Background: an optimization exercise with open tools, aiming at small area. Do not read the settings as production practice.
At most, simulation tests tie the RTL to the original design; equivalence was not proved.
The series may have gaps, and a smaller design here may also do less where the tests do not look.
Function not checked in run 3: the RTL went through the layout flow alone.
The clock port is modelled as an ideal driver; clocking choices that lean on that would not hold on a real chip.
Power and IR drop assume default switching activity.

`design.v`:
```
module motor_pwm_phase #(parameter SIZE=16)(
                        iCLK, iENABLE,
                        iPERIOD, iDUTY, iDEADBAND,
                        iCOUNTER,
                        oPAD_P, oPAD_N );
  input iCLK, iENABLE;
  input [SIZE-1:0] iPERIOD, iDUTY, iDEADBAND, iCOUNTER;
  output oPAD_P, oPAD_N;
  reg [SIZE-1:0] A, B, C, D;
  reg pad_p, pad_n;
  always @( negedge iCLK or negedge iENABLE )
  begin
    if( !iENABLE ) begin
      pad_p <= 0;
      pad_n <= 1;
      A = -16'd1;
      B = -16'd1;
      C = 0;
      D = 0;
    end else begin
      if( iCOUNTER == 0 ) begin
        A = ( iPERIOD - iDUTY ) >> 1;
        B = A + iDEADBAND;
        C = A + iDUTY;
        D = C + iDEADBAND;
      end
      if( ( iCOUNTER < A ) || ( iCOUNTER > D ) ) begin
        pad_n <= 1;
      end else begin
        pad_n <= 0;
      end
      if( ( iCOUNTER < B ) || ( iCOUNTER > C ) ) begin
        pad_p <= 0;
      end else begin
        pad_p <= 1;
      end
    end
  end
  assign oPAD_P = pad_p;
  assign oPAD_N = pad_n;
endmodule
module motor_pwm #(parameter SIZE=16)(
                    iCLK, iENABLE,
                    iPERIOD, iDEADBAND,
                    iDUTY_A, iDUTY_B, iDUTY_C,
                    oPAD_AP, oPAD_AN,
                    oPAD_BP, oPAD_BN,
                    oPAD_CP, oPAD_CN );
  input iCLK, iENABLE;
  input [SIZE-1:0] iPERIOD, iDEADBAND;
  input [SIZE-1:0] iDUTY_A, iDUTY_B, iDUTY_C;
  output oPAD_AP, oPAD_AN;
  output oPAD_BP, oPAD_BN;
  output oPAD_CP, oPAD_CN;
  reg [SIZE-1:0] counter;
  motor_pwm_phase phaseA ( iCLK, iENABLE,
                           iPERIOD, iDUTY_A, iDEADBAND,
                           counter,
                           oPAD_AP, oPAD_AN );
  motor_pwm_phase phaseB ( iCLK, iENABLE,
                           iPERIOD, iDUTY_B, iDEADBAND,
                           counter,
                           oPAD_BP, oPAD_BN );
  motor_pwm_phase phaseC ( iCLK, iENABLE,
                           iPERIOD, iDUTY_C, iDEADBAND,
                           counter,
                           oPAD_CP, oPAD_CN );
  always @( posedge iCLK or negedge iENABLE )
  begin
    if( !iENABLE ) begin
      counter <= 16'hFFFF;
    end else begin
      counter <= counter + 1;
      if( counter >= iPERIOD ) begin
        counter <= 0;
      end
    end
  end
endmodule
```
`run.sh`:
```
#!/bin/bash
# synth_recipe.tcl (not shown) runs the flow's synth.tcl, then flattens the netlist and writes it again
# the make line also repeats each setting of config.mk as NAME=value (left out here)
make -C /OpenROAD-flow-scripts/flow DESIGN_CONFIG=/design/flow/config.mk WORK_HOME=/design/flow/orfs CLKGATE_MAP_FILE= SYNTH_SCRIPT=/design/flow/synth_recipe.tcl finish
```
`config.mk`:
```
export PLATFORM = sky130hd
export DESIGN_NAME = motor_pwm
export DESIGN_NICKNAME = motor_pwm
export VERILOG_FILES = /design/flow/design.v
export SDC_FILE = /design/flow/constraint.sdc
export NUM_CORES = 4
export LEC_CHECK = 0
export CAP_MARGIN = 20
export CORE_MARGIN = 2
export CORE_UTILIZATION = 40
export SLEW_MARGIN = 20
```
`constraint.sdc`:
```
create_clock -name core_clock -period 25.0 [get_ports {iCLK}]
set_input_delay 5.0000 -clock core_clock [delete_from_list [all_inputs] [get_ports {iCLK}]]
set_output_delay 5.0000 -clock core_clock [all_outputs]
set_load 0.01 [all_outputs]
```
Fig. 1: run 1, signal wires by layer
Scale: 2 px per micron.
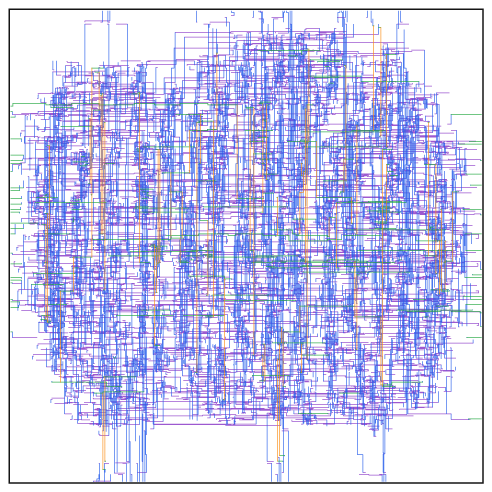
[M1] purple | wire length: 28.0 mm
[M4] orange | wire length: 3100 microns
[M2] blue | wire length: 31.7 mm
[M3] green | wire length: 2540 microns
via count: 18.28k
drt wl/cell: 20.04 microns
GRT Util Overall: 23.43%

Fig. 2: run 1, clock nets
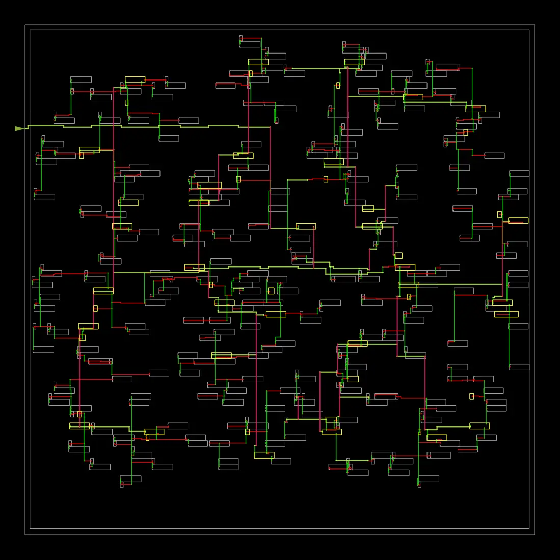
Clock buffer cells: 38
TritonCTS sink count: 214

Fig. 3: run 1, clock network drawn from the DEF
Scale: 2 px per micron.
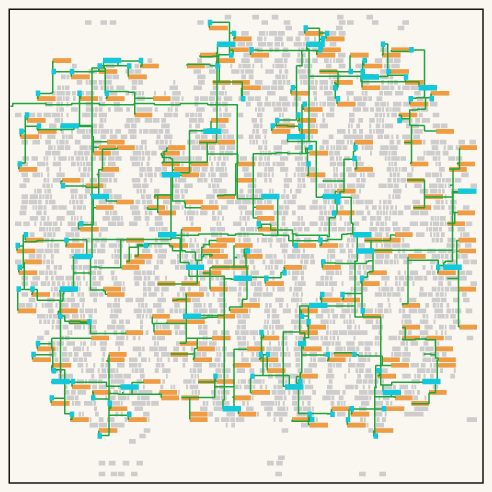
[flip-flops] orange | count: 214
[clock-net drivers] cyan | count: 128
[clock wires] green | length: 4390 microns
routed clock nets: 129
clock power share: 16.9%
clock network power: 0.485 mW

Fig. 4: run 1, wire density map
Scale: 1.5 px per micron. 24 x 24 tiles, from white (low) to dark blue (high), scaled to the fullest tile. Values are wire area over tile area, all layers added.
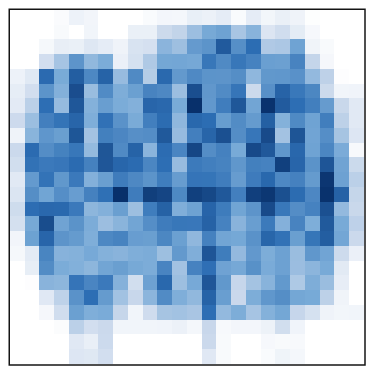
tiles over half the peak: 47%
mean over tiles: 0.19
fullest tile: 0.44
nearly empty tiles: 14%
Detailed Route WL: 65300 microns

==> out/qor.txt, run 1 <==
Peak VDD IR: 0.00005906 V
Post-Syn Instances: 2347
root buffer cell: clkbuf_16
Seq/Total Area, Yosys: 25.52%
worst setup path end: phaseB.pad_n
Seq pwr share: 25.1%
H-tree depth: 1
Clk Latency, worst-skew pair: 0.63 ns
status: finished clean
leak pwr: 12.72 nW
DRC viols: 0
Sw Pwr: 1.266 mW
Non-clock buffer share: 4.011%
Most used DFF post-synth: dfstp_2
Routed met2 length: 31670 microns
Pre-Repair DR Iteration Count: 5
distinct cell type count after synthesis: 73
CP top delay family: compound AO/OA/AOI/OAI gates
Crit Reg-Reg Endpoint: phaseB.pad_n
Avg Cell Area, Syn: 9.181 sq um
combinational cell power: 1.66 mW
max-slew violations: 0
core footprint: 53500 sq um
DP HPWL: 50210 microns
register area: 5499 sq um
Die Width: 236.1 microns
Hold Worst Slack: 0.4218 ns
Place WS: 0.5997 ns
fin area: 24580 sq um
DIE HEIGHT: 236.1 microns
final core occ: 45.95%
synth warn: 2
Biggest consumer: combinational logic
synth cell count leaders: 391 x ha_1, 266 x inv_1, 159 x a21oi_1
DRT antenna net count: 0
WL met3: 2537 microns
Inserted Diodes: 0
Final clock-cell share: 5.364%
DRT iter0 DRCs: 980
r2r setup slk: 6.40 ns
Seq. pwr: 0.720 mW
met3 GRT Util: 2.528%
area occupied by multi-input gates: 14910 sq um
post-synthesis async set-or-reset flop share: 100.0%
==> run 2: changes to the inputs <==
==> design.v (replaced) <==
module motor_pwm_phase #(parameter SIZE=16)(
                        iCLK, iENABLE, iLOAD, iFIRST,
                        iPERIOD, iDUTY,
                        iCOUNTER, iCOUNTER_DB,
                        oPAD_P, oPAD_N );
  input iCLK, iENABLE, iLOAD, iFIRST;
  input [SIZE-1:0] iPERIOD, iDUTY, iCOUNTER, iCOUNTER_DB;
  output oPAD_P, oPAD_N;
  reg [SIZE-1:0] duty_q;
  wire [SIZE-1:0] duty_d = iLOAD ? iDUTY : duty_q;
  always @( posedge iCLK )
    duty_q <= duty_d;
  wire [SIZE:0] dc, sc;
  wire [SIZE-1:0] dif, sum;
  assign dc[0] = 1'b1;
  assign sc[0] = 1'b0;
  genvar i;
  generate
    for (i = 0; i < SIZE; i = i + 1) begin : g_add
      assign dif[i]  = iPERIOD[i] ^ ~duty_d[i] ^ dc[i];
      assign dc[i+1] = (iPERIOD[i] & ~duty_d[i]) | (dc[i] & (iPERIOD[i] ^ ~duty_d[i]));
      assign sum[i]  = iPERIOD[i] ^ duty_d[i] ^ sc[i];
      assign sc[i+1] = (iPERIOD[i] & duty_d[i]) | (sc[i] & (iPERIOD[i] ^ duty_d[i]));
    end
  endgenerate
  wire [SIZE-1:0] A = {1'b0, dif[SIZE-1:1]};
  wire [SIZE-1:0] C = {sc[SIZE] ^ ~dc[SIZE], sum[SIZE-1:1]};
  wire eqA = (iCOUNTER    == A);
  wire eqB = (iCOUNTER_DB == A);
  wire eqC = (iCOUNTER    == C);
  wire eqD = (iCOUNTER_DB == C);
  reg ltA, ltB, geC, geD;
  wire ltA_d = (iLOAD | ltA) & ~eqA;
  wire ltB_d = (iLOAD | ltB) & ~eqB;
  wire geC_d = (~iLOAD & geC) | eqC;
  wire geD_d = (~iLOAD & geD) | eqD;
  wire gtC = ~iLOAD & geC;
  wire gtD = ~iLOAD & geD;
  always @( negedge iCLK ) begin
    ltA <= ltA_d;
    ltB <= ltB_d;
    geC <= geC_d;
    geD <= geD_d;
  end
  reg pad_p, pad_n;
  always @( negedge iCLK or negedge iENABLE )
  begin
    if( !iENABLE ) begin
      pad_p <= 0;
      pad_n <= 1;
    end else begin
      pad_n <= iFIRST | ltA_d | gtD;
      pad_p <= ~iFIRST & ~ltB_d & ~gtC;
    end
  end
  assign oPAD_P = pad_p;
  assign oPAD_N = pad_n;
endmodule
module motor_pwm #(parameter SIZE=16)(
                    iCLK, iENABLE,
                    iPERIOD, iDEADBAND,
                    iDUTY_A, iDUTY_B, iDUTY_C,
                    oPAD_AP, oPAD_AN,
                    oPAD_BP, oPAD_BN,
                    oPAD_CP, oPAD_CN );
  input iCLK, iENABLE;
  input [SIZE-1:0] iPERIOD, iDEADBAND;
  input [SIZE-1:0] iDUTY_A, iDUTY_B, iDUTY_C;
  output oPAD_AP, oPAD_AN;
  output oPAD_BP, oPAD_BN;
  output oPAD_CP, oPAD_CN;
  reg [SIZE-1:0] counter;
  reg first;
  reg [SIZE-1:0] period_q, deadband_q;
  wire load = ~|counter;
  wire [SIZE-1:0] period_d   = load ? iPERIOD   : period_q;
  wire [SIZE-1:0] deadband_d = load ? iDEADBAND : deadband_q;
  wire [SIZE:0] lt;
  assign lt[0] = 1'b0;
  genvar i;
  generate
    for (i = 0; i < SIZE; i = i + 1) begin : g_cmp
      assign lt[i+1] = (~counter[i] & iPERIOD[i]) | (~(counter[i] ^ iPERIOD[i]) & lt[i]);
    end
  endgenerate
  wire wrap = first | ~lt[SIZE];
  wire [SIZE:0] ic;
  wire [SIZE-1:0] inc;
  assign ic[0] = 1'b1;
  generate
    for (i = 0; i < SIZE; i = i + 1) begin : g_inc
      assign inc[i]  = counter[i] ^ ic[i];
      assign ic[i+1] = counter[i] & ic[i];
    end
  endgenerate
  always @( posedge iCLK or negedge iENABLE )
    if( !iENABLE ) first <= 1'b1;
    else           first <= 1'b0;
  always @( posedge iCLK ) begin
    counter    <= wrap ? {SIZE{1'b0}} : inc;
    period_q   <= period_d;
    deadband_q <= deadband_d;
  end
  wire [SIZE:0] kc;
  wire [SIZE-1:0] kd;
  assign kc[0] = 1'b1;
  generate
    for (i = 0; i < SIZE; i = i + 1) begin : g_kd
      assign kd[i]   = counter[i] ^ ~deadband_d[i] ^ kc[i];
      assign kc[i+1] = (counter[i] & ~deadband_d[i]) | (kc[i] & (counter[i] ^ ~deadband_d[i]));
    end
  endgenerate
  motor_pwm_phase phaseA ( iCLK, iENABLE, load, first, period_d, iDUTY_A,
                           counter, kd, oPAD_AP, oPAD_AN );
  motor_pwm_phase phaseB ( iCLK, iENABLE, load, first, period_d, iDUTY_B,
                           counter, kd, oPAD_BP, oPAD_BN );
  motor_pwm_phase phaseC ( iCLK, iENABLE, load, first, period_d, iDUTY_C,
                           counter, kd, oPAD_CP, oPAD_CN );
endmodule
Fig. 5: run 2, cell placement
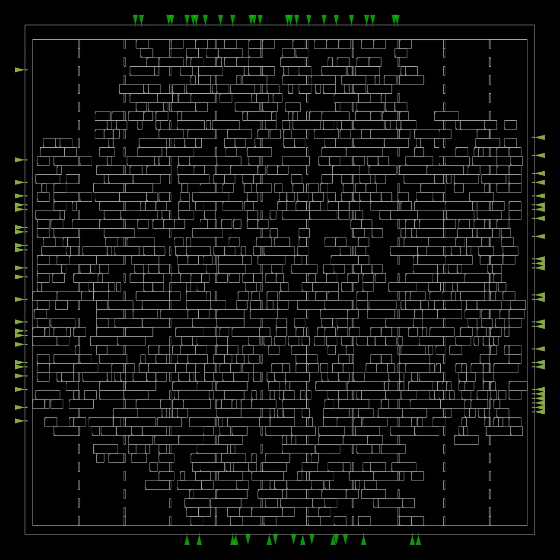
well tap count: 280
Seq cells: 115
final core occ: 51.83%
final std cells w/o fill: 1255
core footprint: 21960 sq um

==> run 2 against run 1 <==
Register-to-register slack worse by 3.7 ns. Sequential power down about 70%. Sequential share of layout area fell by 1.8 points. Largest power group unchanged.
==> out/qor.txt, run 2 <==
CP top delay family: adder cells
clock power share: 23.3%
WL met3: 1421 microns
synth warn: 2
Inserted Diodes: 0
worst setup path end: phaseA.pad_p
clock network power: 0.285 mW
Biggest consumer: combinational logic
DP HPWL: 21720 microns
DRT antenna net count: 0
Most used DFF post-synth: dfxtp_1
DRT iter0 DRCs: 450
area occupied by multi-input gates: 6367 sq um
post-synthesis async set-or-reset flop share: 6.087%
post-synthesis xor/xnor area fraction: 18.98%
distinct cell type count after synthesis: 45
root buffer cell: clkbuf_16
status: finished clean
max-slew violations: 0
register area: 2342 sq um
Seq pwr share: 17.8%
Pre-Repair DR Iteration Count: 5
Final clock-cell share: 6.222%
Post-Syn Instances: 842
Clk Latency, worst-skew pair: 0.46 ns
Seq/Total Area, Yosys: 26.03%
Place WS: -1.501 ns
fin area: 11380 sq um
Crit Reg-Reg Endpoint: phaseA.pad_p
synth cell count leaders: 129 x xor2_1, 108 x dfxtp_1, 101 x inv_1
Compound-Gate Fraction of Synth Area: 3.601%
leak pwr: 5.057 nW
Seq. pwr: 0.218 mW
Routed met2 length: 13050 microns
TritonCTS sink count: 115
H-tree depth: 4
met3 GRT Util: 4.932%
Non-clock buffer share: 10.88%
Fig. 6: run 2, wire density map
Scale: 2 px per micron. 31 x 31 tiles, from white (low) to dark blue (high), scaled to the fullest tile. Values are wire area over tile area, all layers added.
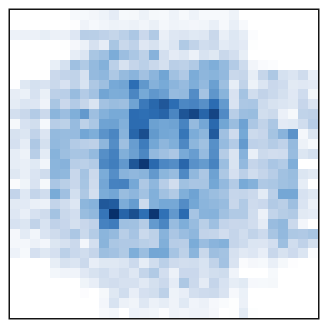
tiles over half the peak: 13%
mean over tiles: 0.18
densest ninth of the die: middle
fullest tile: 0.70
nearly empty tiles: 17%
GRT Util Overall: 23.37%
via count: 6263
drt wl/cell: 21.28 microns
Detailed Route WL: 26710 microns

==> run 3: changes to the inputs <==
--- a/design.v
+++ b/design.v
@@ -1,9 +1,9 @@
 module motor_pwm_phase #(parameter SIZE=16)(
                         iCLK, iENABLE, iLOAD, iFIRST,
-                        iPERIOD, iDUTY,
+                        iPERIOD, iPERIOD_N, iDUTY,
                         iCOUNTER, iCOUNTER_DB,
                         oPAD_P, oPAD_N );
   input iCLK, iENABLE, iLOAD, iFIRST;
-  input [SIZE-1:0] iPERIOD, iDUTY, iCOUNTER, iCOUNTER_DB;
+  input [SIZE-1:0] iPERIOD, iPERIOD_N, iDUTY, iCOUNTER, iCOUNTER_DB;
   output oPAD_P, oPAD_N;
   reg [SIZE-1:0] duty_q;
@@ -12,18 +12,18 @@
     duty_q <= duty_d;
   wire [SIZE:0] dc, sc;
-  wire [SIZE-1:0] dif, sum;
-  assign dc[0] = 1'b1;
+  wire [SIZE-1:0] ndif, sum;
+  assign dc[0] = 1'b0;
   assign sc[0] = 1'b0;
   genvar i;
   generate
     for (i = 0; i < SIZE; i = i + 1) begin : g_add
-      assign dif[i]  = iPERIOD[i] ^ ~duty_d[i] ^ dc[i];
-      assign dc[i+1] = (iPERIOD[i] & ~duty_d[i]) | (dc[i] & (iPERIOD[i] ^ ~duty_d[i]));
+      assign ndif[i] = iPERIOD_N[i] ^ duty_d[i] ^ dc[i];
+      assign dc[i+1] = (iPERIOD_N[i] & duty_d[i]) | (dc[i] & (iPERIOD_N[i] ^ duty_d[i]));
       assign sum[i]  = iPERIOD[i] ^ duty_d[i] ^ sc[i];
       assign sc[i+1] = (iPERIOD[i] & duty_d[i]) | (sc[i] & (iPERIOD[i] ^ duty_d[i]));
     end
   endgenerate
-  wire [SIZE-1:0] A = {1'b0, dif[SIZE-1:1]};
-  wire [SIZE-1:0] C = {sc[SIZE] ^ ~dc[SIZE], sum[SIZE-1:1]};
+  wire [SIZE-1:0] A = {1'b0, ~ndif[SIZE-1:1]};
+  wire [SIZE-1:0] C = {sc[SIZE] ^ dc[SIZE], sum[SIZE-1:1]};
   wire eqA = (iCOUNTER    == A);
   wire eqB = (iCOUNTER_DB == A);
@@ -72,6 +72,6 @@
   reg [SIZE-1:0] counter;
   reg first;
+  reg load;
   reg [SIZE-1:0] period_q, deadband_q;
-  wire load = ~|counter;
   wire [SIZE-1:0] period_d   = load ? iPERIOD   : period_q;
   wire [SIZE-1:0] deadband_d = load ? iDEADBAND : deadband_q;
@@ -81,5 +81,5 @@
   generate
     for (i = 0; i < SIZE; i = i + 1) begin : g_cmp
-      assign lt[i+1] = (~counter[i] & iPERIOD[i]) | (~(counter[i] ^ iPERIOD[i]) & lt[i]);
+      assign lt[i+1] = iPERIOD[i] ? (~counter[i] | lt[i]) : (~counter[i] & lt[i]);
     end
   endgenerate
@@ -99,4 +99,5 @@
   always @( posedge iCLK ) begin
     counter    <= wrap ? {SIZE{1'b0}} : inc;
+    load       <= wrap;
     period_q   <= period_d;
     deadband_q <= deadband_d;
@@ -111,9 +112,10 @@
     end
   endgenerate
-  motor_pwm_phase phaseA ( iCLK, iENABLE, load, first, period_d, iDUTY_A,
+  wire [SIZE-1:0] period_n = ~period_d;
+  motor_pwm_phase phaseA ( iCLK, iENABLE, load, first, period_d, period_n, iDUTY_A,
                            counter, kd, oPAD_AP, oPAD_AN );
-  motor_pwm_phase phaseB ( iCLK, iENABLE, load, first, period_d, iDUTY_B,
+  motor_pwm_phase phaseB ( iCLK, iENABLE, load, first, period_d, period_n, iDUTY_B,
                            counter, kd, oPAD_BP, oPAD_BN );
-  motor_pwm_phase phaseC ( iCLK, iENABLE, load, first, period_d, iDUTY_C,
+  motor_pwm_phase phaseC ( iCLK, iENABLE, load, first, period_d, period_n, iDUTY_C,
                            counter, kd, oPAD_CP, oPAD_CN );
 endmodule
Fig. 7: run 3, M3 wires
Scale: 2 px per micron.
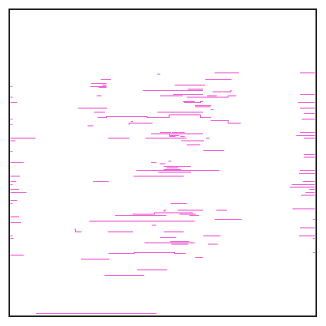
nets with wire on the layer: 103
main direction: horizontal
wire length on this layer: 1190 microns
share of all routed wire: 4.8%
longest straight run: 60.0 microns
met3 GRT Util: 3.840%
via count: 5915

==> run 3 against run 2 <==
Routed wire length down 7.6%. Largest power group unchanged. Combinational power fell by 2.8%. Cell area decreased by 3.1%. Setup slack improved by 0.12 ns. Highest routed layer unchanged. Still clean. Largest cell class unchanged.
==> out/qor.txt, run 3 <==
Place WS: -0.7042 ns
status: finished clean
drt wl/cell: 20.51 microns
Routed met2 length: 11760 microns
fin area: 11030 sq um
DIE HEIGHT: 152.8 microns
Detailed Route WL: 24670 microns
synth cell count leaders: 115 x xor2_1, 109 x dfxtp_1, 104 x fa_1
leak pwr: 4.711 nW
max-slew violations: 0
Hold Worst Slack: 0.4532 ns
Avg Cell Area, Syn: 11.18 sq um
worst setup path end: phaseA.geC
Seq cells: 116
Sw Pwr: 0.5022 mW
Crit Reg-Reg Endpoint: phaseB.pad_n
Pre-Repair DR Iteration Count: 4
Compound-Gate Fraction of Synth Area: 5.555%
DRC viols: 0
well tap count: 280
distinct cell type count after synthesis: 63
post-synthesis xor/xnor area fraction: 18.98%
final core occ: 50.68%
Die Width: 152.8 microns
r2r setup slk: 4.41 ns
WL met3: 1194 microns
Inserted Diodes: 0
DP HPWL: 20270 microns
Biggest consumer: combinational logic
Non-clock buffer share: 10.89%
GRT Util Overall: 21.88%
area occupied by multi-input gates: 6063 sq um
Seq/Total Area, Yosys: 26.69%
Most used DFF post-synth: dfxtp_1
DRT iter0 DRCs: 405
Fig. 8: run 3, clock nets
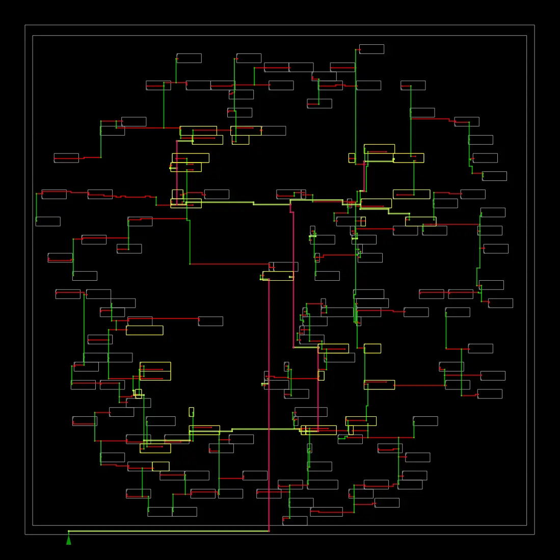
worst clock skew: 0.05264 ns
clock network power: 0.275 mW
Clock buffer cells: 23
TritonCTS sink count: 116
CTS Buf Count: 17

==> run 4: changes to the inputs <==
--- a/design.v
+++ b/design.v
@@ -37,5 +37,5 @@
   wire gtC = ~iLOAD & geC;
   wire gtD = ~iLOAD & geD;
-  always @( negedge iCLK ) begin
+  always @( posedge iCLK ) begin
     ltA <= ltA_d;
     ltB <= ltB_d;
--- a/config.mk
+++ b/config.mk
@@ -8,4 +8,7 @@
 export CAP_MARGIN = 20
 export CORE_MARGIN = 2
-export CORE_UTILIZATION = 40
+export CORE_UTILIZATION = 65
+export CTS_BUF_LIST = sky130_fd_sc_hd__clkbuf_4
+export CTS_CLUSTER_DIAMETER = 50
+export CTS_CLUSTER_SIZE = 20
 export SLEW_MARGIN = 20
Fig. 9: run 4, M3 wires
Scale: 3 px per micron.
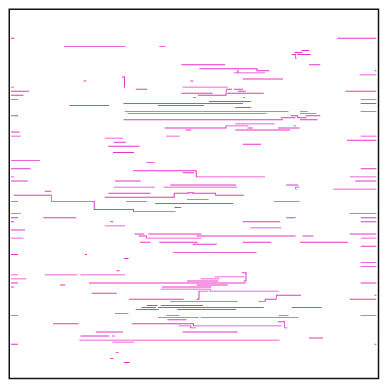
wire length on this layer: 1850 microns
share of all routed wire: 7.3%
main direction: horizontal
longest straight run: 66.5 microns
nets with wire on the layer: 145
met3 GRT Util: 7.017%
Detailed Route WL: 25240 microns
via count: 6374

==> run 4 against run 3 <==
First-iteration DRC count increased by 45%. Sequential power grew 5%. Still clean on timing, DRC and antenna. Area after synthesis is 3.3% higher. Critical path type unchanged.
==> out/qor.txt, run 4 <==
status: finished clean
area occupied by multi-input gates: 6228 sq um
Inserted Diodes: 2
max incr delay on CP: 0.53 ns
register area: 2366 sq um
Non-clock buffer share: 11.00%
max-slew violations: 0
Post-Syn Instances: 827
WL met3: 1850 microns
post-synthesis xor/xnor area fraction: 18.59%
distinct cell type count after synthesis: 55
Routed met2 length: 12020 microns
Avg Cell Area, Syn: 11.06 sq um
core footprint: 13830 sq um
TritonCTS sink count: 116
Seq. pwr: 0.240 mW
H-tree depth: 4
Seq/total area: 22.29%
Nets: 1125
Die Width: 122.6 microns
Compound-Gate Fraction of Synth Area: 5.240%
Pre-Repair DR Iteration Count: 8
DIE HEIGHT: 122.6 microns
worst setup path end: phaseA.pad_p
root buffer cell: clkbuf_4
DRT iter0 DRCs: 586
CP top delay family: adder cells
Final clock-cell share: 2.664%
Clock buffer cells: 18
Biggest consumer: combinational logic
DRC viols: 0
Place WS: -0.7197 ns
DRT antenna net count: 0
clk slew on worst S/H paths: 0.11 ns
Sw Pwr: 0.5310 mW
GRT Util Overall: 35.84%
hold path depth: 2
Seq cells: 116
leak pwr: 4.526 nW
Seq/Total Area, Yosys: 25.83%
fin area: 10620 sq um
Most used DFF post-synth: dfxtp_1
r2r setup slk: 3.57 ns
drt wl/cell: 22.55 microns
post-synthesis async set-or-reset flop share: 6.034%
Seq pwr share: 21.3%
Vias per Instance: 5.696
Hold Worst Slack: 0.4872 ns
DP HPWL: 20610 microns
Crit Reg-Reg Endpoint: phaseB.pad_p
final core occ: 76.77%
combinational cell power: 0.746 mW
Peak VDD IR: 0.00005349 V
Fig. 10: run 4, clock network drawn from the DEF
Scale: 4 px per micron.
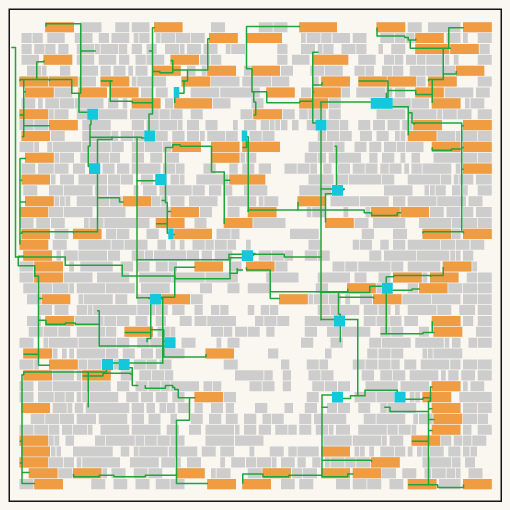
[flip-flops] orange | count: 116
[clock wires] green | length: 1640 microns
[clock-net drivers] cyan | count: 20
routed clock nets: 21
Clk Latency, worst-skew pair: 0.55 ns
clock network power: 0.140 mW
clock power share: 12.5%
worst clock skew: 0.07977 ns

==> run 5: changes to the inputs <==
--- a/config.mk
+++ b/config.mk
@@ -9,6 +9,6 @@
 export CORE_MARGIN = 2
 export CORE_UTILIZATION = 65
-export CTS_BUF_LIST = sky130_fd_sc_hd__clkbuf_4
-export CTS_CLUSTER_DIAMETER = 50
-export CTS_CLUSTER_SIZE = 20
+export CTS_BUF_LIST = sky130_fd_sc_hd__clkbuf_8
+export CTS_CLUSTER_DIAMETER = 60
+export CTS_CLUSTER_SIZE = 30
 export SLEW_MARGIN = 20
Fig. 11: run 5, wire density map
Scale: 3 px per micron. 25 x 25 tiles, from white (low) to dark blue (high), scaled to the fullest tile. Values are wire area over tile area, all layers added.
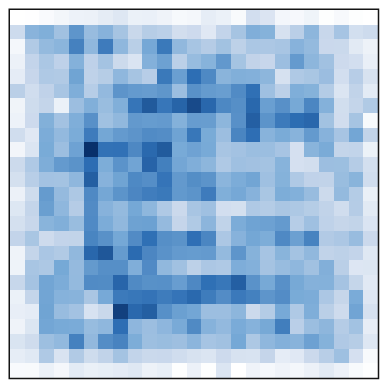
fullest tile: 0.71
tiles over half the peak: 29%
mean over tiles: 0.28
densest ninth of the die: middle
Detailed Route WL: 26030 microns
drt wl/cell: 23.28 microns
via count: 6461

==> run 5 against run 4 <==
Clock skew is 0.025 ns lower. Still clean. Core utilization is 1.0 points higher. Critical path depth is 1 higher. Combinational power is 1% higher. Sequential cell count stayed put. Sequential power hardly changed. Cell area is 1.3% higher. Global-route usage is 1.1 points higher. Highest routed layer unchanged. Routed wire length is 3.1% higher. Count of clock-buffer cells in the layout is 1 higher. Largest cell class unchanged. Setup slack worse by 0.016 ns.
==> out/qor.txt, run 5 <==
clock power share: 15.2%
CTS Buf Count: 17
TritonCTS sink count: 116
max-slew violations: 0
Non-clock buffer share: 10.98%
WL met3: 1840 microns
post-synthesis async set-or-reset flop share: 6.034%
Place WS: -0.7197 ns
DP HPWL: 20610 microns
Initial Utilization: 66.14%
fin area: 10750 sq um
distinct cell type count after synthesis: 55
Vias per Instance: 5.779
Nets: 1126
DRT antenna net count: 0
Pre-Repair DR Iteration Count: 5
Clk Latency, worst-skew pair: 0.46 ns
GRT Util Overall: 36.92%
Hold Worst Slack: 0.4769 ns
status: finished clean
EDFF count, synth: 0
Biggest consumer: combinational logic
synth warn: 2
hold path depth: 2
Sw Pwr: 0.5420 mW
Peak VDD IR: 0.00006631 V
Avg Cell Area, Syn: 11.06 sq um
met2 Use GR: 60.24%
clock network power: 0.178 mW
final core occ: 77.78%
Seq/Total Area, Yosys: 25.83%
H-tree depth: 4
Routed met2 length: 12610 microns
CP top delay family: adder cells
synth cell count leaders: 132 x xor2_1, 109 x dfxtp_1, 104 x fa_1
r2r setup slk: 3.59 ns
well tap count: 180
final std cells w/o fill: 1118
Post-Syn Instances: 827
Crit Reg-Reg Endpoint: phaseA.pad_p
clk slew on worst S/H paths: 0.08 ns
top-count cell post-synth: xor2_1
row count: 43
DRT iter0 DRCs: 599
max incr delay on CP: 0.47 ns
Seq. pwr: 0.240 mW
met3 GRT Util: 6.645%
Compound-Gate Fraction of Synth Area: 5.240%
Synth area leader: dfxtp_1
Die Width: 122.6 microns
leak pwr: 4.595 nW
worst clock skew: 0.05491 ns
area occupied by multi-input gates: 6236 sq um
Inserted Diodes: 0
register area: 2366 sq um
post-synthesis xor/xnor area fraction: 18.59%
DRC viols: 0
Clock buffer cells: 19
Fig. 12: run 5, cell placement
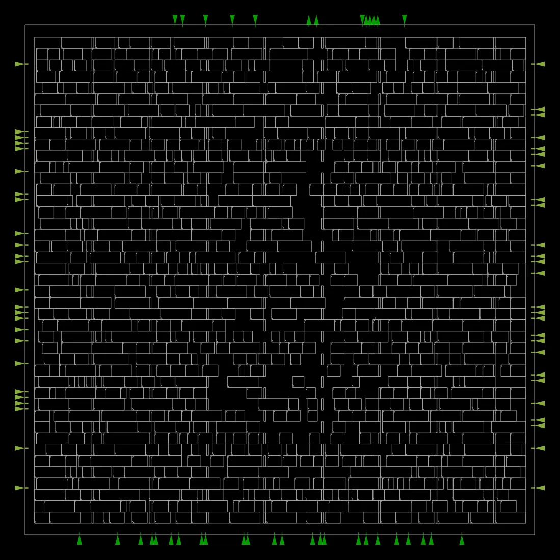
core footprint: 13830 sq um
Seq/total area: 22.00%
Seq cells: 116

==> run 6: changes to the inputs <==
==> flow/run.sh (new file) <==
#!/bin/bash
# Standard ORFS layout (standard.sh, standard synthesis unchanged), with the
# port buffers inserted as the smallest buffer cell instead of the default choice.
set -euo pipefail
export BUFFER_PORTS_ARGS="-buffer_cell sky130_fd_sc_hd__buf_1"
bash standard.sh "BUFFER_PORTS_ARGS=$BUFFER_PORTS_ARGS" finish > standard_make.log 2>&1
==> standard.sh (new file) <==
#!/bin/bash
# synth_recipe.tcl (not shown) runs the flow's synth.tcl, then flattens the netlist and writes it again
# the make line also repeats each setting of config.mk as NAME=value (left out here)
make -C /OpenROAD-flow-scripts/flow DESIGN_CONFIG=/design/flow/config.mk WORK_HOME=/design/flow/orfs CLKGATE_MAP_FILE= SYNTH_SCRIPT=/design/flow/synth_recipe.tcl "${@:-finish}"
--- a/config.mk
+++ b/config.mk
@@ -9,6 +9,6 @@
 export CORE_MARGIN = 2
 export CORE_UTILIZATION = 65
-export CTS_BUF_LIST = sky130_fd_sc_hd__clkbuf_8
-export CTS_CLUSTER_DIAMETER = 60
-export CTS_CLUSTER_SIZE = 30
+export CTS_BUF_LIST = sky130_fd_sc_hd__clkbuf_4
+export CTS_CLUSTER_DIAMETER = 50
+export CTS_CLUSTER_SIZE = 20
 export SLEW_MARGIN = 20
removed: run.sh
Fig. 13: run 6, wire density map
Scale: 3 px per micron. 25 x 25 tiles, from white (low) to dark blue (high), scaled to the fullest tile. Values are wire area over tile area, all layers added.
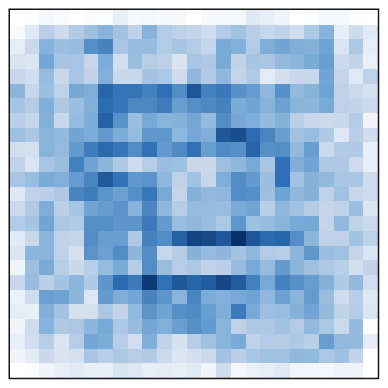
tiles over half the peak: 27%
fullest tile: 0.70
nearly empty tiles: 2.1%
mean over tiles: 0.27
densest ninth of the die: middle
Detailed Route WL: 25120 microns
GRT Util Overall: 36.08%
drt wl/cell: 22.59 microns
via count: 6328

==> run 6 against run 5 <==
Still clean on timing, DRC and antenna. Total power down 4.0%. Combinational power is 2.8% lower. Area after synthesis stayed put. Via count decreased by 2.1%. Die area stayed put. Cell area decreased by 7.2%. Sequential cell count unchanged. First-iteration DRC count fell by 26%. Count of clock-buffer cells in the layout decreased by 2. Cell count is 0.54% lower. Setup slack improved by 0.044 ns. Critical path type unchanged. Critical endpoint is now phaseB.pad_n. Largest cell class unchanged. Highest routed layer unchanged.
==> out/qor.txt, run 6 <==
status: finished clean
max incr delay on CP: 0.58 ns
root buffer cell: clkbuf_4
Initial Utilization: 66.14%
WL met3: 1816 microns
Clk Latency, worst-skew pair: 0.55 ns
row count: 43
Peak VDD IR: 0.00005675 V
r2r setup slk: 3.75 ns
EDFF count, synth: 0
worst clock skew: 0.07546 ns
worst setup path end: phaseB.pad_n
clk slew on worst S/H paths: 0.12 ns
clock power share: 13.6%
post-synthesis xor/xnor area fraction: 18.59%
Nets: 1115
distinct cell type count after synthesis: 55
Non-clock buffer share: 5.416%
register area: 2366 sq um
Post-Syn Instances: 827
CTS Buf Count: 17
Hold Worst Slack: 0.4878 ns
Seq/Total Area, Yosys: 25.83%
Seq pwr share: 21.2%
leak pwr: 4.254 nW
met2 Use GR: 57.26%
post-synthesis async set-or-reset flop share: 6.034%
Place WS: -0.3604 ns
core footprint: 13830 sq um
Inserted Diodes: 5
DRT antenna net count: 0
area occupied by multi-input gates: 6177 sq um
Seq cells: 116
Clock buffer cells: 17
CP top delay family: adder cells
Vias per Instance: 5.691
final std cells w/o fill: 1112
Seq/total area: 23.71%
well tap count: 180
fin area: 9981 sq um
Fig. 14: run 6, signal wires by layer
Scale: 4 px per micron.
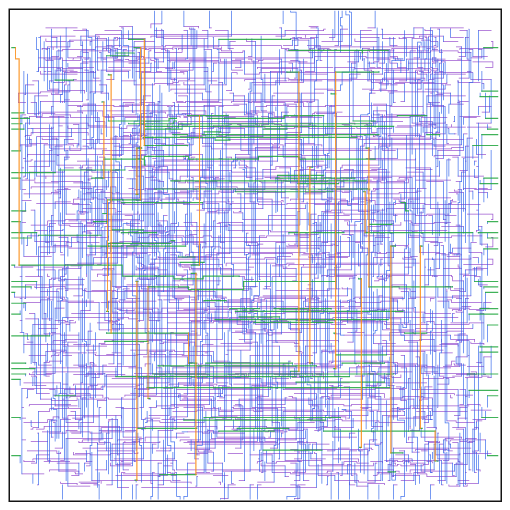
[M2] blue | wire length: 11800 microns
[M4] orange | wire length: 805 microns
[M3] green | wire length: 1820 microns
[M1] purple | wire length: 10700 microns

==> run 7: changes to the inputs <==
--- a/design.v
+++ b/design.v
@@ -9,21 +9,22 @@
   reg [SIZE-1:0] duty_q;
   wire [SIZE-1:0] duty_d = iLOAD ? iDUTY : duty_q;
+  wire [SIZE-1:0] duty_n = ~duty_d;
   always @( posedge iCLK )
     duty_q <= duty_d;
   wire [SIZE:0] dc, sc;
   wire [SIZE-1:0] ndif, sum;
-  assign dc[0] = 1'b0;
-  assign sc[0] = 1'b0;
+  assign dc[0] = 1'b1;
+  assign sc[0] = 1'b1;
   genvar i;
   generate
     for (i = 0; i < SIZE; i = i + 1) begin : g_add
-      assign ndif[i] = iPERIOD_N[i] ^ duty_d[i] ^ dc[i];
-      assign dc[i+1] = (iPERIOD_N[i] & duty_d[i]) | (dc[i] & (iPERIOD_N[i] ^ duty_d[i]));
-      assign sum[i]  = iPERIOD[i] ^ duty_d[i] ^ sc[i];
-      assign sc[i+1] = (iPERIOD[i] & duty_d[i]) | (sc[i] & (iPERIOD[i] ^ duty_d[i]));
+      assign ndif[i] = ~(iPERIOD[i] ^ duty_n[i] ^ dc[i]);
+      assign dc[i+1] = (iPERIOD[i] & duty_n[i]) | (dc[i] & (iPERIOD[i] ^ duty_n[i]));
+      assign sum[i]  = ~(iPERIOD_N[i] ^ duty_n[i] ^ sc[i]);
+      assign sc[i+1] = (iPERIOD_N[i] & duty_n[i]) | (sc[i] & (iPERIOD_N[i] ^ duty_n[i]));
     end
   endgenerate
   wire [SIZE-1:0] A = {1'b0, ~ndif[SIZE-1:1]};
-  wire [SIZE-1:0] C = {sc[SIZE] ^ dc[SIZE], sum[SIZE-1:1]};
+  wire [SIZE-1:0] C = {~sc[SIZE] ^ ~dc[SIZE], sum[SIZE-1:1]};
   wire eqA = (iCOUNTER    == A);
   wire eqB = (iCOUNTER_DB == A);
==> flow/run.sh (replaced) <==
#!/bin/bash
# Standard ORFS layout (standard.sh, standard synthesis unchanged), with the
# port buffers inserted as the smallest buffer cell and no dummy clock loads in CTS.
set -euo pipefail
BP="-buffer_cell sky130_fd_sc_hd__buf_1"
CTS="-sink_clustering_enable -repair_clock_nets -buf_list sky130_fd_sc_hd__clkbuf_4 -sink_clustering_size 20 -sink_clustering_max_diameter 50 -dont_use_dummy_load"
export BUFFER_PORTS_ARGS="$BP" CTS_ARGS="$CTS"
bash standard.sh "BUFFER_PORTS_ARGS=$BP" "CTS_ARGS=$CTS" finish > standard_make.log 2>&1
--- a/config.mk
+++ b/config.mk
@@ -12,3 +12,4 @@
 export CTS_CLUSTER_DIAMETER = 50
 export CTS_CLUSTER_SIZE = 20
+export GPL_TIMING_DRIVEN = 0
 export SLEW_MARGIN = 20
Fig. 15: run 7, cell placement
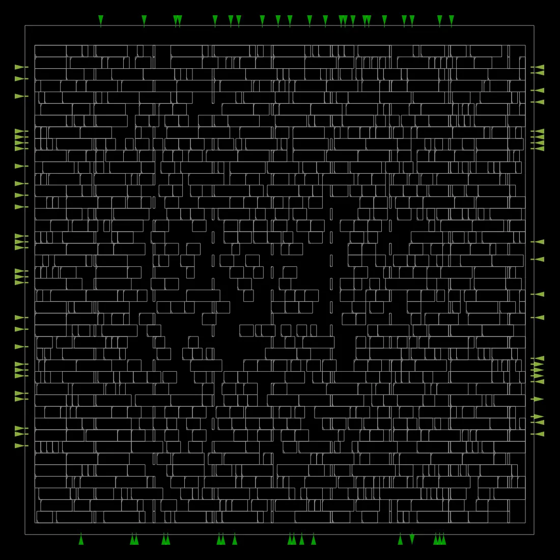
final core occ: 73.67%
row count: 41

==> run 7 against run 6 <==
Core utilization up 1.5 points. Non-clock buffer count up 20. Sequential power down 12%. Critical endpoint is now phaseA.pad_n. Sequential cell count unchanged. Still clean on timing, DRC and antenna. Setup slack worse by 0.11 ns. Largest cell class unchanged. Critical path type unchanged.
==> out/qor.txt, run 7 <==
DP HPWL: 21420 microns
r2r setup slk: 2.41 ns
Place WS: -0.7745 ns
distinct cell type count after synthesis: 45
Most used DFF post-synth: dfxtp_1
Die Width: 118.9 microns
post-synthesis xor/xnor area fraction: 19.61%
register area: 2362 sq um
Nets: 1091
via count: 6202
max incr delay on CP: 0.65 ns
Synth area leader: dfxtp_1
met2 Use GR: 62.68%
DRC viols: 0
post-synthesis async set-or-reset flop share: 6.034%
WL met3: 1938 microns
Inserted Diodes: 0
Initial Utilization: 67.14%
worst setup path end: phaseA.pad_n
Crit Reg-Reg Endpoint: phaseA.pad_n
core footprint: 12770 sq um
Peak VDD IR: 0.00005332 V
Pre-Repair DR Iteration Count: 5
CP top delay family: adder cells
area occupied by multi-input gates: 5851 sq um
H-tree depth: 4
Non-clock buffer share: 5.890%
status: finished clean
Compound-Gate Fraction of Synth Area: 3.983%
max-slew violations: 0
hold path depth: 2
Avg Cell Area, Syn: 11.04 sq um
DIE HEIGHT: 118.9 microns
Post-Syn Instances: 777
TritonCTS sink count: 116
Detailed Route WL: 25680 microns
GRT Util Overall: 38.34%
well tap count: 172
Hold Worst Slack: 0.4708 ns
fin area: 9410 sq um
Fig. 16: run 7, clock network drawn from the DEF
Scale: 4 px per micron.
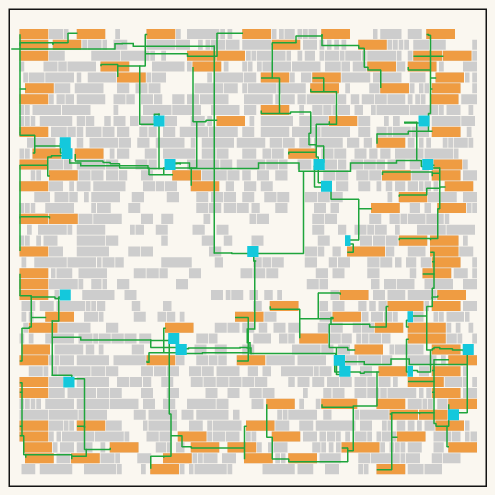
[clock wires] green | length: 1610 microns
[flip-flops] orange | count: 116
[clock-net drivers] cyan | count: 20
flops lie: widely spread
clock network power: 0.0976 mW
Clk Latency, worst-skew pair: 0.57 ns
worst clock skew: 0.08196 ns
clock power share: 11.6%

==> run 8: changes to the inputs <==
--- a/config.mk
+++ b/config.mk
@@ -12,4 +12,3 @@
 export CTS_CLUSTER_DIAMETER = 50
 export CTS_CLUSTER_SIZE = 20
-export GPL_TIMING_DRIVEN = 0
 export SLEW_MARGIN = 20
Fig. 17: run 8, cell placement
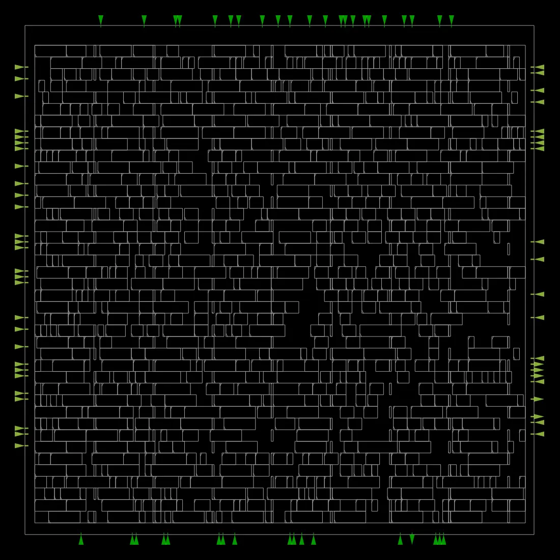
well tap count: 172
core footprint: 12770 sq um

==> run 8 against run 7 <==
Critical endpoint unchanged. Non-clock buffer count down 34. Synthesized cell count unchanged. Largest cell class unchanged. Area after synthesis unchanged. Setup slack better by 0.066 ns. Cell count down 3.2%. Still clean on timing, DRC and antenna. Highest routed layer unchanged. Sequential power up 3%.
==> out/qor.txt, run 8 <==
status: finished clean
r2r setup slk: 3.73 ns
max-slew violations: 0
top-count cell post-synth: xnor2_1
EDFF count, synth: 0
Avg Cell Area, Syn: 11.04 sq um
distinct cell type count after synthesis: 45
CTS Buf Count: 17
synth warn: 2
worst clock skew: 0.08742 ns
Post-Syn Instances: 777
fin area: 9233 sq um
Non-clock buffer share: 4.675%
met2 Use GR: 55.60%
hold path depth: 2
Most used DFF post-synth: dfxtp_1
Seq cells: 116
WL met3: 2346 microns
Routed met2 length: 11270 microns
Initial Utilization: 67.14%
combinational cell power: 0.512 mW
post-synthesis async set-or-reset flop share: 6.034%
Final clock-cell share: 1.504%
TritonCTS sink count: 116
Compound-Gate Fraction of Synth Area: 3.983%
Seq/Total Area, Yosys: 27.55%
Seq/total area: 25.63%
DIE HEIGHT: 118.9 microns
Fig. 18: run 8, wire density map
Scale: 3 px per micron. 24 x 24 tiles, from white (low) to dark blue (high), scaled to the fullest tile. Values are wire area over tile area, all layers added.
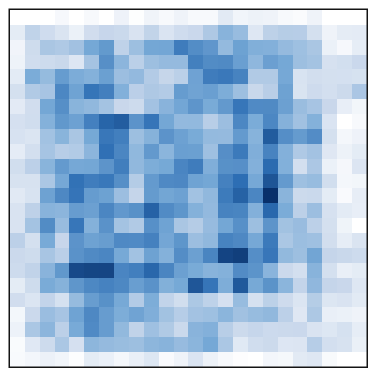
fullest tile: 0.76
mean over tiles: 0.29
densest ninth of the die: middle
tiles over half the peak: 32%
nearly empty tiles: 2.8%
Detailed Route WL: 24200 microns
via count: 6013
drt wl/cell: 23.58 microns
GRT Util Overall: 36.06%

==> run 9: changes to the inputs <==
--- a/config.mk
+++ b/config.mk
@@ -8,5 +8,5 @@
 export CAP_MARGIN = 20
 export CORE_MARGIN = 2
-export CORE_UTILIZATION = 65
+export CORE_UTILIZATION = 78
 export CTS_BUF_LIST = sky130_fd_sc_hd__clkbuf_4
 export CTS_CLUSTER_DIAMETER = 50
Fig. 19: run 9, clock nets
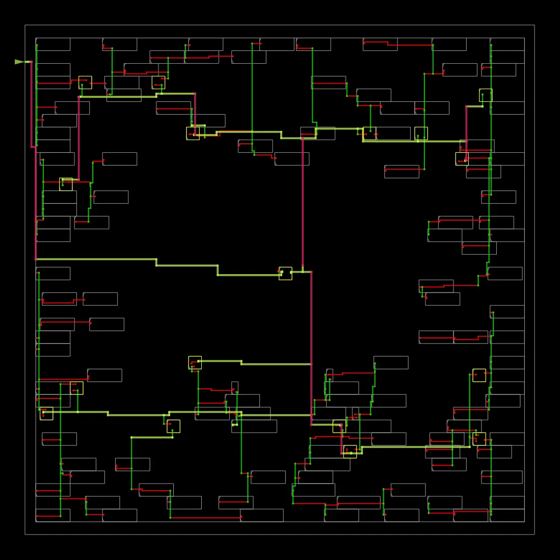
worst clock skew: 0.09659 ns
Clock buffer cells: 17

==> run 9 against run 8 <==
Cell count down 3.6%. Count of clock-buffer cells in the layout unchanged. Die area is 16% lower. Worst hold slack got worse by 0.010 ns. Routed wire length down 3.6%. Cell area fell by 0.94%. Setup slack worse by 0.041 ns. Register-to-register slack hardly changed. Total power up 0.65%. Critical endpoint is now phaseB.pad_n. Largest cell class unchanged. Highest routed layer unchanged.
==> out/qor.txt, run 9 <==
synth cell count leaders: 145 x xnor2_1, 109 x dfxtp_1, 104 x fa_1
Biggest consumer: combinational logic
leak pwr: 3.670 nW
worst setup path end: phaseB.pad_n
EDFF count, synth: 0
Detailed Route WL: 23320 microns
Synth area leader: dfxtp_1
r2r setup slk: 3.73 ns
Place WS: -0.3722 ns
Clk Latency, worst-skew pair: 0.57 ns
max-slew violations: 0
final core occ: 84.74%
Most used DFF post-synth: dfxtp_1
core footprint: 10790 sq um
Final clock-cell share: 1.518%
synth warn: 2
hold path depth: 2
row count: 38
GRT Util Overall: 42.57%
Seq cells: 116
post-synthesis async set-or-reset flop share: 6.034%
CP top delay family: adder cells
Nets: 1051
DRT iter0 DRCs: 531
Avg Cell Area, Syn: 11.04 sq um
root buffer cell: clkbuf_4
clk slew on worst S/H paths: 0.08 ns
DIE HEIGHT: 108.9 microns
WL met3: 2293 microns
Peak VDD IR: 0.00006672 V
Inserted Diodes: 1
fin area: 9146 sq um
drt wl/cell: 23.58 microns
DRC viols: 0
area occupied by multi-input gates: 5788 sq um
Crit Reg-Reg Endpoint: phaseB.pad_n
Seq/Total Area, Yosys: 27.55%
Die Width: 108.9 microns
max incr delay on CP: 0.53 ns
H-tree depth: 4
Post-Syn Instances: 777
DP HPWL: 19180 microns
Sw Pwr: 0.3613 mW
status: finished clean
top-count cell post-synth: xnor2_1
Vias per Instance: 6.269
clock power share: 11.2%
Initial Utilization: 79.46%
well tap count: 140
clock network power: 0.0928 mW
CTS Buf Count: 17
register area: 2366 sq um
Compound-Gate Fraction of Synth Area: 3.983%
TritonCTS sink count: 116
Pre-Repair DR Iteration Count: 6
met2 Use GR: 67.77%
Seq. pwr: 0.217 mW
Fig. 20: run 9, M3 wires
Scale: 3 px per micron.
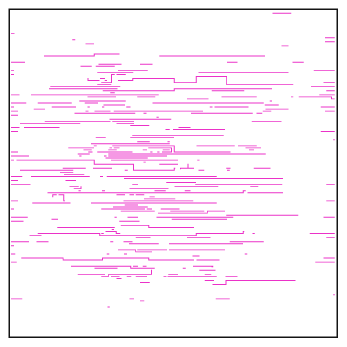
wire length on this layer: 2290 microns
share of all routed wire: 9.8%
main direction: horizontal
nets with wire on the layer: 175
longest straight run: 65.1 microns
via count: 6200
met3 GRT Util: 13.03%

==> run 10: changes to the inputs <==
--- a/config.mk
+++ b/config.mk
@@ -7,8 +7,8 @@
 export LEC_CHECK = 0
 export CAP_MARGIN = 20
+export CELL_PAD_IN_SITES_DETAIL_PLACEMENT = 0
+export CELL_PAD_IN_SITES_GLOBAL_PLACEMENT = 0
 export CORE_MARGIN = 2
 export CORE_UTILIZATION = 78
 export CTS_BUF_LIST = sky130_fd_sc_hd__clkbuf_4
-export CTS_CLUSTER_DIAMETER = 50
-export CTS_CLUSTER_SIZE = 20
 export SLEW_MARGIN = 20
Fig. 21: run 10, clock network drawn from the DEF
Scale: 4 px per micron.
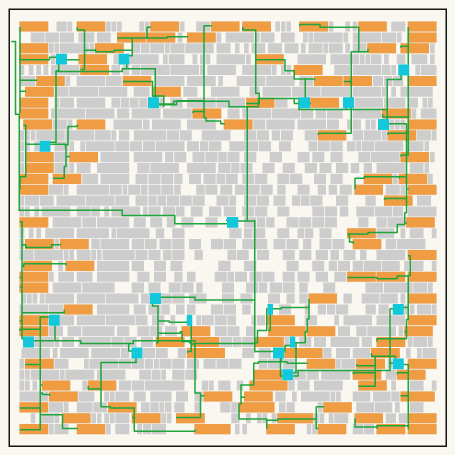
[clock-net drivers] cyan | count: 20
[flip-flops] orange | count: 116
[clock wires] green | length: 1410 microns
flops lie: widely spread
routed clock nets: 21
clock power share: 11.2%
clock network power: 0.0928 mW

==> run 10 against run 9 <==
Cell count unchanged. Sequential power about the same. Total power unchanged. Setup slack unchanged. Sequential cell count unchanged. Clock skew unchanged. Via count unchanged. Sequential share of layout area unchanged. Critical endpoint unchanged. Largest cell class unchanged. Highest routed layer unchanged.
==> out/qor.txt, run 10 <==
status: finished clean
Seq/Total Area, Yosys: 27.55%
register area: 2366 sq um
Final clock-cell share: 1.518%
final core occ: 84.74%
leak pwr: 3.670 nW
Biggest consumer: combinational logic
final std cells w/o fill: 989
fill count: 592
Seq pwr share: 26.1%
Crit Reg-Reg Endpoint: phaseB.pad_n
clk slew on worst S/H paths: 0.08 ns
max incr delay on CP: 0.53 ns
r2r setup slk: 3.73 ns
row count: 38
Place WS: -0.3722 ns
root buffer cell: clkbuf_4
worst clock skew: 0.09659 ns
Initial Utilization: 79.46%
Hold Worst Slack: 0.4748 ns
fin area: 9146 sq um
H-tree depth: 4
Avg Cell Area, Syn: 11.04 sq um
EDFF count, synth: 0
Seq/total area: 25.87%
combinational cell power: 0.521 mW
Nets: 1051
top-count cell post-synth: xnor2_1
TritonCTS sink count: 116
worst setup path end: phaseB.pad_n
met2 Use GR: 67.77%
DRT iter0 DRCs: 531
synth warn: 2
Non-clock buffer share: 4.227%
hold path depth: 2
max-slew violations: 0
WL met3: 2293 microns
Peak VDD IR: 0.00006672 V
core footprint: 10790 sq um
crit path DAT: 12.76 ns
DRT antenna net count: 0
GRT Util Overall: 42.57%
Compound-Gate Fraction of Synth Area: 3.983%
Netlist Area Pre-Place: 8576 sq um
CTS Buf Count: 17
post-synthesis xor/xnor area fraction: 19.61%
area occupied by multi-input gates: 5788 sq um
Vias per Instance: 6.269
Routed met2 length: 11050 microns
DIE HEIGHT: 108.9 microns
DP HPWL: 19180 microns
Seq. pwr: 0.217 mW
final setup fails: 0
Sw Pwr: 0.3613 mW
synth cell count leaders: 145 x xnor2_1, 109 x dfxtp_1, 104 x fa_1
inverter count: 77
Most used DFF post-synth: dfxtp_1
Fig. 22: run 10, wire density map
Scale: 3 px per micron. 22 x 22 tiles, from white (low) to dark blue (high), scaled to the fullest tile. Values are wire area over tile area, all layers added.
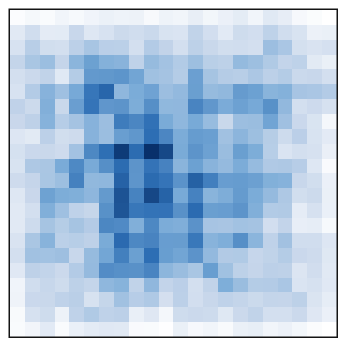
mean over tiles: 0.34
densest ninth of the die: middle
tiles over half the peak: 21%
fullest tile: 0.99
nearly empty tiles: 1.0%
emptiest ninth of the die: bottom right
drt wl/cell: 23.58 microns
Detailed Route WL: 23320 microns

==> run 11: changes to the inputs <==
==> flow/run.sh (replaced) <==
#!/bin/bash
# Standard ORFS layout (standard.sh, standard synthesis unchanged), with the
# port buffers inserted as the smallest buffer cell and no dummy clock loads in CTS.
set -euo pipefail
BP="-buffer_cell sky130_fd_sc_hd__buf_1"
CTS="-sink_clustering_enable -repair_clock_nets -buf_list sky130_fd_sc_hd__clkbuf_4 -sink_clustering_size 20 -sink_clustering_max_diameter 50 -dont_use_dummy_load"
export BUFFER_PORTS_ARGS="$BP" CTS_ARGS="$CTS" RECOVER_POWER=100
bash standard.sh "BUFFER_PORTS_ARGS=$BP" "CTS_ARGS=$CTS" RECOVER_POWER=100 finish > standard_make.log 2>&1
--- a/config.mk
+++ b/config.mk
@@ -7,8 +7,8 @@
 export LEC_CHECK = 0
 export CAP_MARGIN = 20
-export CELL_PAD_IN_SITES_DETAIL_PLACEMENT = 0
-export CELL_PAD_IN_SITES_GLOBAL_PLACEMENT = 0
 export CORE_MARGIN = 2
-export CORE_UTILIZATION = 78
+export CORE_UTILIZATION = 65
 export CTS_BUF_LIST = sky130_fd_sc_hd__clkbuf_4
+export CTS_CLUSTER_DIAMETER = 50
+export CTS_CLUSTER_SIZE = 20
 export SLEW_MARGIN = 20
Fig. 23: run 11, signal wires by layer
Scale: 4 px per micron.
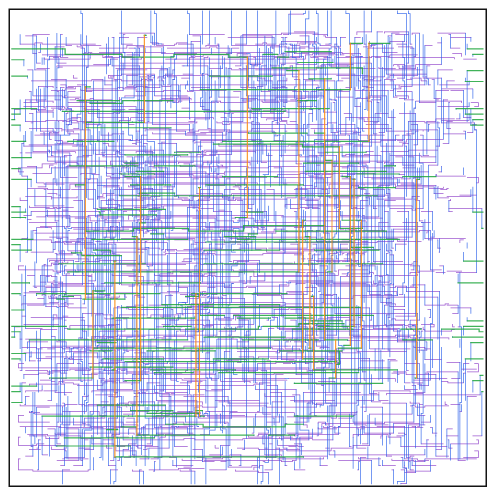
[M3] green | wire length: 2390 microns
[M4] orange | wire length: 825 microns
[M2] blue | wire length: 11200 microns
[M1] purple | wire length: 9770 microns
Detailed Route WL: 24150 microns
via count: 6031
drt wl/cell: 23.53 microns

==> run 11 against run 10 <==
Still clean. Area after synthesis is the same. Global-route usage decreased by 6.5 points. Critical path depth grew 2. Via count is 2.7% lower. Synthesized cell count unchanged. Sequential share of layout area fell by 0.24 points.
==> out/qor.txt, run 11 <==
CP top delay family: adder cells
synth cell count leaders: 145 x xnor2_1, 109 x dfxtp_1, 104 x fa_1
Crit Reg-Reg Endpoint: phaseB.pad_n
leak pwr: 3.704 nW
inverter count: 77
max incr delay on CP: 0.55 ns
Place WS: -0.3996 ns
Die Width: 118.9 microns
well tap count: 172
Seq/total area: 25.63%
status: finished clean
Synth area leader: dfxtp_1
Vias per Instance: 5.878
Initial Utilization: 67.14%
Clock buffer cells: 17
top-count cell post-synth: xnor2_1
Seq. pwr: 0.217 mW
met2 Use GR: 55.60%
Netlist Area Pre-Place: 8576 sq um
TritonCTS sink count: 116
hold path depth: 2
Final clock-cell share: 1.504%
H-tree depth: 4
Clk Latency, worst-skew pair: 0.58 ns
clock network power: 0.0970 mW
post-synthesis xor/xnor area fraction: 19.61%
Biggest consumer: combinational logic
EDFF count, synth: 0
core footprint: 12770 sq um
r2r setup slk: 3.71 ns
distinct cell type count after synthesis: 45
worst setup path end: phaseA.pad_n
final std cells w/o fill: 1026
clock power share: 11.8%
Inserted Diodes: 0
max-slew violations: 0
Fig. 24: run 11, M3 wires
Scale: 3 px per micron.
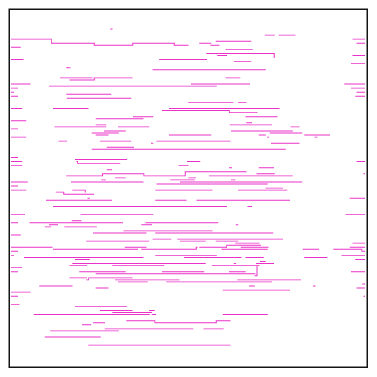
longest straight run: 64.4 microns
wire length on this layer: 2390 microns
main direction: horizontal
met3 GRT Util: 8.621%

==> run 12: changes to the inputs <==
==> flow/run.sh (replaced) <==
#!/bin/bash
# Standard ORFS layout (standard.sh, standard synthesis unchanged), with the
# port buffers inserted as the smallest buffer cell and no dummy clock loads in CTS.
set -euo pipefail
BP="-buffer_cell sky130_fd_sc_hd__buf_1"
CTS="-sink_clustering_enable -repair_clock_nets -buf_list sky130_fd_sc_hd__clkbuf_4 -sink_clustering_size 30 -sink_clustering_max_diameter 60 -dont_use_dummy_load"
export BUFFER_PORTS_ARGS="$BP" CTS_ARGS="$CTS"
bash standard.sh "BUFFER_PORTS_ARGS=$BP" "CTS_ARGS=$CTS" finish > standard_make.log 2>&1
Fig. 25: run 12, clock network drawn from the DEF
Scale: 4 px per micron.
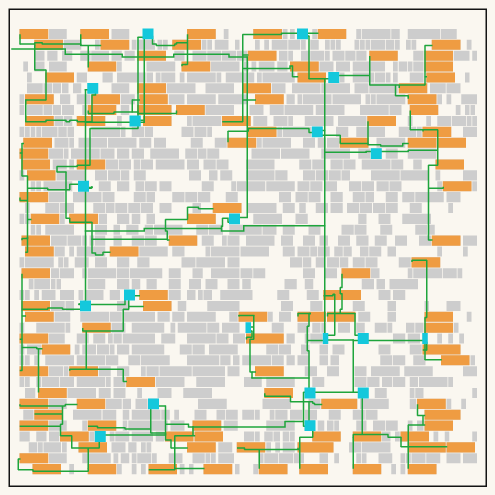
[clock wires] green | length: 1600 microns
[clock-net drivers] cyan | count: 20
[flip-flops] orange | count: 116
flops lie: widely spread
worst clock skew: 0.08742 ns
clock power share: 11.7%

==> run 12 against run 11 <==
Still clean on timing, DRC and antenna. Setup slack worse by 0.022 ns. Die area unchanged. Core utilization unchanged. Non-clock buffer count unchanged. Cell area unchanged. Count of clock-buffer cells in the layout unchanged. Clock power about the same. Sequential share of layout area unchanged. Cell count unchanged. Global-route usage unchanged. Critical path type unchanged. Largest power group unchanged.
==> out/qor.txt, run 12 <==
status: finished clean
Place WS: -0.3996 ns
clk slew on worst S/H paths: 0.09 ns
Non-clock buffer share: 4.675%
area occupied by multi-input gates: 5792 sq um
fin area: 9233 sq um
Hold Worst Slack: 0.4848 ns
final std cells w/o fill: 1026
Routed met2 length: 11270 microns
hold path depth: 2
top-count cell post-synth: xnor2_1
Vias per Instance: 5.861
final core occ: 72.28%
final setup fails: 0
Final clock-cell share: 1.504%
Post-Syn Instances: 777
GRT Util Overall: 36.06%
Netlist Area Pre-Place: 8576 sq um
Inserted Diodes: 0
core footprint: 12770 sq um
DIE HEIGHT: 118.9 microns
met2 Use GR: 55.60%
post-synthesis xor/xnor area fraction: 19.61%
clock network power: 0.0968 mW
Avg Cell Area, Syn: 11.04 sq um
inverter count: 77
Fig. 26: run 12, signal wires by layer
Scale: 4 px per micron.
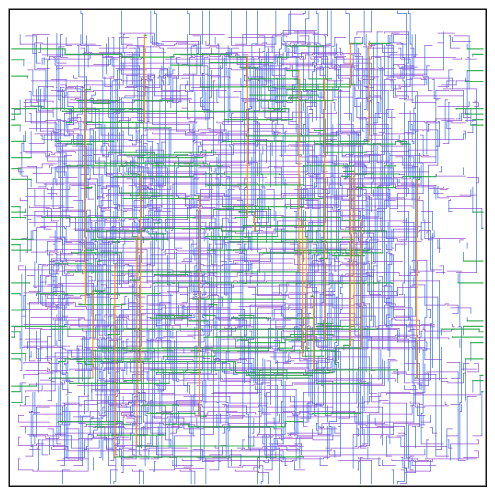
[M2] blue | wire length: 11300 microns
[M4] orange | wire length: 743 microns
[M1] purple | wire length: 9840 microns
[M3] green | wire length: 2350 microns
drt wl/cell: 23.58 microns
via count: 6013
Detailed Route WL: 24200 microns

==> run 13: changes to the inputs <==
--- a/design.v
+++ b/design.v
@@ -74,7 +74,11 @@
   reg first;
   reg load;
-  reg [SIZE-1:0] period_q, deadband_q;
-  wire [SIZE-1:0] period_d   = load ? iPERIOD   : period_q;
-  wire [SIZE-1:0] deadband_d = load ? iDEADBAND : deadband_q;
+  reg [SIZE-1:0] period_q;
+  wire [SIZE-1:0] period_d = load ? iPERIOD : period_q;
+  reg [SIZE-1:0] cdb_q;
+  wire [SIZE-1:0] cdb_m = load ? ~iDEADBAND : cdb_q;
+  wire [SIZE:0] dc;
+  wire [SIZE-1:0] cdb;
+  assign dc[0] = 1'b1;
   wire [SIZE:0] lt;
   assign lt[0] = 1'b0;
@@ -98,25 +102,22 @@
     if( !iENABLE ) first <= 1'b1;
     else           first <= 1'b0;
-  always @( posedge iCLK ) begin
-    counter    <= wrap ? {SIZE{1'b0}} : inc;
-    load       <= wrap;
-    period_q   <= period_d;
-    deadband_q <= deadband_d;
-  end
-  wire [SIZE:0] kc;
-  wire [SIZE-1:0] kd;
-  assign kc[0] = 1'b1;
   generate
-    for (i = 0; i < SIZE; i = i + 1) begin : g_kd
-      assign kd[i]   = counter[i] ^ ~deadband_d[i] ^ kc[i];
-      assign kc[i+1] = (counter[i] & ~deadband_d[i]) | (kc[i] & (counter[i] ^ ~deadband_d[i]));
+    for (i = 0; i < SIZE; i = i + 1) begin : g_cdb
+      assign cdb[i]  = cdb_m[i] ^ dc[i];
+      assign dc[i+1] = cdb_m[i] & dc[i];
     end
   endgenerate
+  always @( posedge iCLK ) begin
+    counter  <= wrap ? {SIZE{1'b0}} : inc;
+    load     <= wrap;
+    period_q <= period_d;
+    cdb_q    <= cdb;
+  end
   wire [SIZE-1:0] period_n = ~period_d;
   motor_pwm_phase phaseA ( iCLK, iENABLE, load, first, period_d, period_n, iDUTY_A,
-                           counter, kd, oPAD_AP, oPAD_AN );
+                           counter, cdb, oPAD_AP, oPAD_AN );
   motor_pwm_phase phaseB ( iCLK, iENABLE, load, first, period_d, period_n, iDUTY_B,
-                           counter, kd, oPAD_BP, oPAD_BN );
+                           counter, cdb, oPAD_BP, oPAD_BN );
   motor_pwm_phase phaseC ( iCLK, iENABLE, load, first, period_d, period_n, iDUTY_C,
-                           counter, kd, oPAD_CP, oPAD_CN );
+                           counter, cdb, oPAD_CP, oPAD_CN );
 endmodule
==> flow/run.sh (replaced) <==
#!/bin/bash
# Standard ORFS layout (standard.sh, standard synthesis unchanged), with the
# port buffers inserted as the smallest buffer cell and no dummy clock loads in CTS.
set -euo pipefail
BP="-buffer_cell sky130_fd_sc_hd__buf_1"
CTS="-sink_clustering_enable -repair_clock_nets -buf_list sky130_fd_sc_hd__clkbuf_4 -sink_clustering_size 20 -sink_clustering_max_diameter 50 -dont_use_dummy_load"
export BUFFER_PORTS_ARGS="$BP" CTS_ARGS="$CTS"
bash standard.sh "BUFFER_PORTS_ARGS=$BP" "CTS_ARGS=$CTS" finish > standard_make.log 2>&1
--- a/config.mk
+++ b/config.mk
@@ -8,5 +8,5 @@
 export CAP_MARGIN = 20
 export CORE_MARGIN = 2
-export CORE_UTILIZATION = 65
+export CORE_UTILIZATION = 78
 export CTS_BUF_LIST = sky130_fd_sc_hd__clkbuf_4
 export CTS_CLUSTER_DIAMETER = 50
Fig. 27: run 13, signal wires by layer
Scale: 4 px per micron.
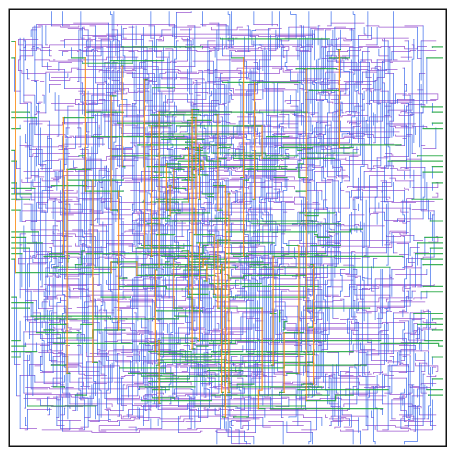
[M1] purple | wire length: 8540 microns
[M2] blue | wire length: 10600 microns
[M4] orange | wire length: 1180 microns
[M3] green | wire length: 2290 microns
Detailed Route WL: 22580 microns
GRT Util Overall: 40.75%

==> run 13 against run 12 <==
Worst hold slack lost 0.0040 ns. Register-to-register slack gained 0.17 ns. First-iteration DRC count grew 17%. Routed wire length shrank 6.7%. Cell area shrank 1.6%. Critical path depth shrank 1. Critical endpoint is now phaseC.pad_p.
==> out/qor.txt, run 13 <==
fill count: 615
Inserted Diodes: 1
row count: 38
final setup fails: 0
crit path DAT: 12.71 ns
distinct cell type count after synthesis: 52
Sw Pwr: 0.2618 mW
leak pwr: 3.660 nW
DRT antenna net count: 0
Most used DFF post-synth: dfxtp_1
Final clock-cell share: 1.529%
met2 Use GR: 65.49%
Post-Syn Instances: 786
Clock buffer cells: 17
top-count cell post-synth: xnor2_1
register area: 2366 sq um
area occupied by multi-input gates: 5758 sq um
Vias per Instance: 6.242
Initial Utilization: 79.46%
hold path depth: 2
Biggest consumer: combinational logic
synth warn: 2
root buffer cell: clkbuf_4
status: finished clean
Synth area leader: dfxtp_1
via count: 6230
Routed met2 length: 10570 microns
CTS Buf Count: 17
Seq cells: 116
worst setup path end: phaseC.pad_p
well tap count: 140
post-synthesis async set-or-reset flop share: 6.034%
Fig. 28: run 13, clock network drawn from the DEF
Scale: 4 px per micron.
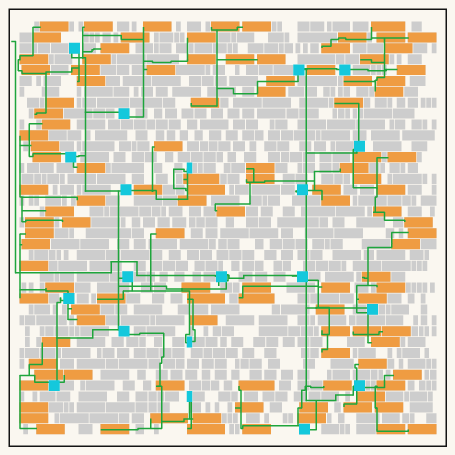
[flip-flops] orange | count: 116
[clock-net drivers] cyan | count: 20
[clock wires] green | length: 1440 microns
routed clock nets: 21
Clk Latency, worst-skew pair: 0.56 ns
clock network power: 0.0936 mW
clock power share: 14.4%
worst clock skew: 0.09563 ns

==> run 14: changes to the inputs <==
--- a/config.mk
+++ b/config.mk
@@ -10,5 +10,4 @@
 export CORE_UTILIZATION = 78
 export CTS_BUF_LIST = sky130_fd_sc_hd__clkbuf_4
-export CTS_CLUSTER_DIAMETER = 50
-export CTS_CLUSTER_SIZE = 20
+export GPL_ROUTABILITY_DRIVEN = 0
 export SLEW_MARGIN = 20
Fig. 29: run 14, clock network drawn from the DEF
Scale: 4 px per micron.
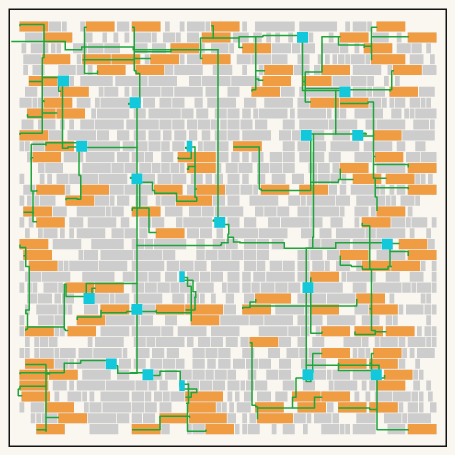
[flip-flops] orange | count: 116
[clock wires] green | length: 1440 microns
[clock-net drivers] cyan | count: 20
routed clock nets: 21
flops lie: widely spread
Clk Latency, worst-skew pair: 0.57 ns
clock network power: 0.0951 mW

==> run 14 against run 13 <==
Synthesized cell count unchanged. Sequential power about the same. Combinational power hardly changed. Count of clock-buffer cells in the layout is the same. Cell count is 0.30% lower. Core utilization barely moved. Sequential share of layout area about the same. Routed wire length increased by 0.46%. Setup slack got worse by 0.0041 ns.
==> out/qor.txt, run 14 <==
Crit Reg-Reg Endpoint: phaseC.pad_p
Sw Pwr: 0.2640 mW
final setup fails: 0
Die Width: 108.9 microns
Peak VDD IR: 0.00004614 V
Seq. pwr: 0.207 mW
final core occ: 84.16%
CTS Buf Count: 17
Pre-Repair DR Iteration Count: 5
crit path DAT: 12.73 ns
combinational cell power: 0.351 mW
status: finished clean
met2 Use GR: 65.98%
Seq pwr share: 31.7%
fin area: 9084 sq um
EDFF count, synth: 0
top-count cell post-synth: xnor2_1
well tap count: 140
max-slew violations: 0
DRT antenna net count: 0
root buffer cell: clkbuf_4
DRT iter0 DRCs: 655
core footprint: 10790 sq um
Vias per Instance: 6.163
Seq/Total Area, Yosys: 27.55%
clk slew on worst S/H paths: 0.08 ns
Netlist Area Pre-Place: 8576 sq um
register area: 2366 sq um
area occupied by multi-input gates: 5777 sq um
Clock buffer cells: 17
final std cells w/o fill: 995
synth cell count leaders: 126 x xnor2_1, 109 x dfxtp_1, 90 x fa_1
Seq/total area: 26.05%
Non-clock buffer share: 4.256%
synth warn: 2
row count: 38
via count: 6132
Hold Worst Slack: 0.4762 ns
Avg Cell Area, Syn: 10.91 sq um
Most used DFF post-synth: dfxtp_1
DRC viols: 0
Post-Syn Instances: 786
Routed met2 length: 10620 microns
CP top delay family: adder cells
post-synthesis async set-or-reset flop share: 6.034%
Place WS: -0.3550 ns
r2r setup slk: 3.58 ns
H-tree depth: 4
Biggest consumer: combinational logic
worst clock skew: 0.09409 ns
Seq cells: 116
leak pwr: 3.651 nW
fill count: 636
Fig. 30: run 14, signal wires by layer
Scale: 4 px per micron.
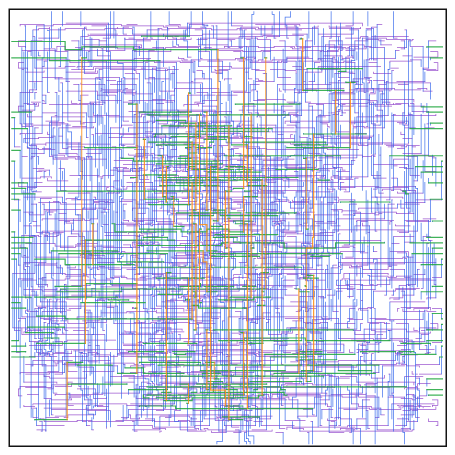
[M2] blue | wire length: 10600 microns
[M4] orange | wire length: 1120 microns
[M3] green | wire length: 2320 microns
[M1] purple | wire length: 8620 microns
drt wl/cell: 22.80 microns
Detailed Route WL: 22680 microns
GRT Util Overall: 40.83%

==> run 15: changes to the inputs <==
--- a/config.mk
+++ b/config.mk
@@ -10,4 +10,4 @@
 export CORE_UTILIZATION = 78
 export CTS_BUF_LIST = sky130_fd_sc_hd__clkbuf_4
-export GPL_ROUTABILITY_DRIVEN = 0
+export PLACE_DENSITY = 0.85
 export SLEW_MARGIN = 20
Fig. 31: run 15, clock network drawn from the DEF
Scale: 4 px per micron.
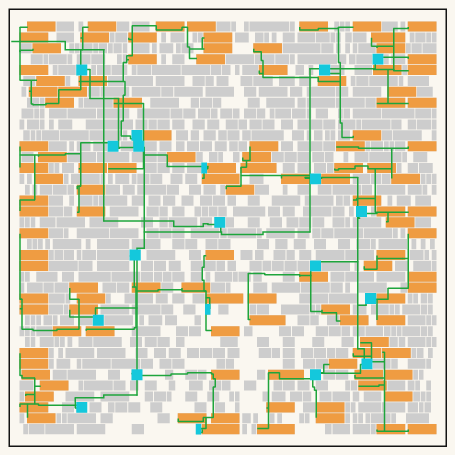
[clock wires] green | length: 1380 microns
[flip-flops] orange | count: 116
[clock-net drivers] cyan | count: 20
routed clock nets: 21
Clk Latency, worst-skew pair: 0.55 ns
clock network power: 0.0935 mW
worst clock skew: 0.08804 ns
clock power share: 14.3%

==> run 15 against run 14 <==
Critical endpoint is now phaseA.pad_n. Still clean on timing, DRC and antenna. Setup slack got worse by 0.055 ns. First-iteration DRC count increased by 1.2%. Largest cell class unchanged. Clock power decreased by 2%. Register-to-register slack got worse by 0.09 ns. Cell area about the same.
==> out/qor.txt, run 15 <==
Netlist Area Pre-Place: 8576 sq um
Pre-Repair DR Iteration Count: 7
Seq/Total Area, Yosys: 27.55%
EDFF count, synth: 0
r2r setup slk: 3.49 ns
distinct cell type count after synthesis: 52
met2 Use GR: 67.37%
DRT iter0 DRCs: 663
Peak VDD IR: 0.00005014 V
well tap count: 140
DIE HEIGHT: 108.9 microns
Die Width: 108.9 microns
Clock buffer cells: 17
Avg Cell Area, Syn: 10.91 sq um
inverter count: 64
leak pwr: 3.653 nW
crit path DAT: 12.72 ns
Sw Pwr: 0.2638 mW
area occupied by multi-input gates: 5772 sq um
hold path depth: 2
Post-Syn Instances: 786
Hold Worst Slack: 0.4931 ns
worst setup path end: phaseA.pad_n
via count: 6260
Seq. pwr: 0.207 mW
Seq pwr share: 31.8%
GRT Util Overall: 42.05%
status: finished clean
Fig. 32: run 15, cell placement
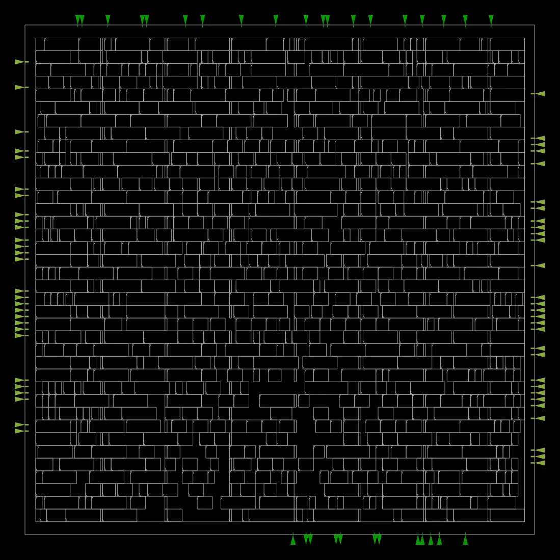
core footprint: 10790 sq um
Seq/total area: 26.04%
final std cells w/o fill: 996

==> run 16: changes to the inputs <==
--- a/config.mk
+++ b/config.mk
@@ -10,4 +10,4 @@
 export CORE_UTILIZATION = 78
 export CTS_BUF_LIST = sky130_fd_sc_hd__clkbuf_4
-export PLACE_DENSITY = 0.85
 export SLEW_MARGIN = 20
+export SYNTH_HIERARCHICAL = 1
Fig. 33: run 16, signal wires by layer
Scale: 4 px per micron.
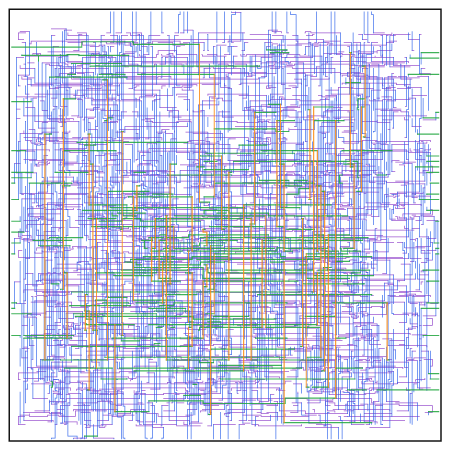
[M4] orange | wire length: 1550 microns
[M2] blue | wire length: 11300 microns
[M1] purple | wire length: 8420 microns
[M3] green | wire length: 2440 microns
drt wl/cell: 23.58 microns
via count: 6281
Detailed Route WL: 23750 microns
GRT Util Overall: 44.17%

==> run 16 against run 15 <==
Routed wire length grew 1.9%. First-iteration DRC count is 14% lower. Total power up 3.3%. Largest power group unchanged. Count of clock-buffer cells in the layout did not move. Combinational power grew 6.2%. Area after synthesis down 2.5%. Sequential power about the same. Largest cell class unchanged. Setup slack worse by 0.039 ns. Cell area is 1.2% lower.
==> out/qor.txt, run 16 <==
distinct cell type count after synthesis: 49
final core occ: 86.57%
CTS Buf Count: 17
Non-clock buffer share: 4.139%
post-synthesis xor/xnor area fraction: 19.90%
DP HPWL: 19720 microns
Biggest consumer: combinational logic
Final clock-cell share: 1.547%
Netlist Area Pre-Place: 8364 sq um
area occupied by multi-input gates: 5585 sq um
fill count: 546
Most used DFF post-synth: dfxtp_1
combinational cell power: 0.374 mW
synth warn: 8
max-slew violations: 0
crit path DAT: 12.64 ns
Peak VDD IR: 0.00005719 V
inverter count: 92
WL met3: 2438 microns
Seq. pwr: 0.208 mW
Post-Syn Instances: 773
TritonCTS sink count: 116
Seq/Total Area, Yosys: 28.24%
r2r setup slk: 3.82 ns
root buffer cell: clkbuf_4
post-synthesis async set-or-reset flop share: 6.034%
top-count cell post-synth: xnor2_1
CP top delay family: adder cells
Pre-Repair DR Iteration Count: 5
Place WS: -0.2000 ns
final std cells w/o fill: 1007
Seq cells: 116
Sw Pwr: 0.2816 mW
EDFF count, synth: 0
H-tree depth: 4
DRT iter0 DRCs: 572
DRC viols: 0
Hold Worst Slack: 0.4685 ns
leak pwr: 3.774 nW
final setup fails: 0
core footprint: 10370 sq um
Inserted Diodes: 0
status: finished clean
hold path depth: 2
Avg Cell Area, Syn: 10.82 sq um
Fig. 34: run 16, clock nets
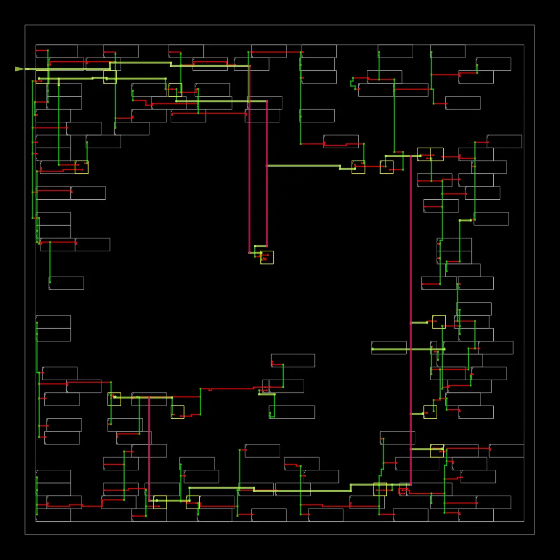
clock network power: 0.0924 mW
Clk Latency, worst-skew pair: 0.54 ns
worst clock skew: 0.08566 ns

==> run 17: changes to the inputs <==
==> flow/run.sh (replaced) <==
#!/bin/bash
# Standard ORFS layout (standard.sh, standard synthesis unchanged), with the
# port buffers inserted as the smallest buffer cell and no dummy clock loads in CTS.
set -euo pipefail
BP="-buffer_cell sky130_fd_sc_hd__buf_1"
CTS="-repair_clock_nets -buf_list sky130_fd_sc_hd__clkbuf_4 -dont_use_dummy_load"
export BUFFER_PORTS_ARGS="$BP" CTS_ARGS="$CTS"
bash standard.sh "BUFFER_PORTS_ARGS=$BP" "CTS_ARGS=$CTS" finish > standard_make.log 2>&1
Fig. 35: run 17, cell placement
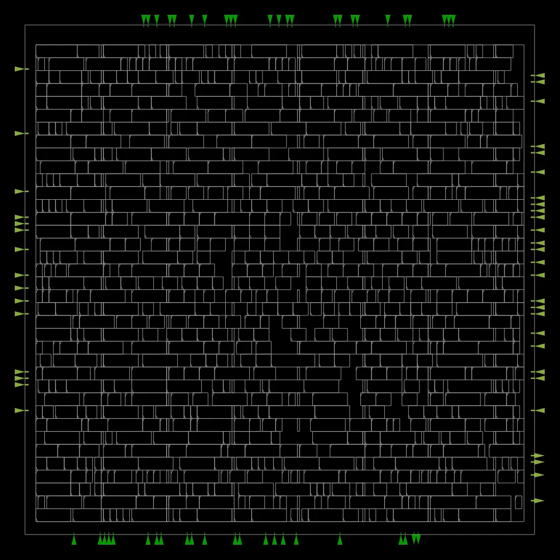
core footprint: 10370 sq um
fill count: 546
row count: 37

==> run 17 against run 16 <==
Cell count did not move. Global-route usage did not move. Core utilization did not move. Non-clock buffer count did not move. Critical path depth did not move. Sequential power barely moved.
==> out/qor.txt, run 17 <==
status: finished clean
max incr delay on CP: 0.55 ns
Die Width: 107.6 microns
H-tree depth: 4
CP top delay family: adder cells
met3 GRT Util: 14.47%
Seq/total area: 26.36%
Routed met2 length: 11340 microns
Biggest consumer: combinational logic
Sw Pwr: 0.2816 mW
EDFF count, synth: 0
fin area: 8977 sq um
distinct cell type count after synthesis: 49
via count: 6281
DIE HEIGHT: 107.6 microns
DRT iter0 DRCs: 572
Detailed Route WL: 23750 microns
Pre-Repair DR Iteration Count: 5
DP HPWL: 19720 microns
final setup fails: 0
clock network power: 0.0924 mW
Inserted Diodes: 0
WL met3: 2438 microns
Vias per Instance: 6.237
Nets: 1073
Fig. 36: run 17, clock network drawn from the DEF
Scale: 4 px per micron.
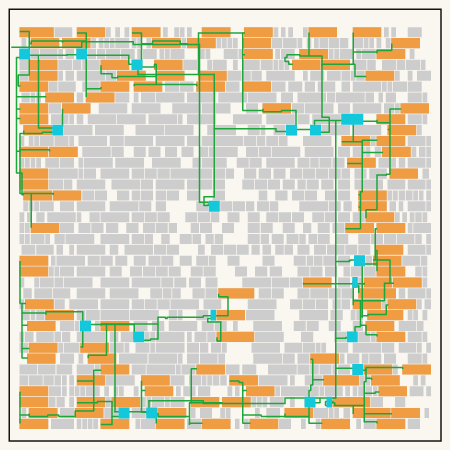
[clock wires] green | length: 1370 microns
[clock-net drivers] cyan | count: 20
[flip-flops] orange | count: 116
flops lie: widely spread
routed clock nets: 21
clock power share: 13.7%

==> run 18: changes to the inputs <==
--- a/design.v
+++ b/design.v
@@ -31,18 +31,16 @@
   wire eqC = (iCOUNTER    == C);
   wire eqD = (iCOUNTER_DB == C);
-  reg ltA, ltB, geC, geD;
-  wire ltA_d = (iLOAD | ltA) & ~eqA;
-  wire ltB_d = (iLOAD | ltB) & ~eqB;
-  wire geC_d = (~iLOAD & geC) | eqC;
-  wire geD_d = (~iLOAD & geD) | eqD;
+  reg geC, geD;
   wire gtC = ~iLOAD & geC;
   wire gtD = ~iLOAD & geD;
+  wire geC_d = gtC | eqC;
+  wire geD_d = gtD | eqD;
   always @( posedge iCLK ) begin
-    ltA <= ltA_d;
-    ltB <= ltB_d;
     geC <= geC_d;
     geD <= geD_d;
   end
   reg pad_p, pad_n;
+  wire ltA_d = (iLOAD | pad_n) & ~eqA;
+  wire ltB_d = (iLOAD | ~pad_p) & ~eqB;
   always @( negedge iCLK or negedge iENABLE )
   begin
--- a/flow/run.sh
+++ b/flow/run.sh
@@ -4,5 +4,5 @@
 set -euo pipefail
 BP="-buffer_cell sky130_fd_sc_hd__buf_1"
-CTS="-repair_clock_nets -buf_list sky130_fd_sc_hd__clkbuf_4 -dont_use_dummy_load"
+CTS="-sink_clustering_enable -repair_clock_nets -buf_list sky130_fd_sc_hd__clkbuf_8 -sink_clustering_size 20 -sink_clustering_max_diameter 50 -dont_use_dummy_load"
 export BUFFER_PORTS_ARGS="$BP" CTS_ARGS="$CTS"
 bash standard.sh "BUFFER_PORTS_ARGS=$BP" "CTS_ARGS=$CTS" finish > standard_make.log 2>&1
Fig. 37: run 18, clock network drawn from the DEF
Scale: 4 px per micron.
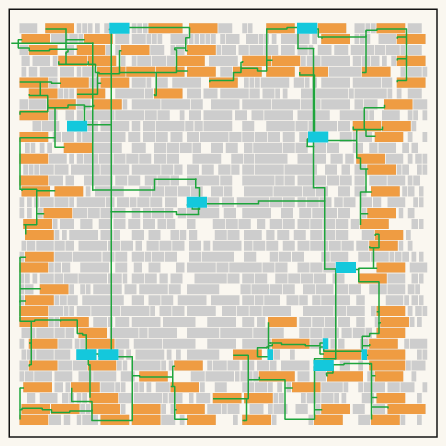
[flip-flops] orange | count: 110
[clock wires] green | length: 1180 microns
[clock-net drivers] cyan | count: 12
flops lie: widely spread
routed clock nets: 13
worst clock skew: 0.04356 ns
Clk Latency, worst-skew pair: 0.41 ns
clock power share: 13.3%

==> run 18 against run 17 <==
Largest cell class unchanged. Critical endpoint is now phaseA.pad_n. Sequential power is 4% lower. Area after synthesis down 1.9%. Routed wire length is 3.4% lower. Sequential cell count shrank 6. Cell count decreased by 1.7%. Combinational power about the same. Critical path type unchanged.
==> out/qor.txt, run 18 <==
synth warn: 8
Seq cells: 110
Avg Cell Area, Syn: 10.82 sq um
H-tree depth: 3
DRT iter0 DRCs: 593
met3 GRT Util: 9.381%
clock network power: 0.0880 mW
DRT antenna net count: 0
DRC viols: 0
Die Width: 106.6 microns
TritonCTS sink count: 110
Crit Reg-Reg Endpoint: phaseA.pad_n
Most used DFF post-synth: dfxtp_1
Sw Pwr: 0.2686 mW
EDFF count, synth: 0
fin area: 8955 sq um
max incr delay on CP: 0.53 ns
status: finished clean
root buffer cell: clkbuf_8
hold path depth: 1
CP top delay family: adder cells
Biggest consumer: combinational logic
Routed met2 length: 10840 microns
DIE HEIGHT: 106.6 microns
DP HPWL: 19020 microns
Seq/Total Area, Yosys: 27.33%
Hold Worst Slack: 0.4764 ns
Compound-Gate Fraction of Synth Area: 4.012%
final std cells w/o fill: 990
Non-clock buffer share: 4.653%
Seq/total area: 25.08%
clk slew on worst S/H paths: 0.09 ns
Clock buffer cells: 9
post-synthesis xor/xnor area fraction: 20.29%
Place WS: -0.2509 ns
Netlist Area Pre-Place: 8203 sq um
Vias per Instance: 6.222
leak pwr: 3.720 nW
crit path DAT: 12.72 ns
met2 Use GR: 68.13%
max-slew violations: 0
Peak VDD IR: 0.00005405 V
inverter count: 92
post-synthesis async set-or-reset flop share: 6.364%
CTS Buf Count: 9
register area: 2246 sq um
Synth area leader: dfxtp_1
core footprint: 10280 sq um
final setup fails: 0
well tap count: 136
Initial Utilization: 79.81%
final core occ: 87.13%
Fig. 38: run 18, signal wires by layer
Scale: 4 px per micron.
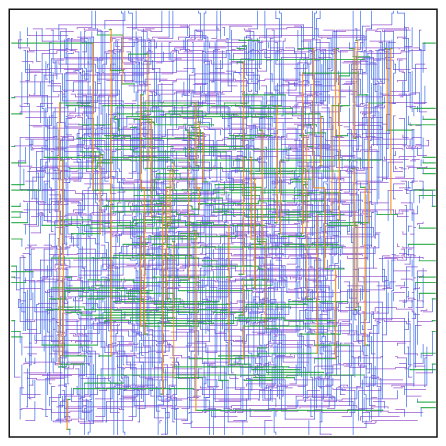
[M3] green | wire length: 2400 microns
[M1] purple | wire length: 8270 microns
[M2] blue | wire length: 10800 microns
[M4] orange | wire length: 1430 microns
drt wl/cell: 23.17 microns
GRT Util Overall: 42.87%
Detailed Route WL: 22940 microns
via count: 6160

==> run 19: changes to the inputs <==
==> flow/run.sh (replaced) <==
#!/bin/bash
# Standard ORFS layout (standard.sh, standard synthesis unchanged), with the
# port buffers inserted as the smallest buffer cell and no dummy clock loads in CTS.
set -euo pipefail
BP="-buffer_cell sky130_fd_sc_hd__buf_1"
CTS="-sink_clustering_enable -repair_clock_nets -buf_list {sky130_fd_sc_hd__clkbuf_4 sky130_fd_sc_hd__clkbuf_8} -sink_clustering_size 20 -sink_clustering_max_diameter 50 -dont_use_dummy_load"
export BUFFER_PORTS_ARGS="$BP" CTS_ARGS="$CTS"
bash standard.sh "BUFFER_PORTS_ARGS=$BP" "CTS_ARGS=$CTS" finish > standard_make.log 2>&1
Fig. 39: run 19, M3 wires
Scale: 4 px per micron.
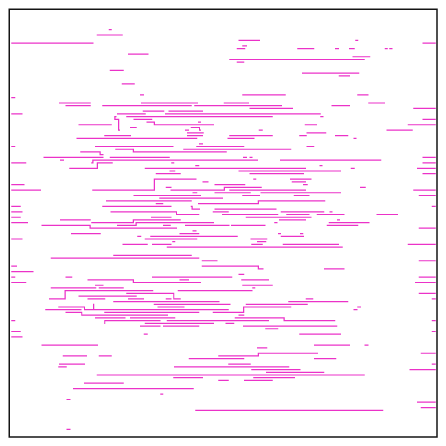
nets with wire on the layer: 182
wire length on this layer: 2400 microns
met3 GRT Util: 9.381%

==> run 19 against run 18 <==
Still clean. Count of clock-buffer cells in the layout unchanged. Register-to-register slack hardly changed. Clock power is essentially flat. Synthesized cell count unchanged. Cell area is the same. Total power unchanged. Cell count is the same. Area after synthesis unchanged. Via count stayed put. Sequential power hardly changed. Worst hold slack unchanged. Setup slack is the same. Highest routed layer unchanged.
==> out/qor.txt, run 19 <==
root buffer cell: clkbuf_8
worst setup path end: phaseA.pad_n
Vias per Instance: 6.222
Final clock-cell share: 1.509%
Nets: 1056
Seq pwr share: 30.2%
inverter count: 92
final std cells w/o fill: 990
Avg Cell Area, Syn: 10.82 sq um
DRT iter0 DRCs: 593
Post-Syn Instances: 758
r2r setup slk: 3.71 ns
Crit Reg-Reg Endpoint: phaseA.pad_n
synth warn: 8
fill count: 532
max-slew violations: 0
core footprint: 10280 sq um
clk slew on worst S/H paths: 0.09 ns
crit path DAT: 12.72 ns
row count: 37
Place WS: -0.2509 ns
met2 Use GR: 68.13%
status: finished clean
synth cell count leaders: 127 x xnor2_1, 103 x dfxtp_1, 94 x inv_1
leak pwr: 3.720 nW
final setup fails: 0
hold path depth: 1
Seq/Total Area, Yosys: 27.33%
Fig. 40: run 19, clock nets
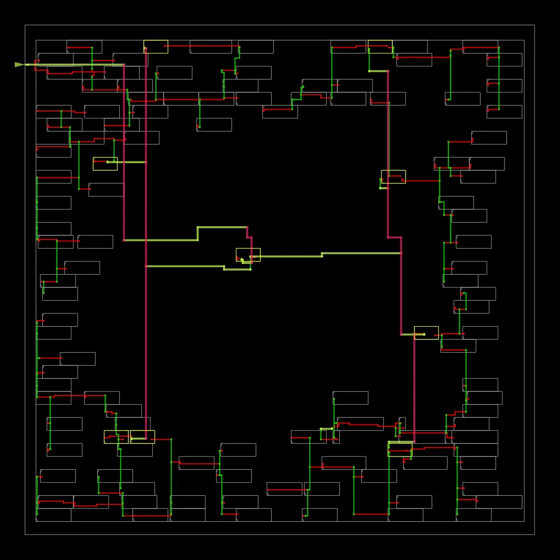
TritonCTS sink count: 110
Clock buffer cells: 9
clock network power: 0.0880 mW
CTS Buf Count: 9
Seq cells: 110

==> run 20: changes to the inputs <==
==> flow/run.sh (replaced) <==
#!/bin/bash
# Standard ORFS layout (standard.sh, standard synthesis unchanged), with the
# port buffers inserted as the smallest buffer cell, no dummy clock loads in CTS, and
# the clock buffers that drive many flip-flops upsized after CTS.
set -euo pipefail
BP="-buffer_cell sky130_fd_sc_hd__buf_1"
CTS="-sink_clustering_enable -repair_clock_nets -buf_list sky130_fd_sc_hd__clkbuf_4 -sink_clustering_size 20 -sink_clustering_max_diameter 50 -dont_use_dummy_load"
FIX="$(pwd)/flow/cts_fix.tcl"
export BUFFER_PORTS_ARGS="$BP" CTS_ARGS="$CTS" POST_CTS_TCL="$FIX"
bash standard.sh "BUFFER_PORTS_ARGS=$BP" "CTS_ARGS=$CTS" "POST_CTS_TCL=$FIX" finish > standard_make.log 2>&1
==> flow/cts_fix.tcl (new file) <==
foreach inst [get_cells *] {
  if { [get_property $inst ref_name] != "sky130_fd_sc_hd__clkbuf_4" } { continue }
  set out [get_pins -of_objects $inst -filter "direction == output"]
  set loads [get_pins -of_objects [get_nets -of_objects $out] -filter "direction == input"]
  if { [llength $loads] > 10 } {
    puts "cts_fix: [get_property $inst full_name] drives [llength $loads] pins, upsized"
    replace_cell $inst sky130_fd_sc_hd__clkbuf_8
  }
}
detailed_placement
check_placement -verbose
Fig. 41: run 20, signal wires by layer
Scale: 4 px per micron.
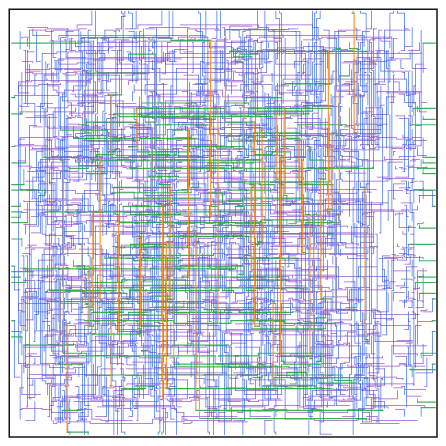
[M2] blue | wire length: 10600 microns
[M4] orange | wire length: 1400 microns
[M3] green | wire length: 2460 microns
[M1] purple | wire length: 8200 microns
drt wl/cell: 22.96 microns
GRT Util Overall: 43.06%
Detailed Route WL: 22700 microns
via count: 6178

==> run 20 against run 19 <==
Total power fell by 1.8%. Clock skew rose by 0.034 ns. Worst hold slack barely moved. Non-clock buffer count fell by 1. Critical path depth did not move. Cell count fell by 0.10%. Area after synthesis did not move. Routed wire length fell by 1.0%. Setup slack improved by 0.10 ns. Via count rose by 0.29%. Sequential share of layout area rose by 0.25 points. Cell area fell by 1.0%. Critical path type unchanged. Critical endpoint is now phaseA.pad_p. Largest cell class unchanged. Highest routed layer unchanged.
==> out/qor.txt, run 20 <==
stages on the worst setup path: 24
Clock buffer cells: 9
DIE HEIGHT: 106.6 microns
TritonCTS sink count: 110
status: finished clean
Non-clock buffer share: 4.615%
area occupied by multi-input gates: 5572 sq um
combinational cell power: 0.365 mW
inverter count: 92
Post-Syn Instances: 758
hold path depth: 1
Nets: 1055
DRT iter0 DRCs: 634
WL met3: 2458 microns
final core occ: 86.26%
die area: 11350 sq um
Most used DFF post-synth: dfxtp_1
Routed met2 length: 10650 microns
Die Width: 106.6 microns
well tap count: 136
row count: 37
EDFF count, synth: 0
Final clock-cell share: 1.383%
Crit Reg-Reg Endpoint: phaseB.pad_n
Pint: 0.3829 mW
synth cell count leaders: 127 x xnor2_1, 103 x dfxtp_1, 94 x inv_1
Hold Worst Slack: 0.4763 ns
register area: 2246 sq um
Seq. pwr: 0.199 mW
Netlist Area Pre-Place: 8203 sq um
Compound-Gate Fraction of Synth Area: 4.012%
fill count: 552
met2 Use GR: 68.36%
Synth area leader: dfxtp_1
Seq pwr share: 30.7%
DP HPWL: 19020 microns
Seq/Total Area, Yosys: 27.33%
Vias per Instance: 6.247
Inserted Diodes: 0
synth warn: 8
DRC viols: 0
post-synthesis async set-or-reset flop share: 6.364%
leak pwr: 3.697 nW
Pre-Repair DR Iteration Count: 11
distinct cell type count after synthesis: 48
max-slew violations: 0
crit path DAT: 12.74 ns
max incr delay on CP: 0.50 ns
clock power share: 13.0%
post-synthesis xor/xnor area fraction: 20.29%
final setup fails: 0
Ports: 88
core footprint: 10280 sq um
DRT antenna net count: 0
fin area: 8865 sq um
Seq/total area: 25.34%
Peak VDD IR: 0.00005077 V
Fig. 42: run 20, clock nets
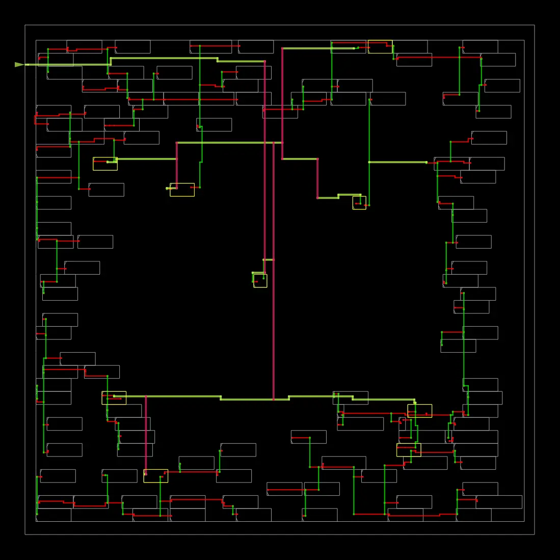
Clk Latency, worst-skew pair: 0.52 ns
clock network power: 0.0845 mW
worst clock skew: 0.07783 ns

==> run 21: changes to the inputs <==
--- a/design.v
+++ b/design.v
@@ -7,9 +7,8 @@
   input [SIZE-1:0] iPERIOD, iPERIOD_N, iDUTY, iCOUNTER, iCOUNTER_DB;
   output oPAD_P, oPAD_N;
-  reg [SIZE-1:0] duty_q;
-  wire [SIZE-1:0] duty_d = iLOAD ? iDUTY : duty_q;
-  wire [SIZE-1:0] duty_n = ~duty_d;
+  reg [SIZE-1:0] duty_nq;
+  wire [SIZE-1:0] duty_n = iLOAD ? ~iDUTY : duty_nq;
   always @( posedge iCLK )
-    duty_q <= duty_d;
+    duty_nq <= duty_n;
   wire [SIZE:0] dc, sc;
   wire [SIZE-1:0] ndif, sum;
--- a/config.mk
+++ b/config.mk
@@ -8,5 +8,5 @@
 export CAP_MARGIN = 20
 export CORE_MARGIN = 2
-export CORE_UTILIZATION = 78
+export CORE_UTILIZATION = 72
 export CTS_BUF_LIST = sky130_fd_sc_hd__clkbuf_4
 export SLEW_MARGIN = 20
Fig. 43: run 21, clock network drawn from the DEF
Scale: 4 px per micron.
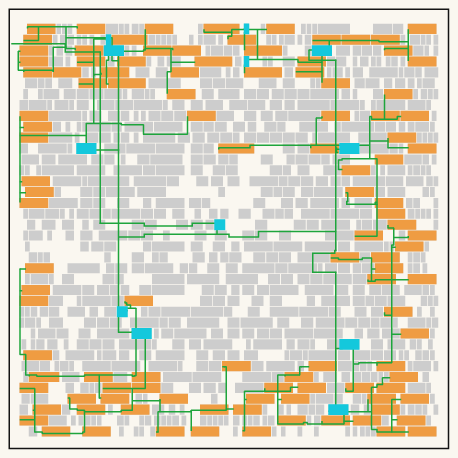
[clock-net drivers] cyan | count: 12
[flip-flops] orange | count: 110
[clock wires] green | length: 1300 microns
flops lie: widely spread
worst clock skew: 0.06613 ns
Clk Latency, worst-skew pair: 0.50 ns
clock power share: 13.4%
clock network power: 0.0870 mW

==> run 21 against run 20 <==
Still clean. Synthesized cell count rose by 1.2%. Total power down 0.12%. Sequential cell count did not move. First-iteration DRC count is 16% lower. Via count is 2.1% higher. Combinational power about the same. Critical endpoint is now phaseC.pad_p. Highest routed layer unchanged.
==> out/qor.txt, run 21 <==
Post-Syn Instances: 767
fin area: 8838 sq um
worst setup path end: phaseC.pad_p
top-count cell post-synth: xnor2_1
row count: 38
well tap count: 140
die area: 11980 sq um
Most used DFF post-synth: dfxtp_1
met3 GRT Util: 9.484%
Netlist Area Pre-Place: 8004 sq um
Synth area leader: dfxtp_1
distinct cell type count after synthesis: 47
Seq/total area: 25.38%
Avg Cell Area, Syn: 10.44 sq um
Seq/Total Area, Yosys: 28.01%
Seq cells: 110
Detailed Route WL: 24590 microns
final std cells w/o fill: 1010
Pint: 0.3782 mW
Initial Utilization: 73.83%
DRT iter0 DRCs: 535
combinational cell power: 0.364 mW
max incr delay on CP: 0.63 ns
synth warn: 8
Pre-Repair DR Iteration Count: 5
TritonCTS sink count: 110
status: finished clean
register area: 2243 sq um
inverter count: 53
Nets: 1072
post-synthesis xor/xnor area fraction: 20.79%
Non-clock buffer share: 5.563%
Seq pwr share: 30.4%
Biggest consumer: combinational logic
final setup fails: 0
DIE HEIGHT: 109.4 microns
Die Width: 109.4 microns
area occupied by multi-input gates: 5607 sq um
EDFF count, synth: 0
hold path depth: 1
clk slew on worst S/H paths: 0.09 ns
DP HPWL: 19630 microns
Fig. 44: run 21, clock nets
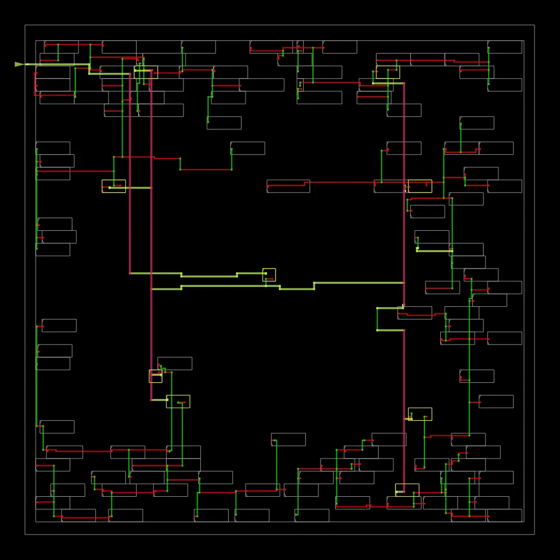

==> run 22: changes to the inputs <==
--- a/config.mk
+++ b/config.mk
@@ -8,5 +8,5 @@
 export CAP_MARGIN = 20
 export CORE_MARGIN = 2
-export CORE_UTILIZATION = 72
+export CORE_UTILIZATION = 83
 export CTS_BUF_LIST = sky130_fd_sc_hd__clkbuf_4
 export SLEW_MARGIN = 20
==> run 22 against run 21 <==
The flow now stops in 5_1_grt. Area after synthesis did not move. Synthesized cell count is the same.
==> out/qor.txt, run 22 <==
status: did not finish
stopping stage: 5_1_grt
Run Error: [ERROR GRT-0116] Global routing finished with congestion. Check the congestion regions in the DRC Viewer.
EDFF count, synth: 0
DIE HEIGHT: 102.2 microns
GRT overflow: 3
gp weighted congestion: 1.206
distinct cell type count after synthesis: 47
synth cell count leaders: 127 x xnor2_1, 103 x dfxtp_1, 90 x fa_1
Mapped Nets: 967
Seq/Total Area, Yosys: 28.01%
Compound-Gate Fraction of Synth Area: 6.925%
largest family of logic cells by synthesized area: adder cells
DP HPWL: 20210 microns
GRT Util Overall: 68.92%
post-synthesis async set-or-reset flop share: 6.364%
Place WS: -0.8234 ns
Synth Area in Adders: 27.29%
pin count of the biggest net entering global routing: 44
Avg Cell Area, Syn: 10.44 sq um
post-synthesis xor/xnor area fraction: 20.79%
synth warn: 8
top cells by area, synth: dfxtp_1 26%, fa_1 23%, xnor2_1 14%
Yosys reg bits: 110
port bufs: 87
Initial Utilization: 86.21%
mux contribution to synthesized area: 2.626%
Post-Synth Simple-Gate Area: 10.88%
Most used DFF post-synth: dfxtp_1
top-count cell post-synth: xnor2_1
Post-Syn Instances: 767
Netlist Area Pre-Place: 8004 sq um
grt met1 use: 70.55%
TritonCTS sink count: 110
Ports: 88
met3 GRT Util: 50.68%
met2 Use GR: 88.16%
Die Width: 102.2 microns
placed insts: 986
top cell type's share of synthesized area: 25.76%
Synth area leader: dfxtp_1
row count: 35
vias in the first global route: 8594
first-pass GRT wire length: 50820 microns
Most Used Layer, Global Route: met2
Placed Area: 8588 sq um
==> run 23: changes to the inputs <==
--- a/config.mk
+++ b/config.mk
@@ -8,5 +8,5 @@
 export CAP_MARGIN = 20
 export CORE_MARGIN = 2
-export CORE_UTILIZATION = 83
+export CORE_UTILIZATION = 78
 export CTS_BUF_LIST = sky130_fd_sc_hd__clkbuf_4
 export SLEW_MARGIN = 20
Fig. 45: run 23, cell placement
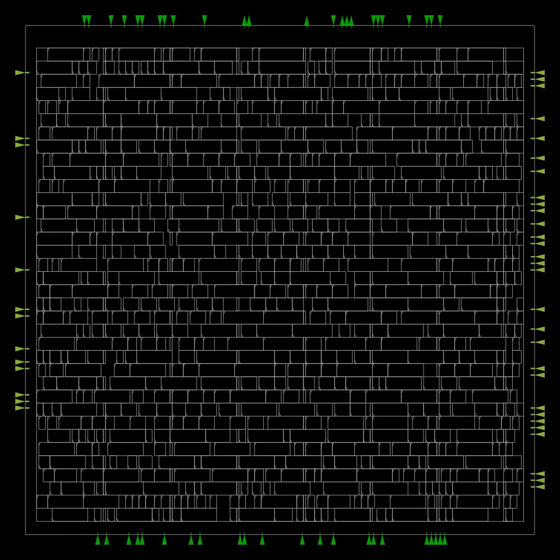
core footprint: 9864 sq um
row count: 36
well tap count: 133
final core occ: 89.02%
final std cells w/o fill: 1000

==> run 23 against run 22 <==
Area after synthesis is the same. Synthesized cell count is the same. The run now finishes clean.
==> out/qor.txt, run 23 <==
status: finished clean
leak pwr: 3.413 nW
via count: 6466
port bufs: 87
Die Width: 105.3 microns
drt wl/cell: 24.09 microns
r2r setup slk: 3.87 ns
Initial Utilization: 81.14%
register area: 2243 sq um
Vias per Instance: 6.466
Biggest consumer: combinational logic
Most used DFF post-synth: dfxtp_1
first-pass GRT wire length: 36380 microns
Post-Synth Simple-Gate Area: 10.88%
DIE HEIGHT: 105.3 microns
Most Used Layer, Global Route: met2
met2 Use GR: 73.04%
Netlist Area Pre-Place: 8004 sq um
stages on the worst setup path: 23
Detailed Route WL: 24090 microns
Pre-Repair DR Iteration Count: 7
Clock buffer cells: 9
Place WS: -0.6161 ns
Seq/total area: 25.55%
top cell type's share of synthesized area: 25.76%
DRC viols: 0
distinct cell type count after synthesis: 47
vias in the first global route: 6724
post-synthesis async set-or-reset flop share: 6.364%
Seq. pwr: 0.197 mW
placed insts: 990
GRT Util Overall: 44.44%
Clk Latency, worst-skew pair: 0.50 ns
Final clock-cell share: 1.396%
EDFF count, synth: 0
final setup fails: 0
Hold Worst Slack: 0.4810 ns
Nets: 1069
Compound-Gate Fraction of Synth Area: 6.925%
fill count: 489
Seq cells: 110
Fig. 46: run 23, clock nets
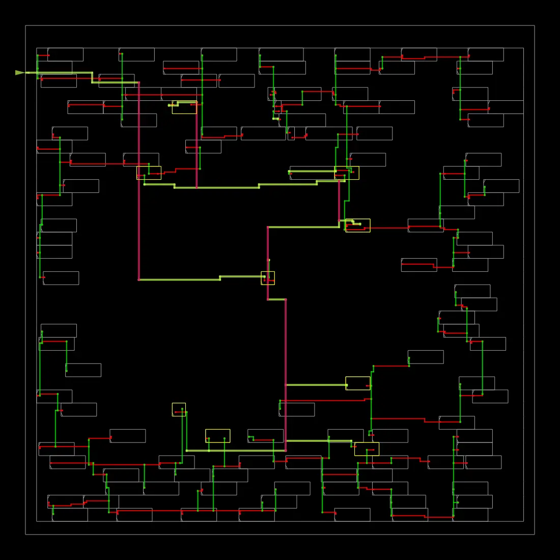
clock network power: 0.0854 mW
worst clock skew: 0.07310 ns


==> notes/layouts.md <==
Pictures saved along the way, in no particular order.

Clock nets.
(a)
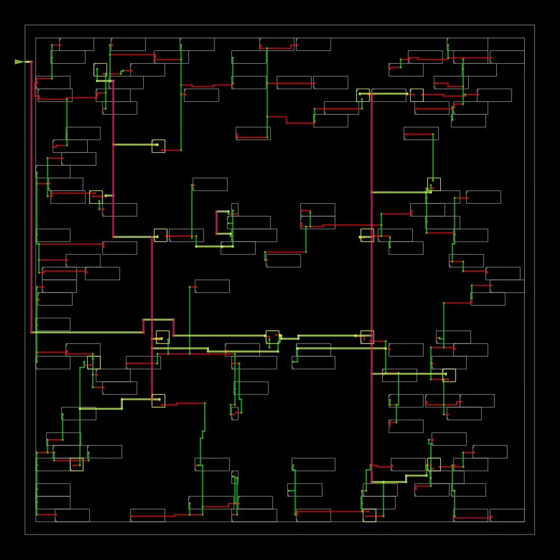
(b)
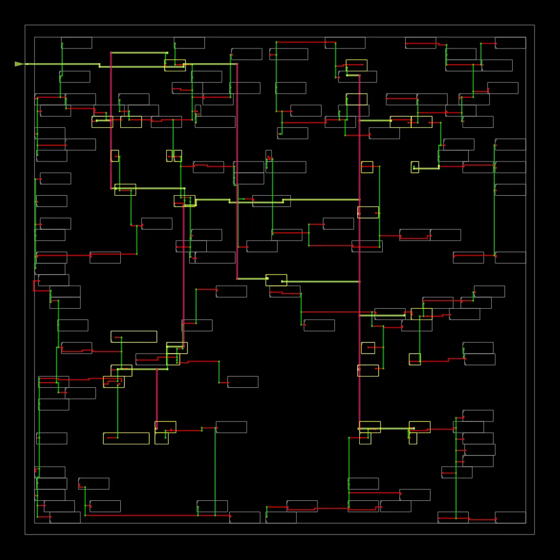
(c)
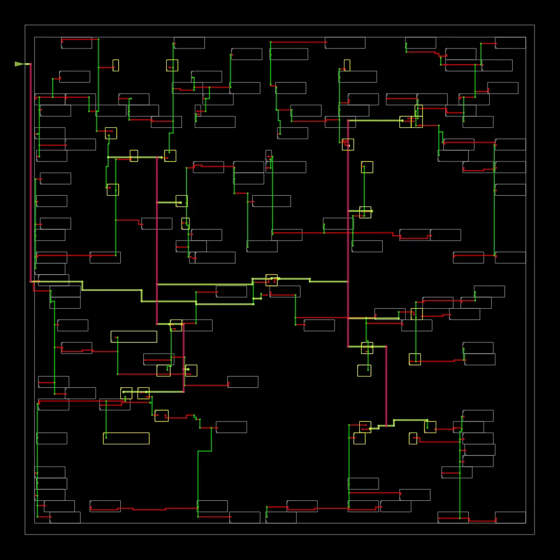
(d)
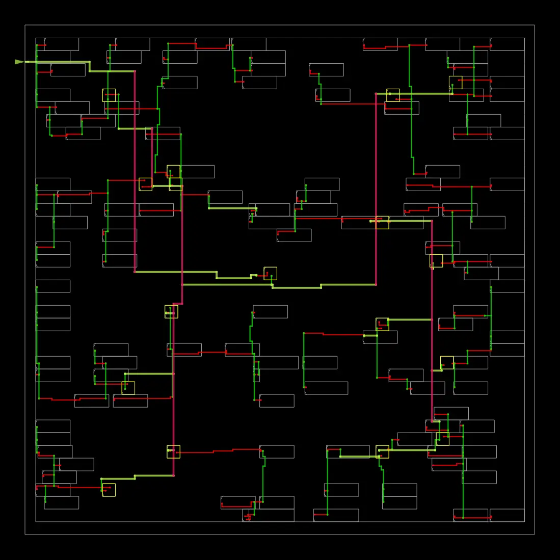
(e)
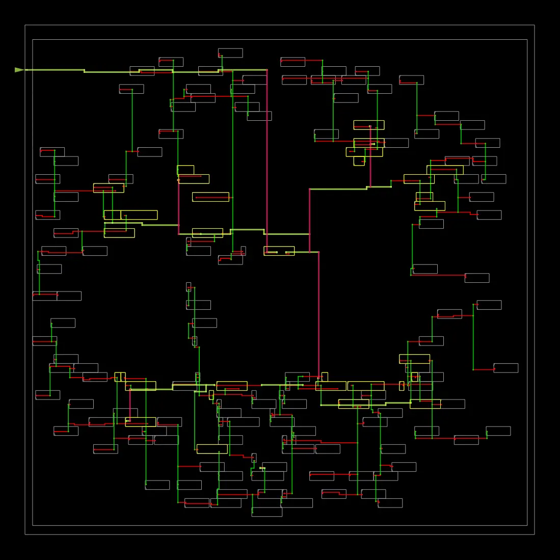
(f)
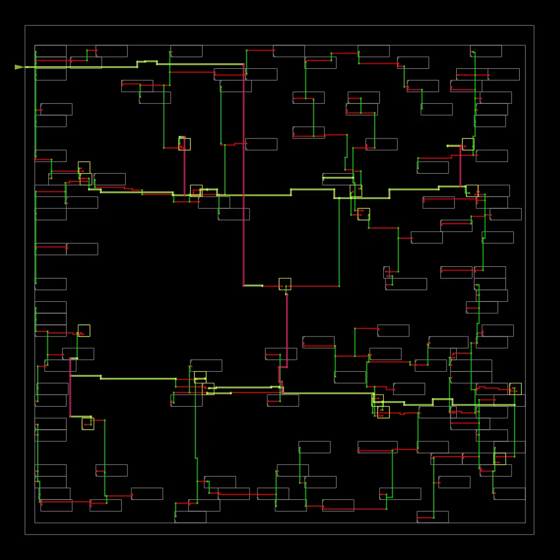
Run 5 is (b).
Run 15 is (d).
Run 2 is (e).
Run 7 is (f).
Run 13 is (a).
Run 4 is (c).


==> screenshots <==
Signal wires by layer.
Plate I
Scale: 4 px per micron.
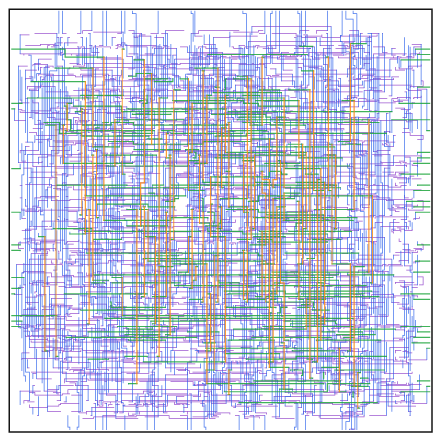
Plate II
Scale: 3 px per micron.
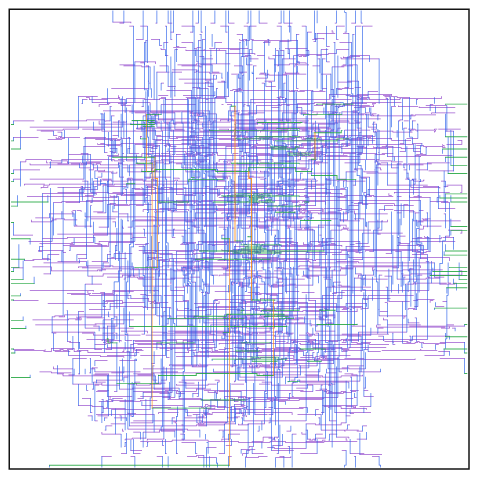
Plate III
Scale: 4 px per micron.
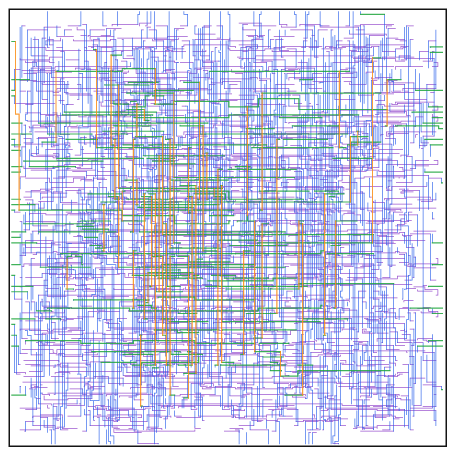
Plate IV
Scale: 4 px per micron.
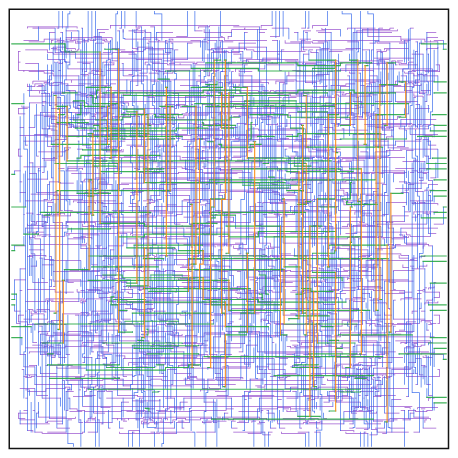
Plate V
Scale: 4 px per micron.
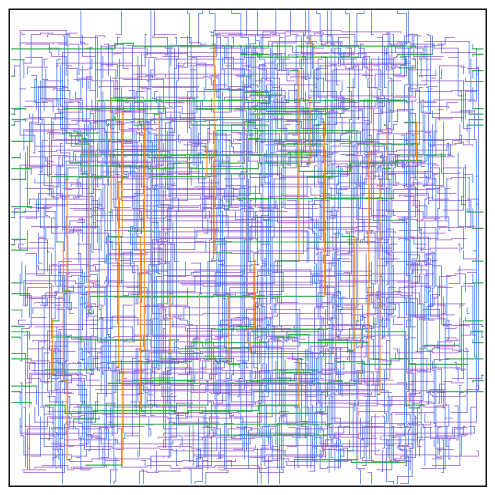
Plate VI
Scale: 3 px per micron.
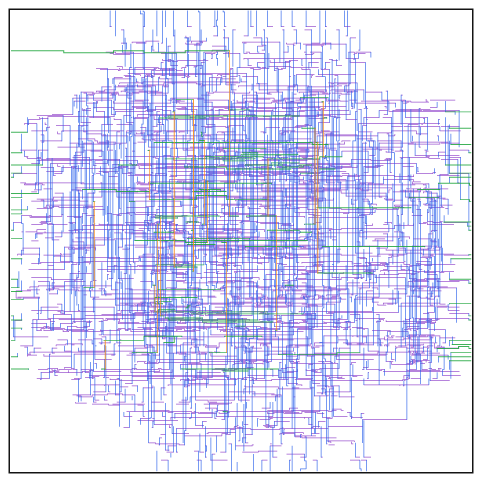
| picture | from |
|---|---|
| Plate VI | run 2 |
| Plate IV | run 21 |
| Plate I | run 23 |
| Plate III | run 9 |
| Plate V | run 7 |
| Plate II | run 3 |

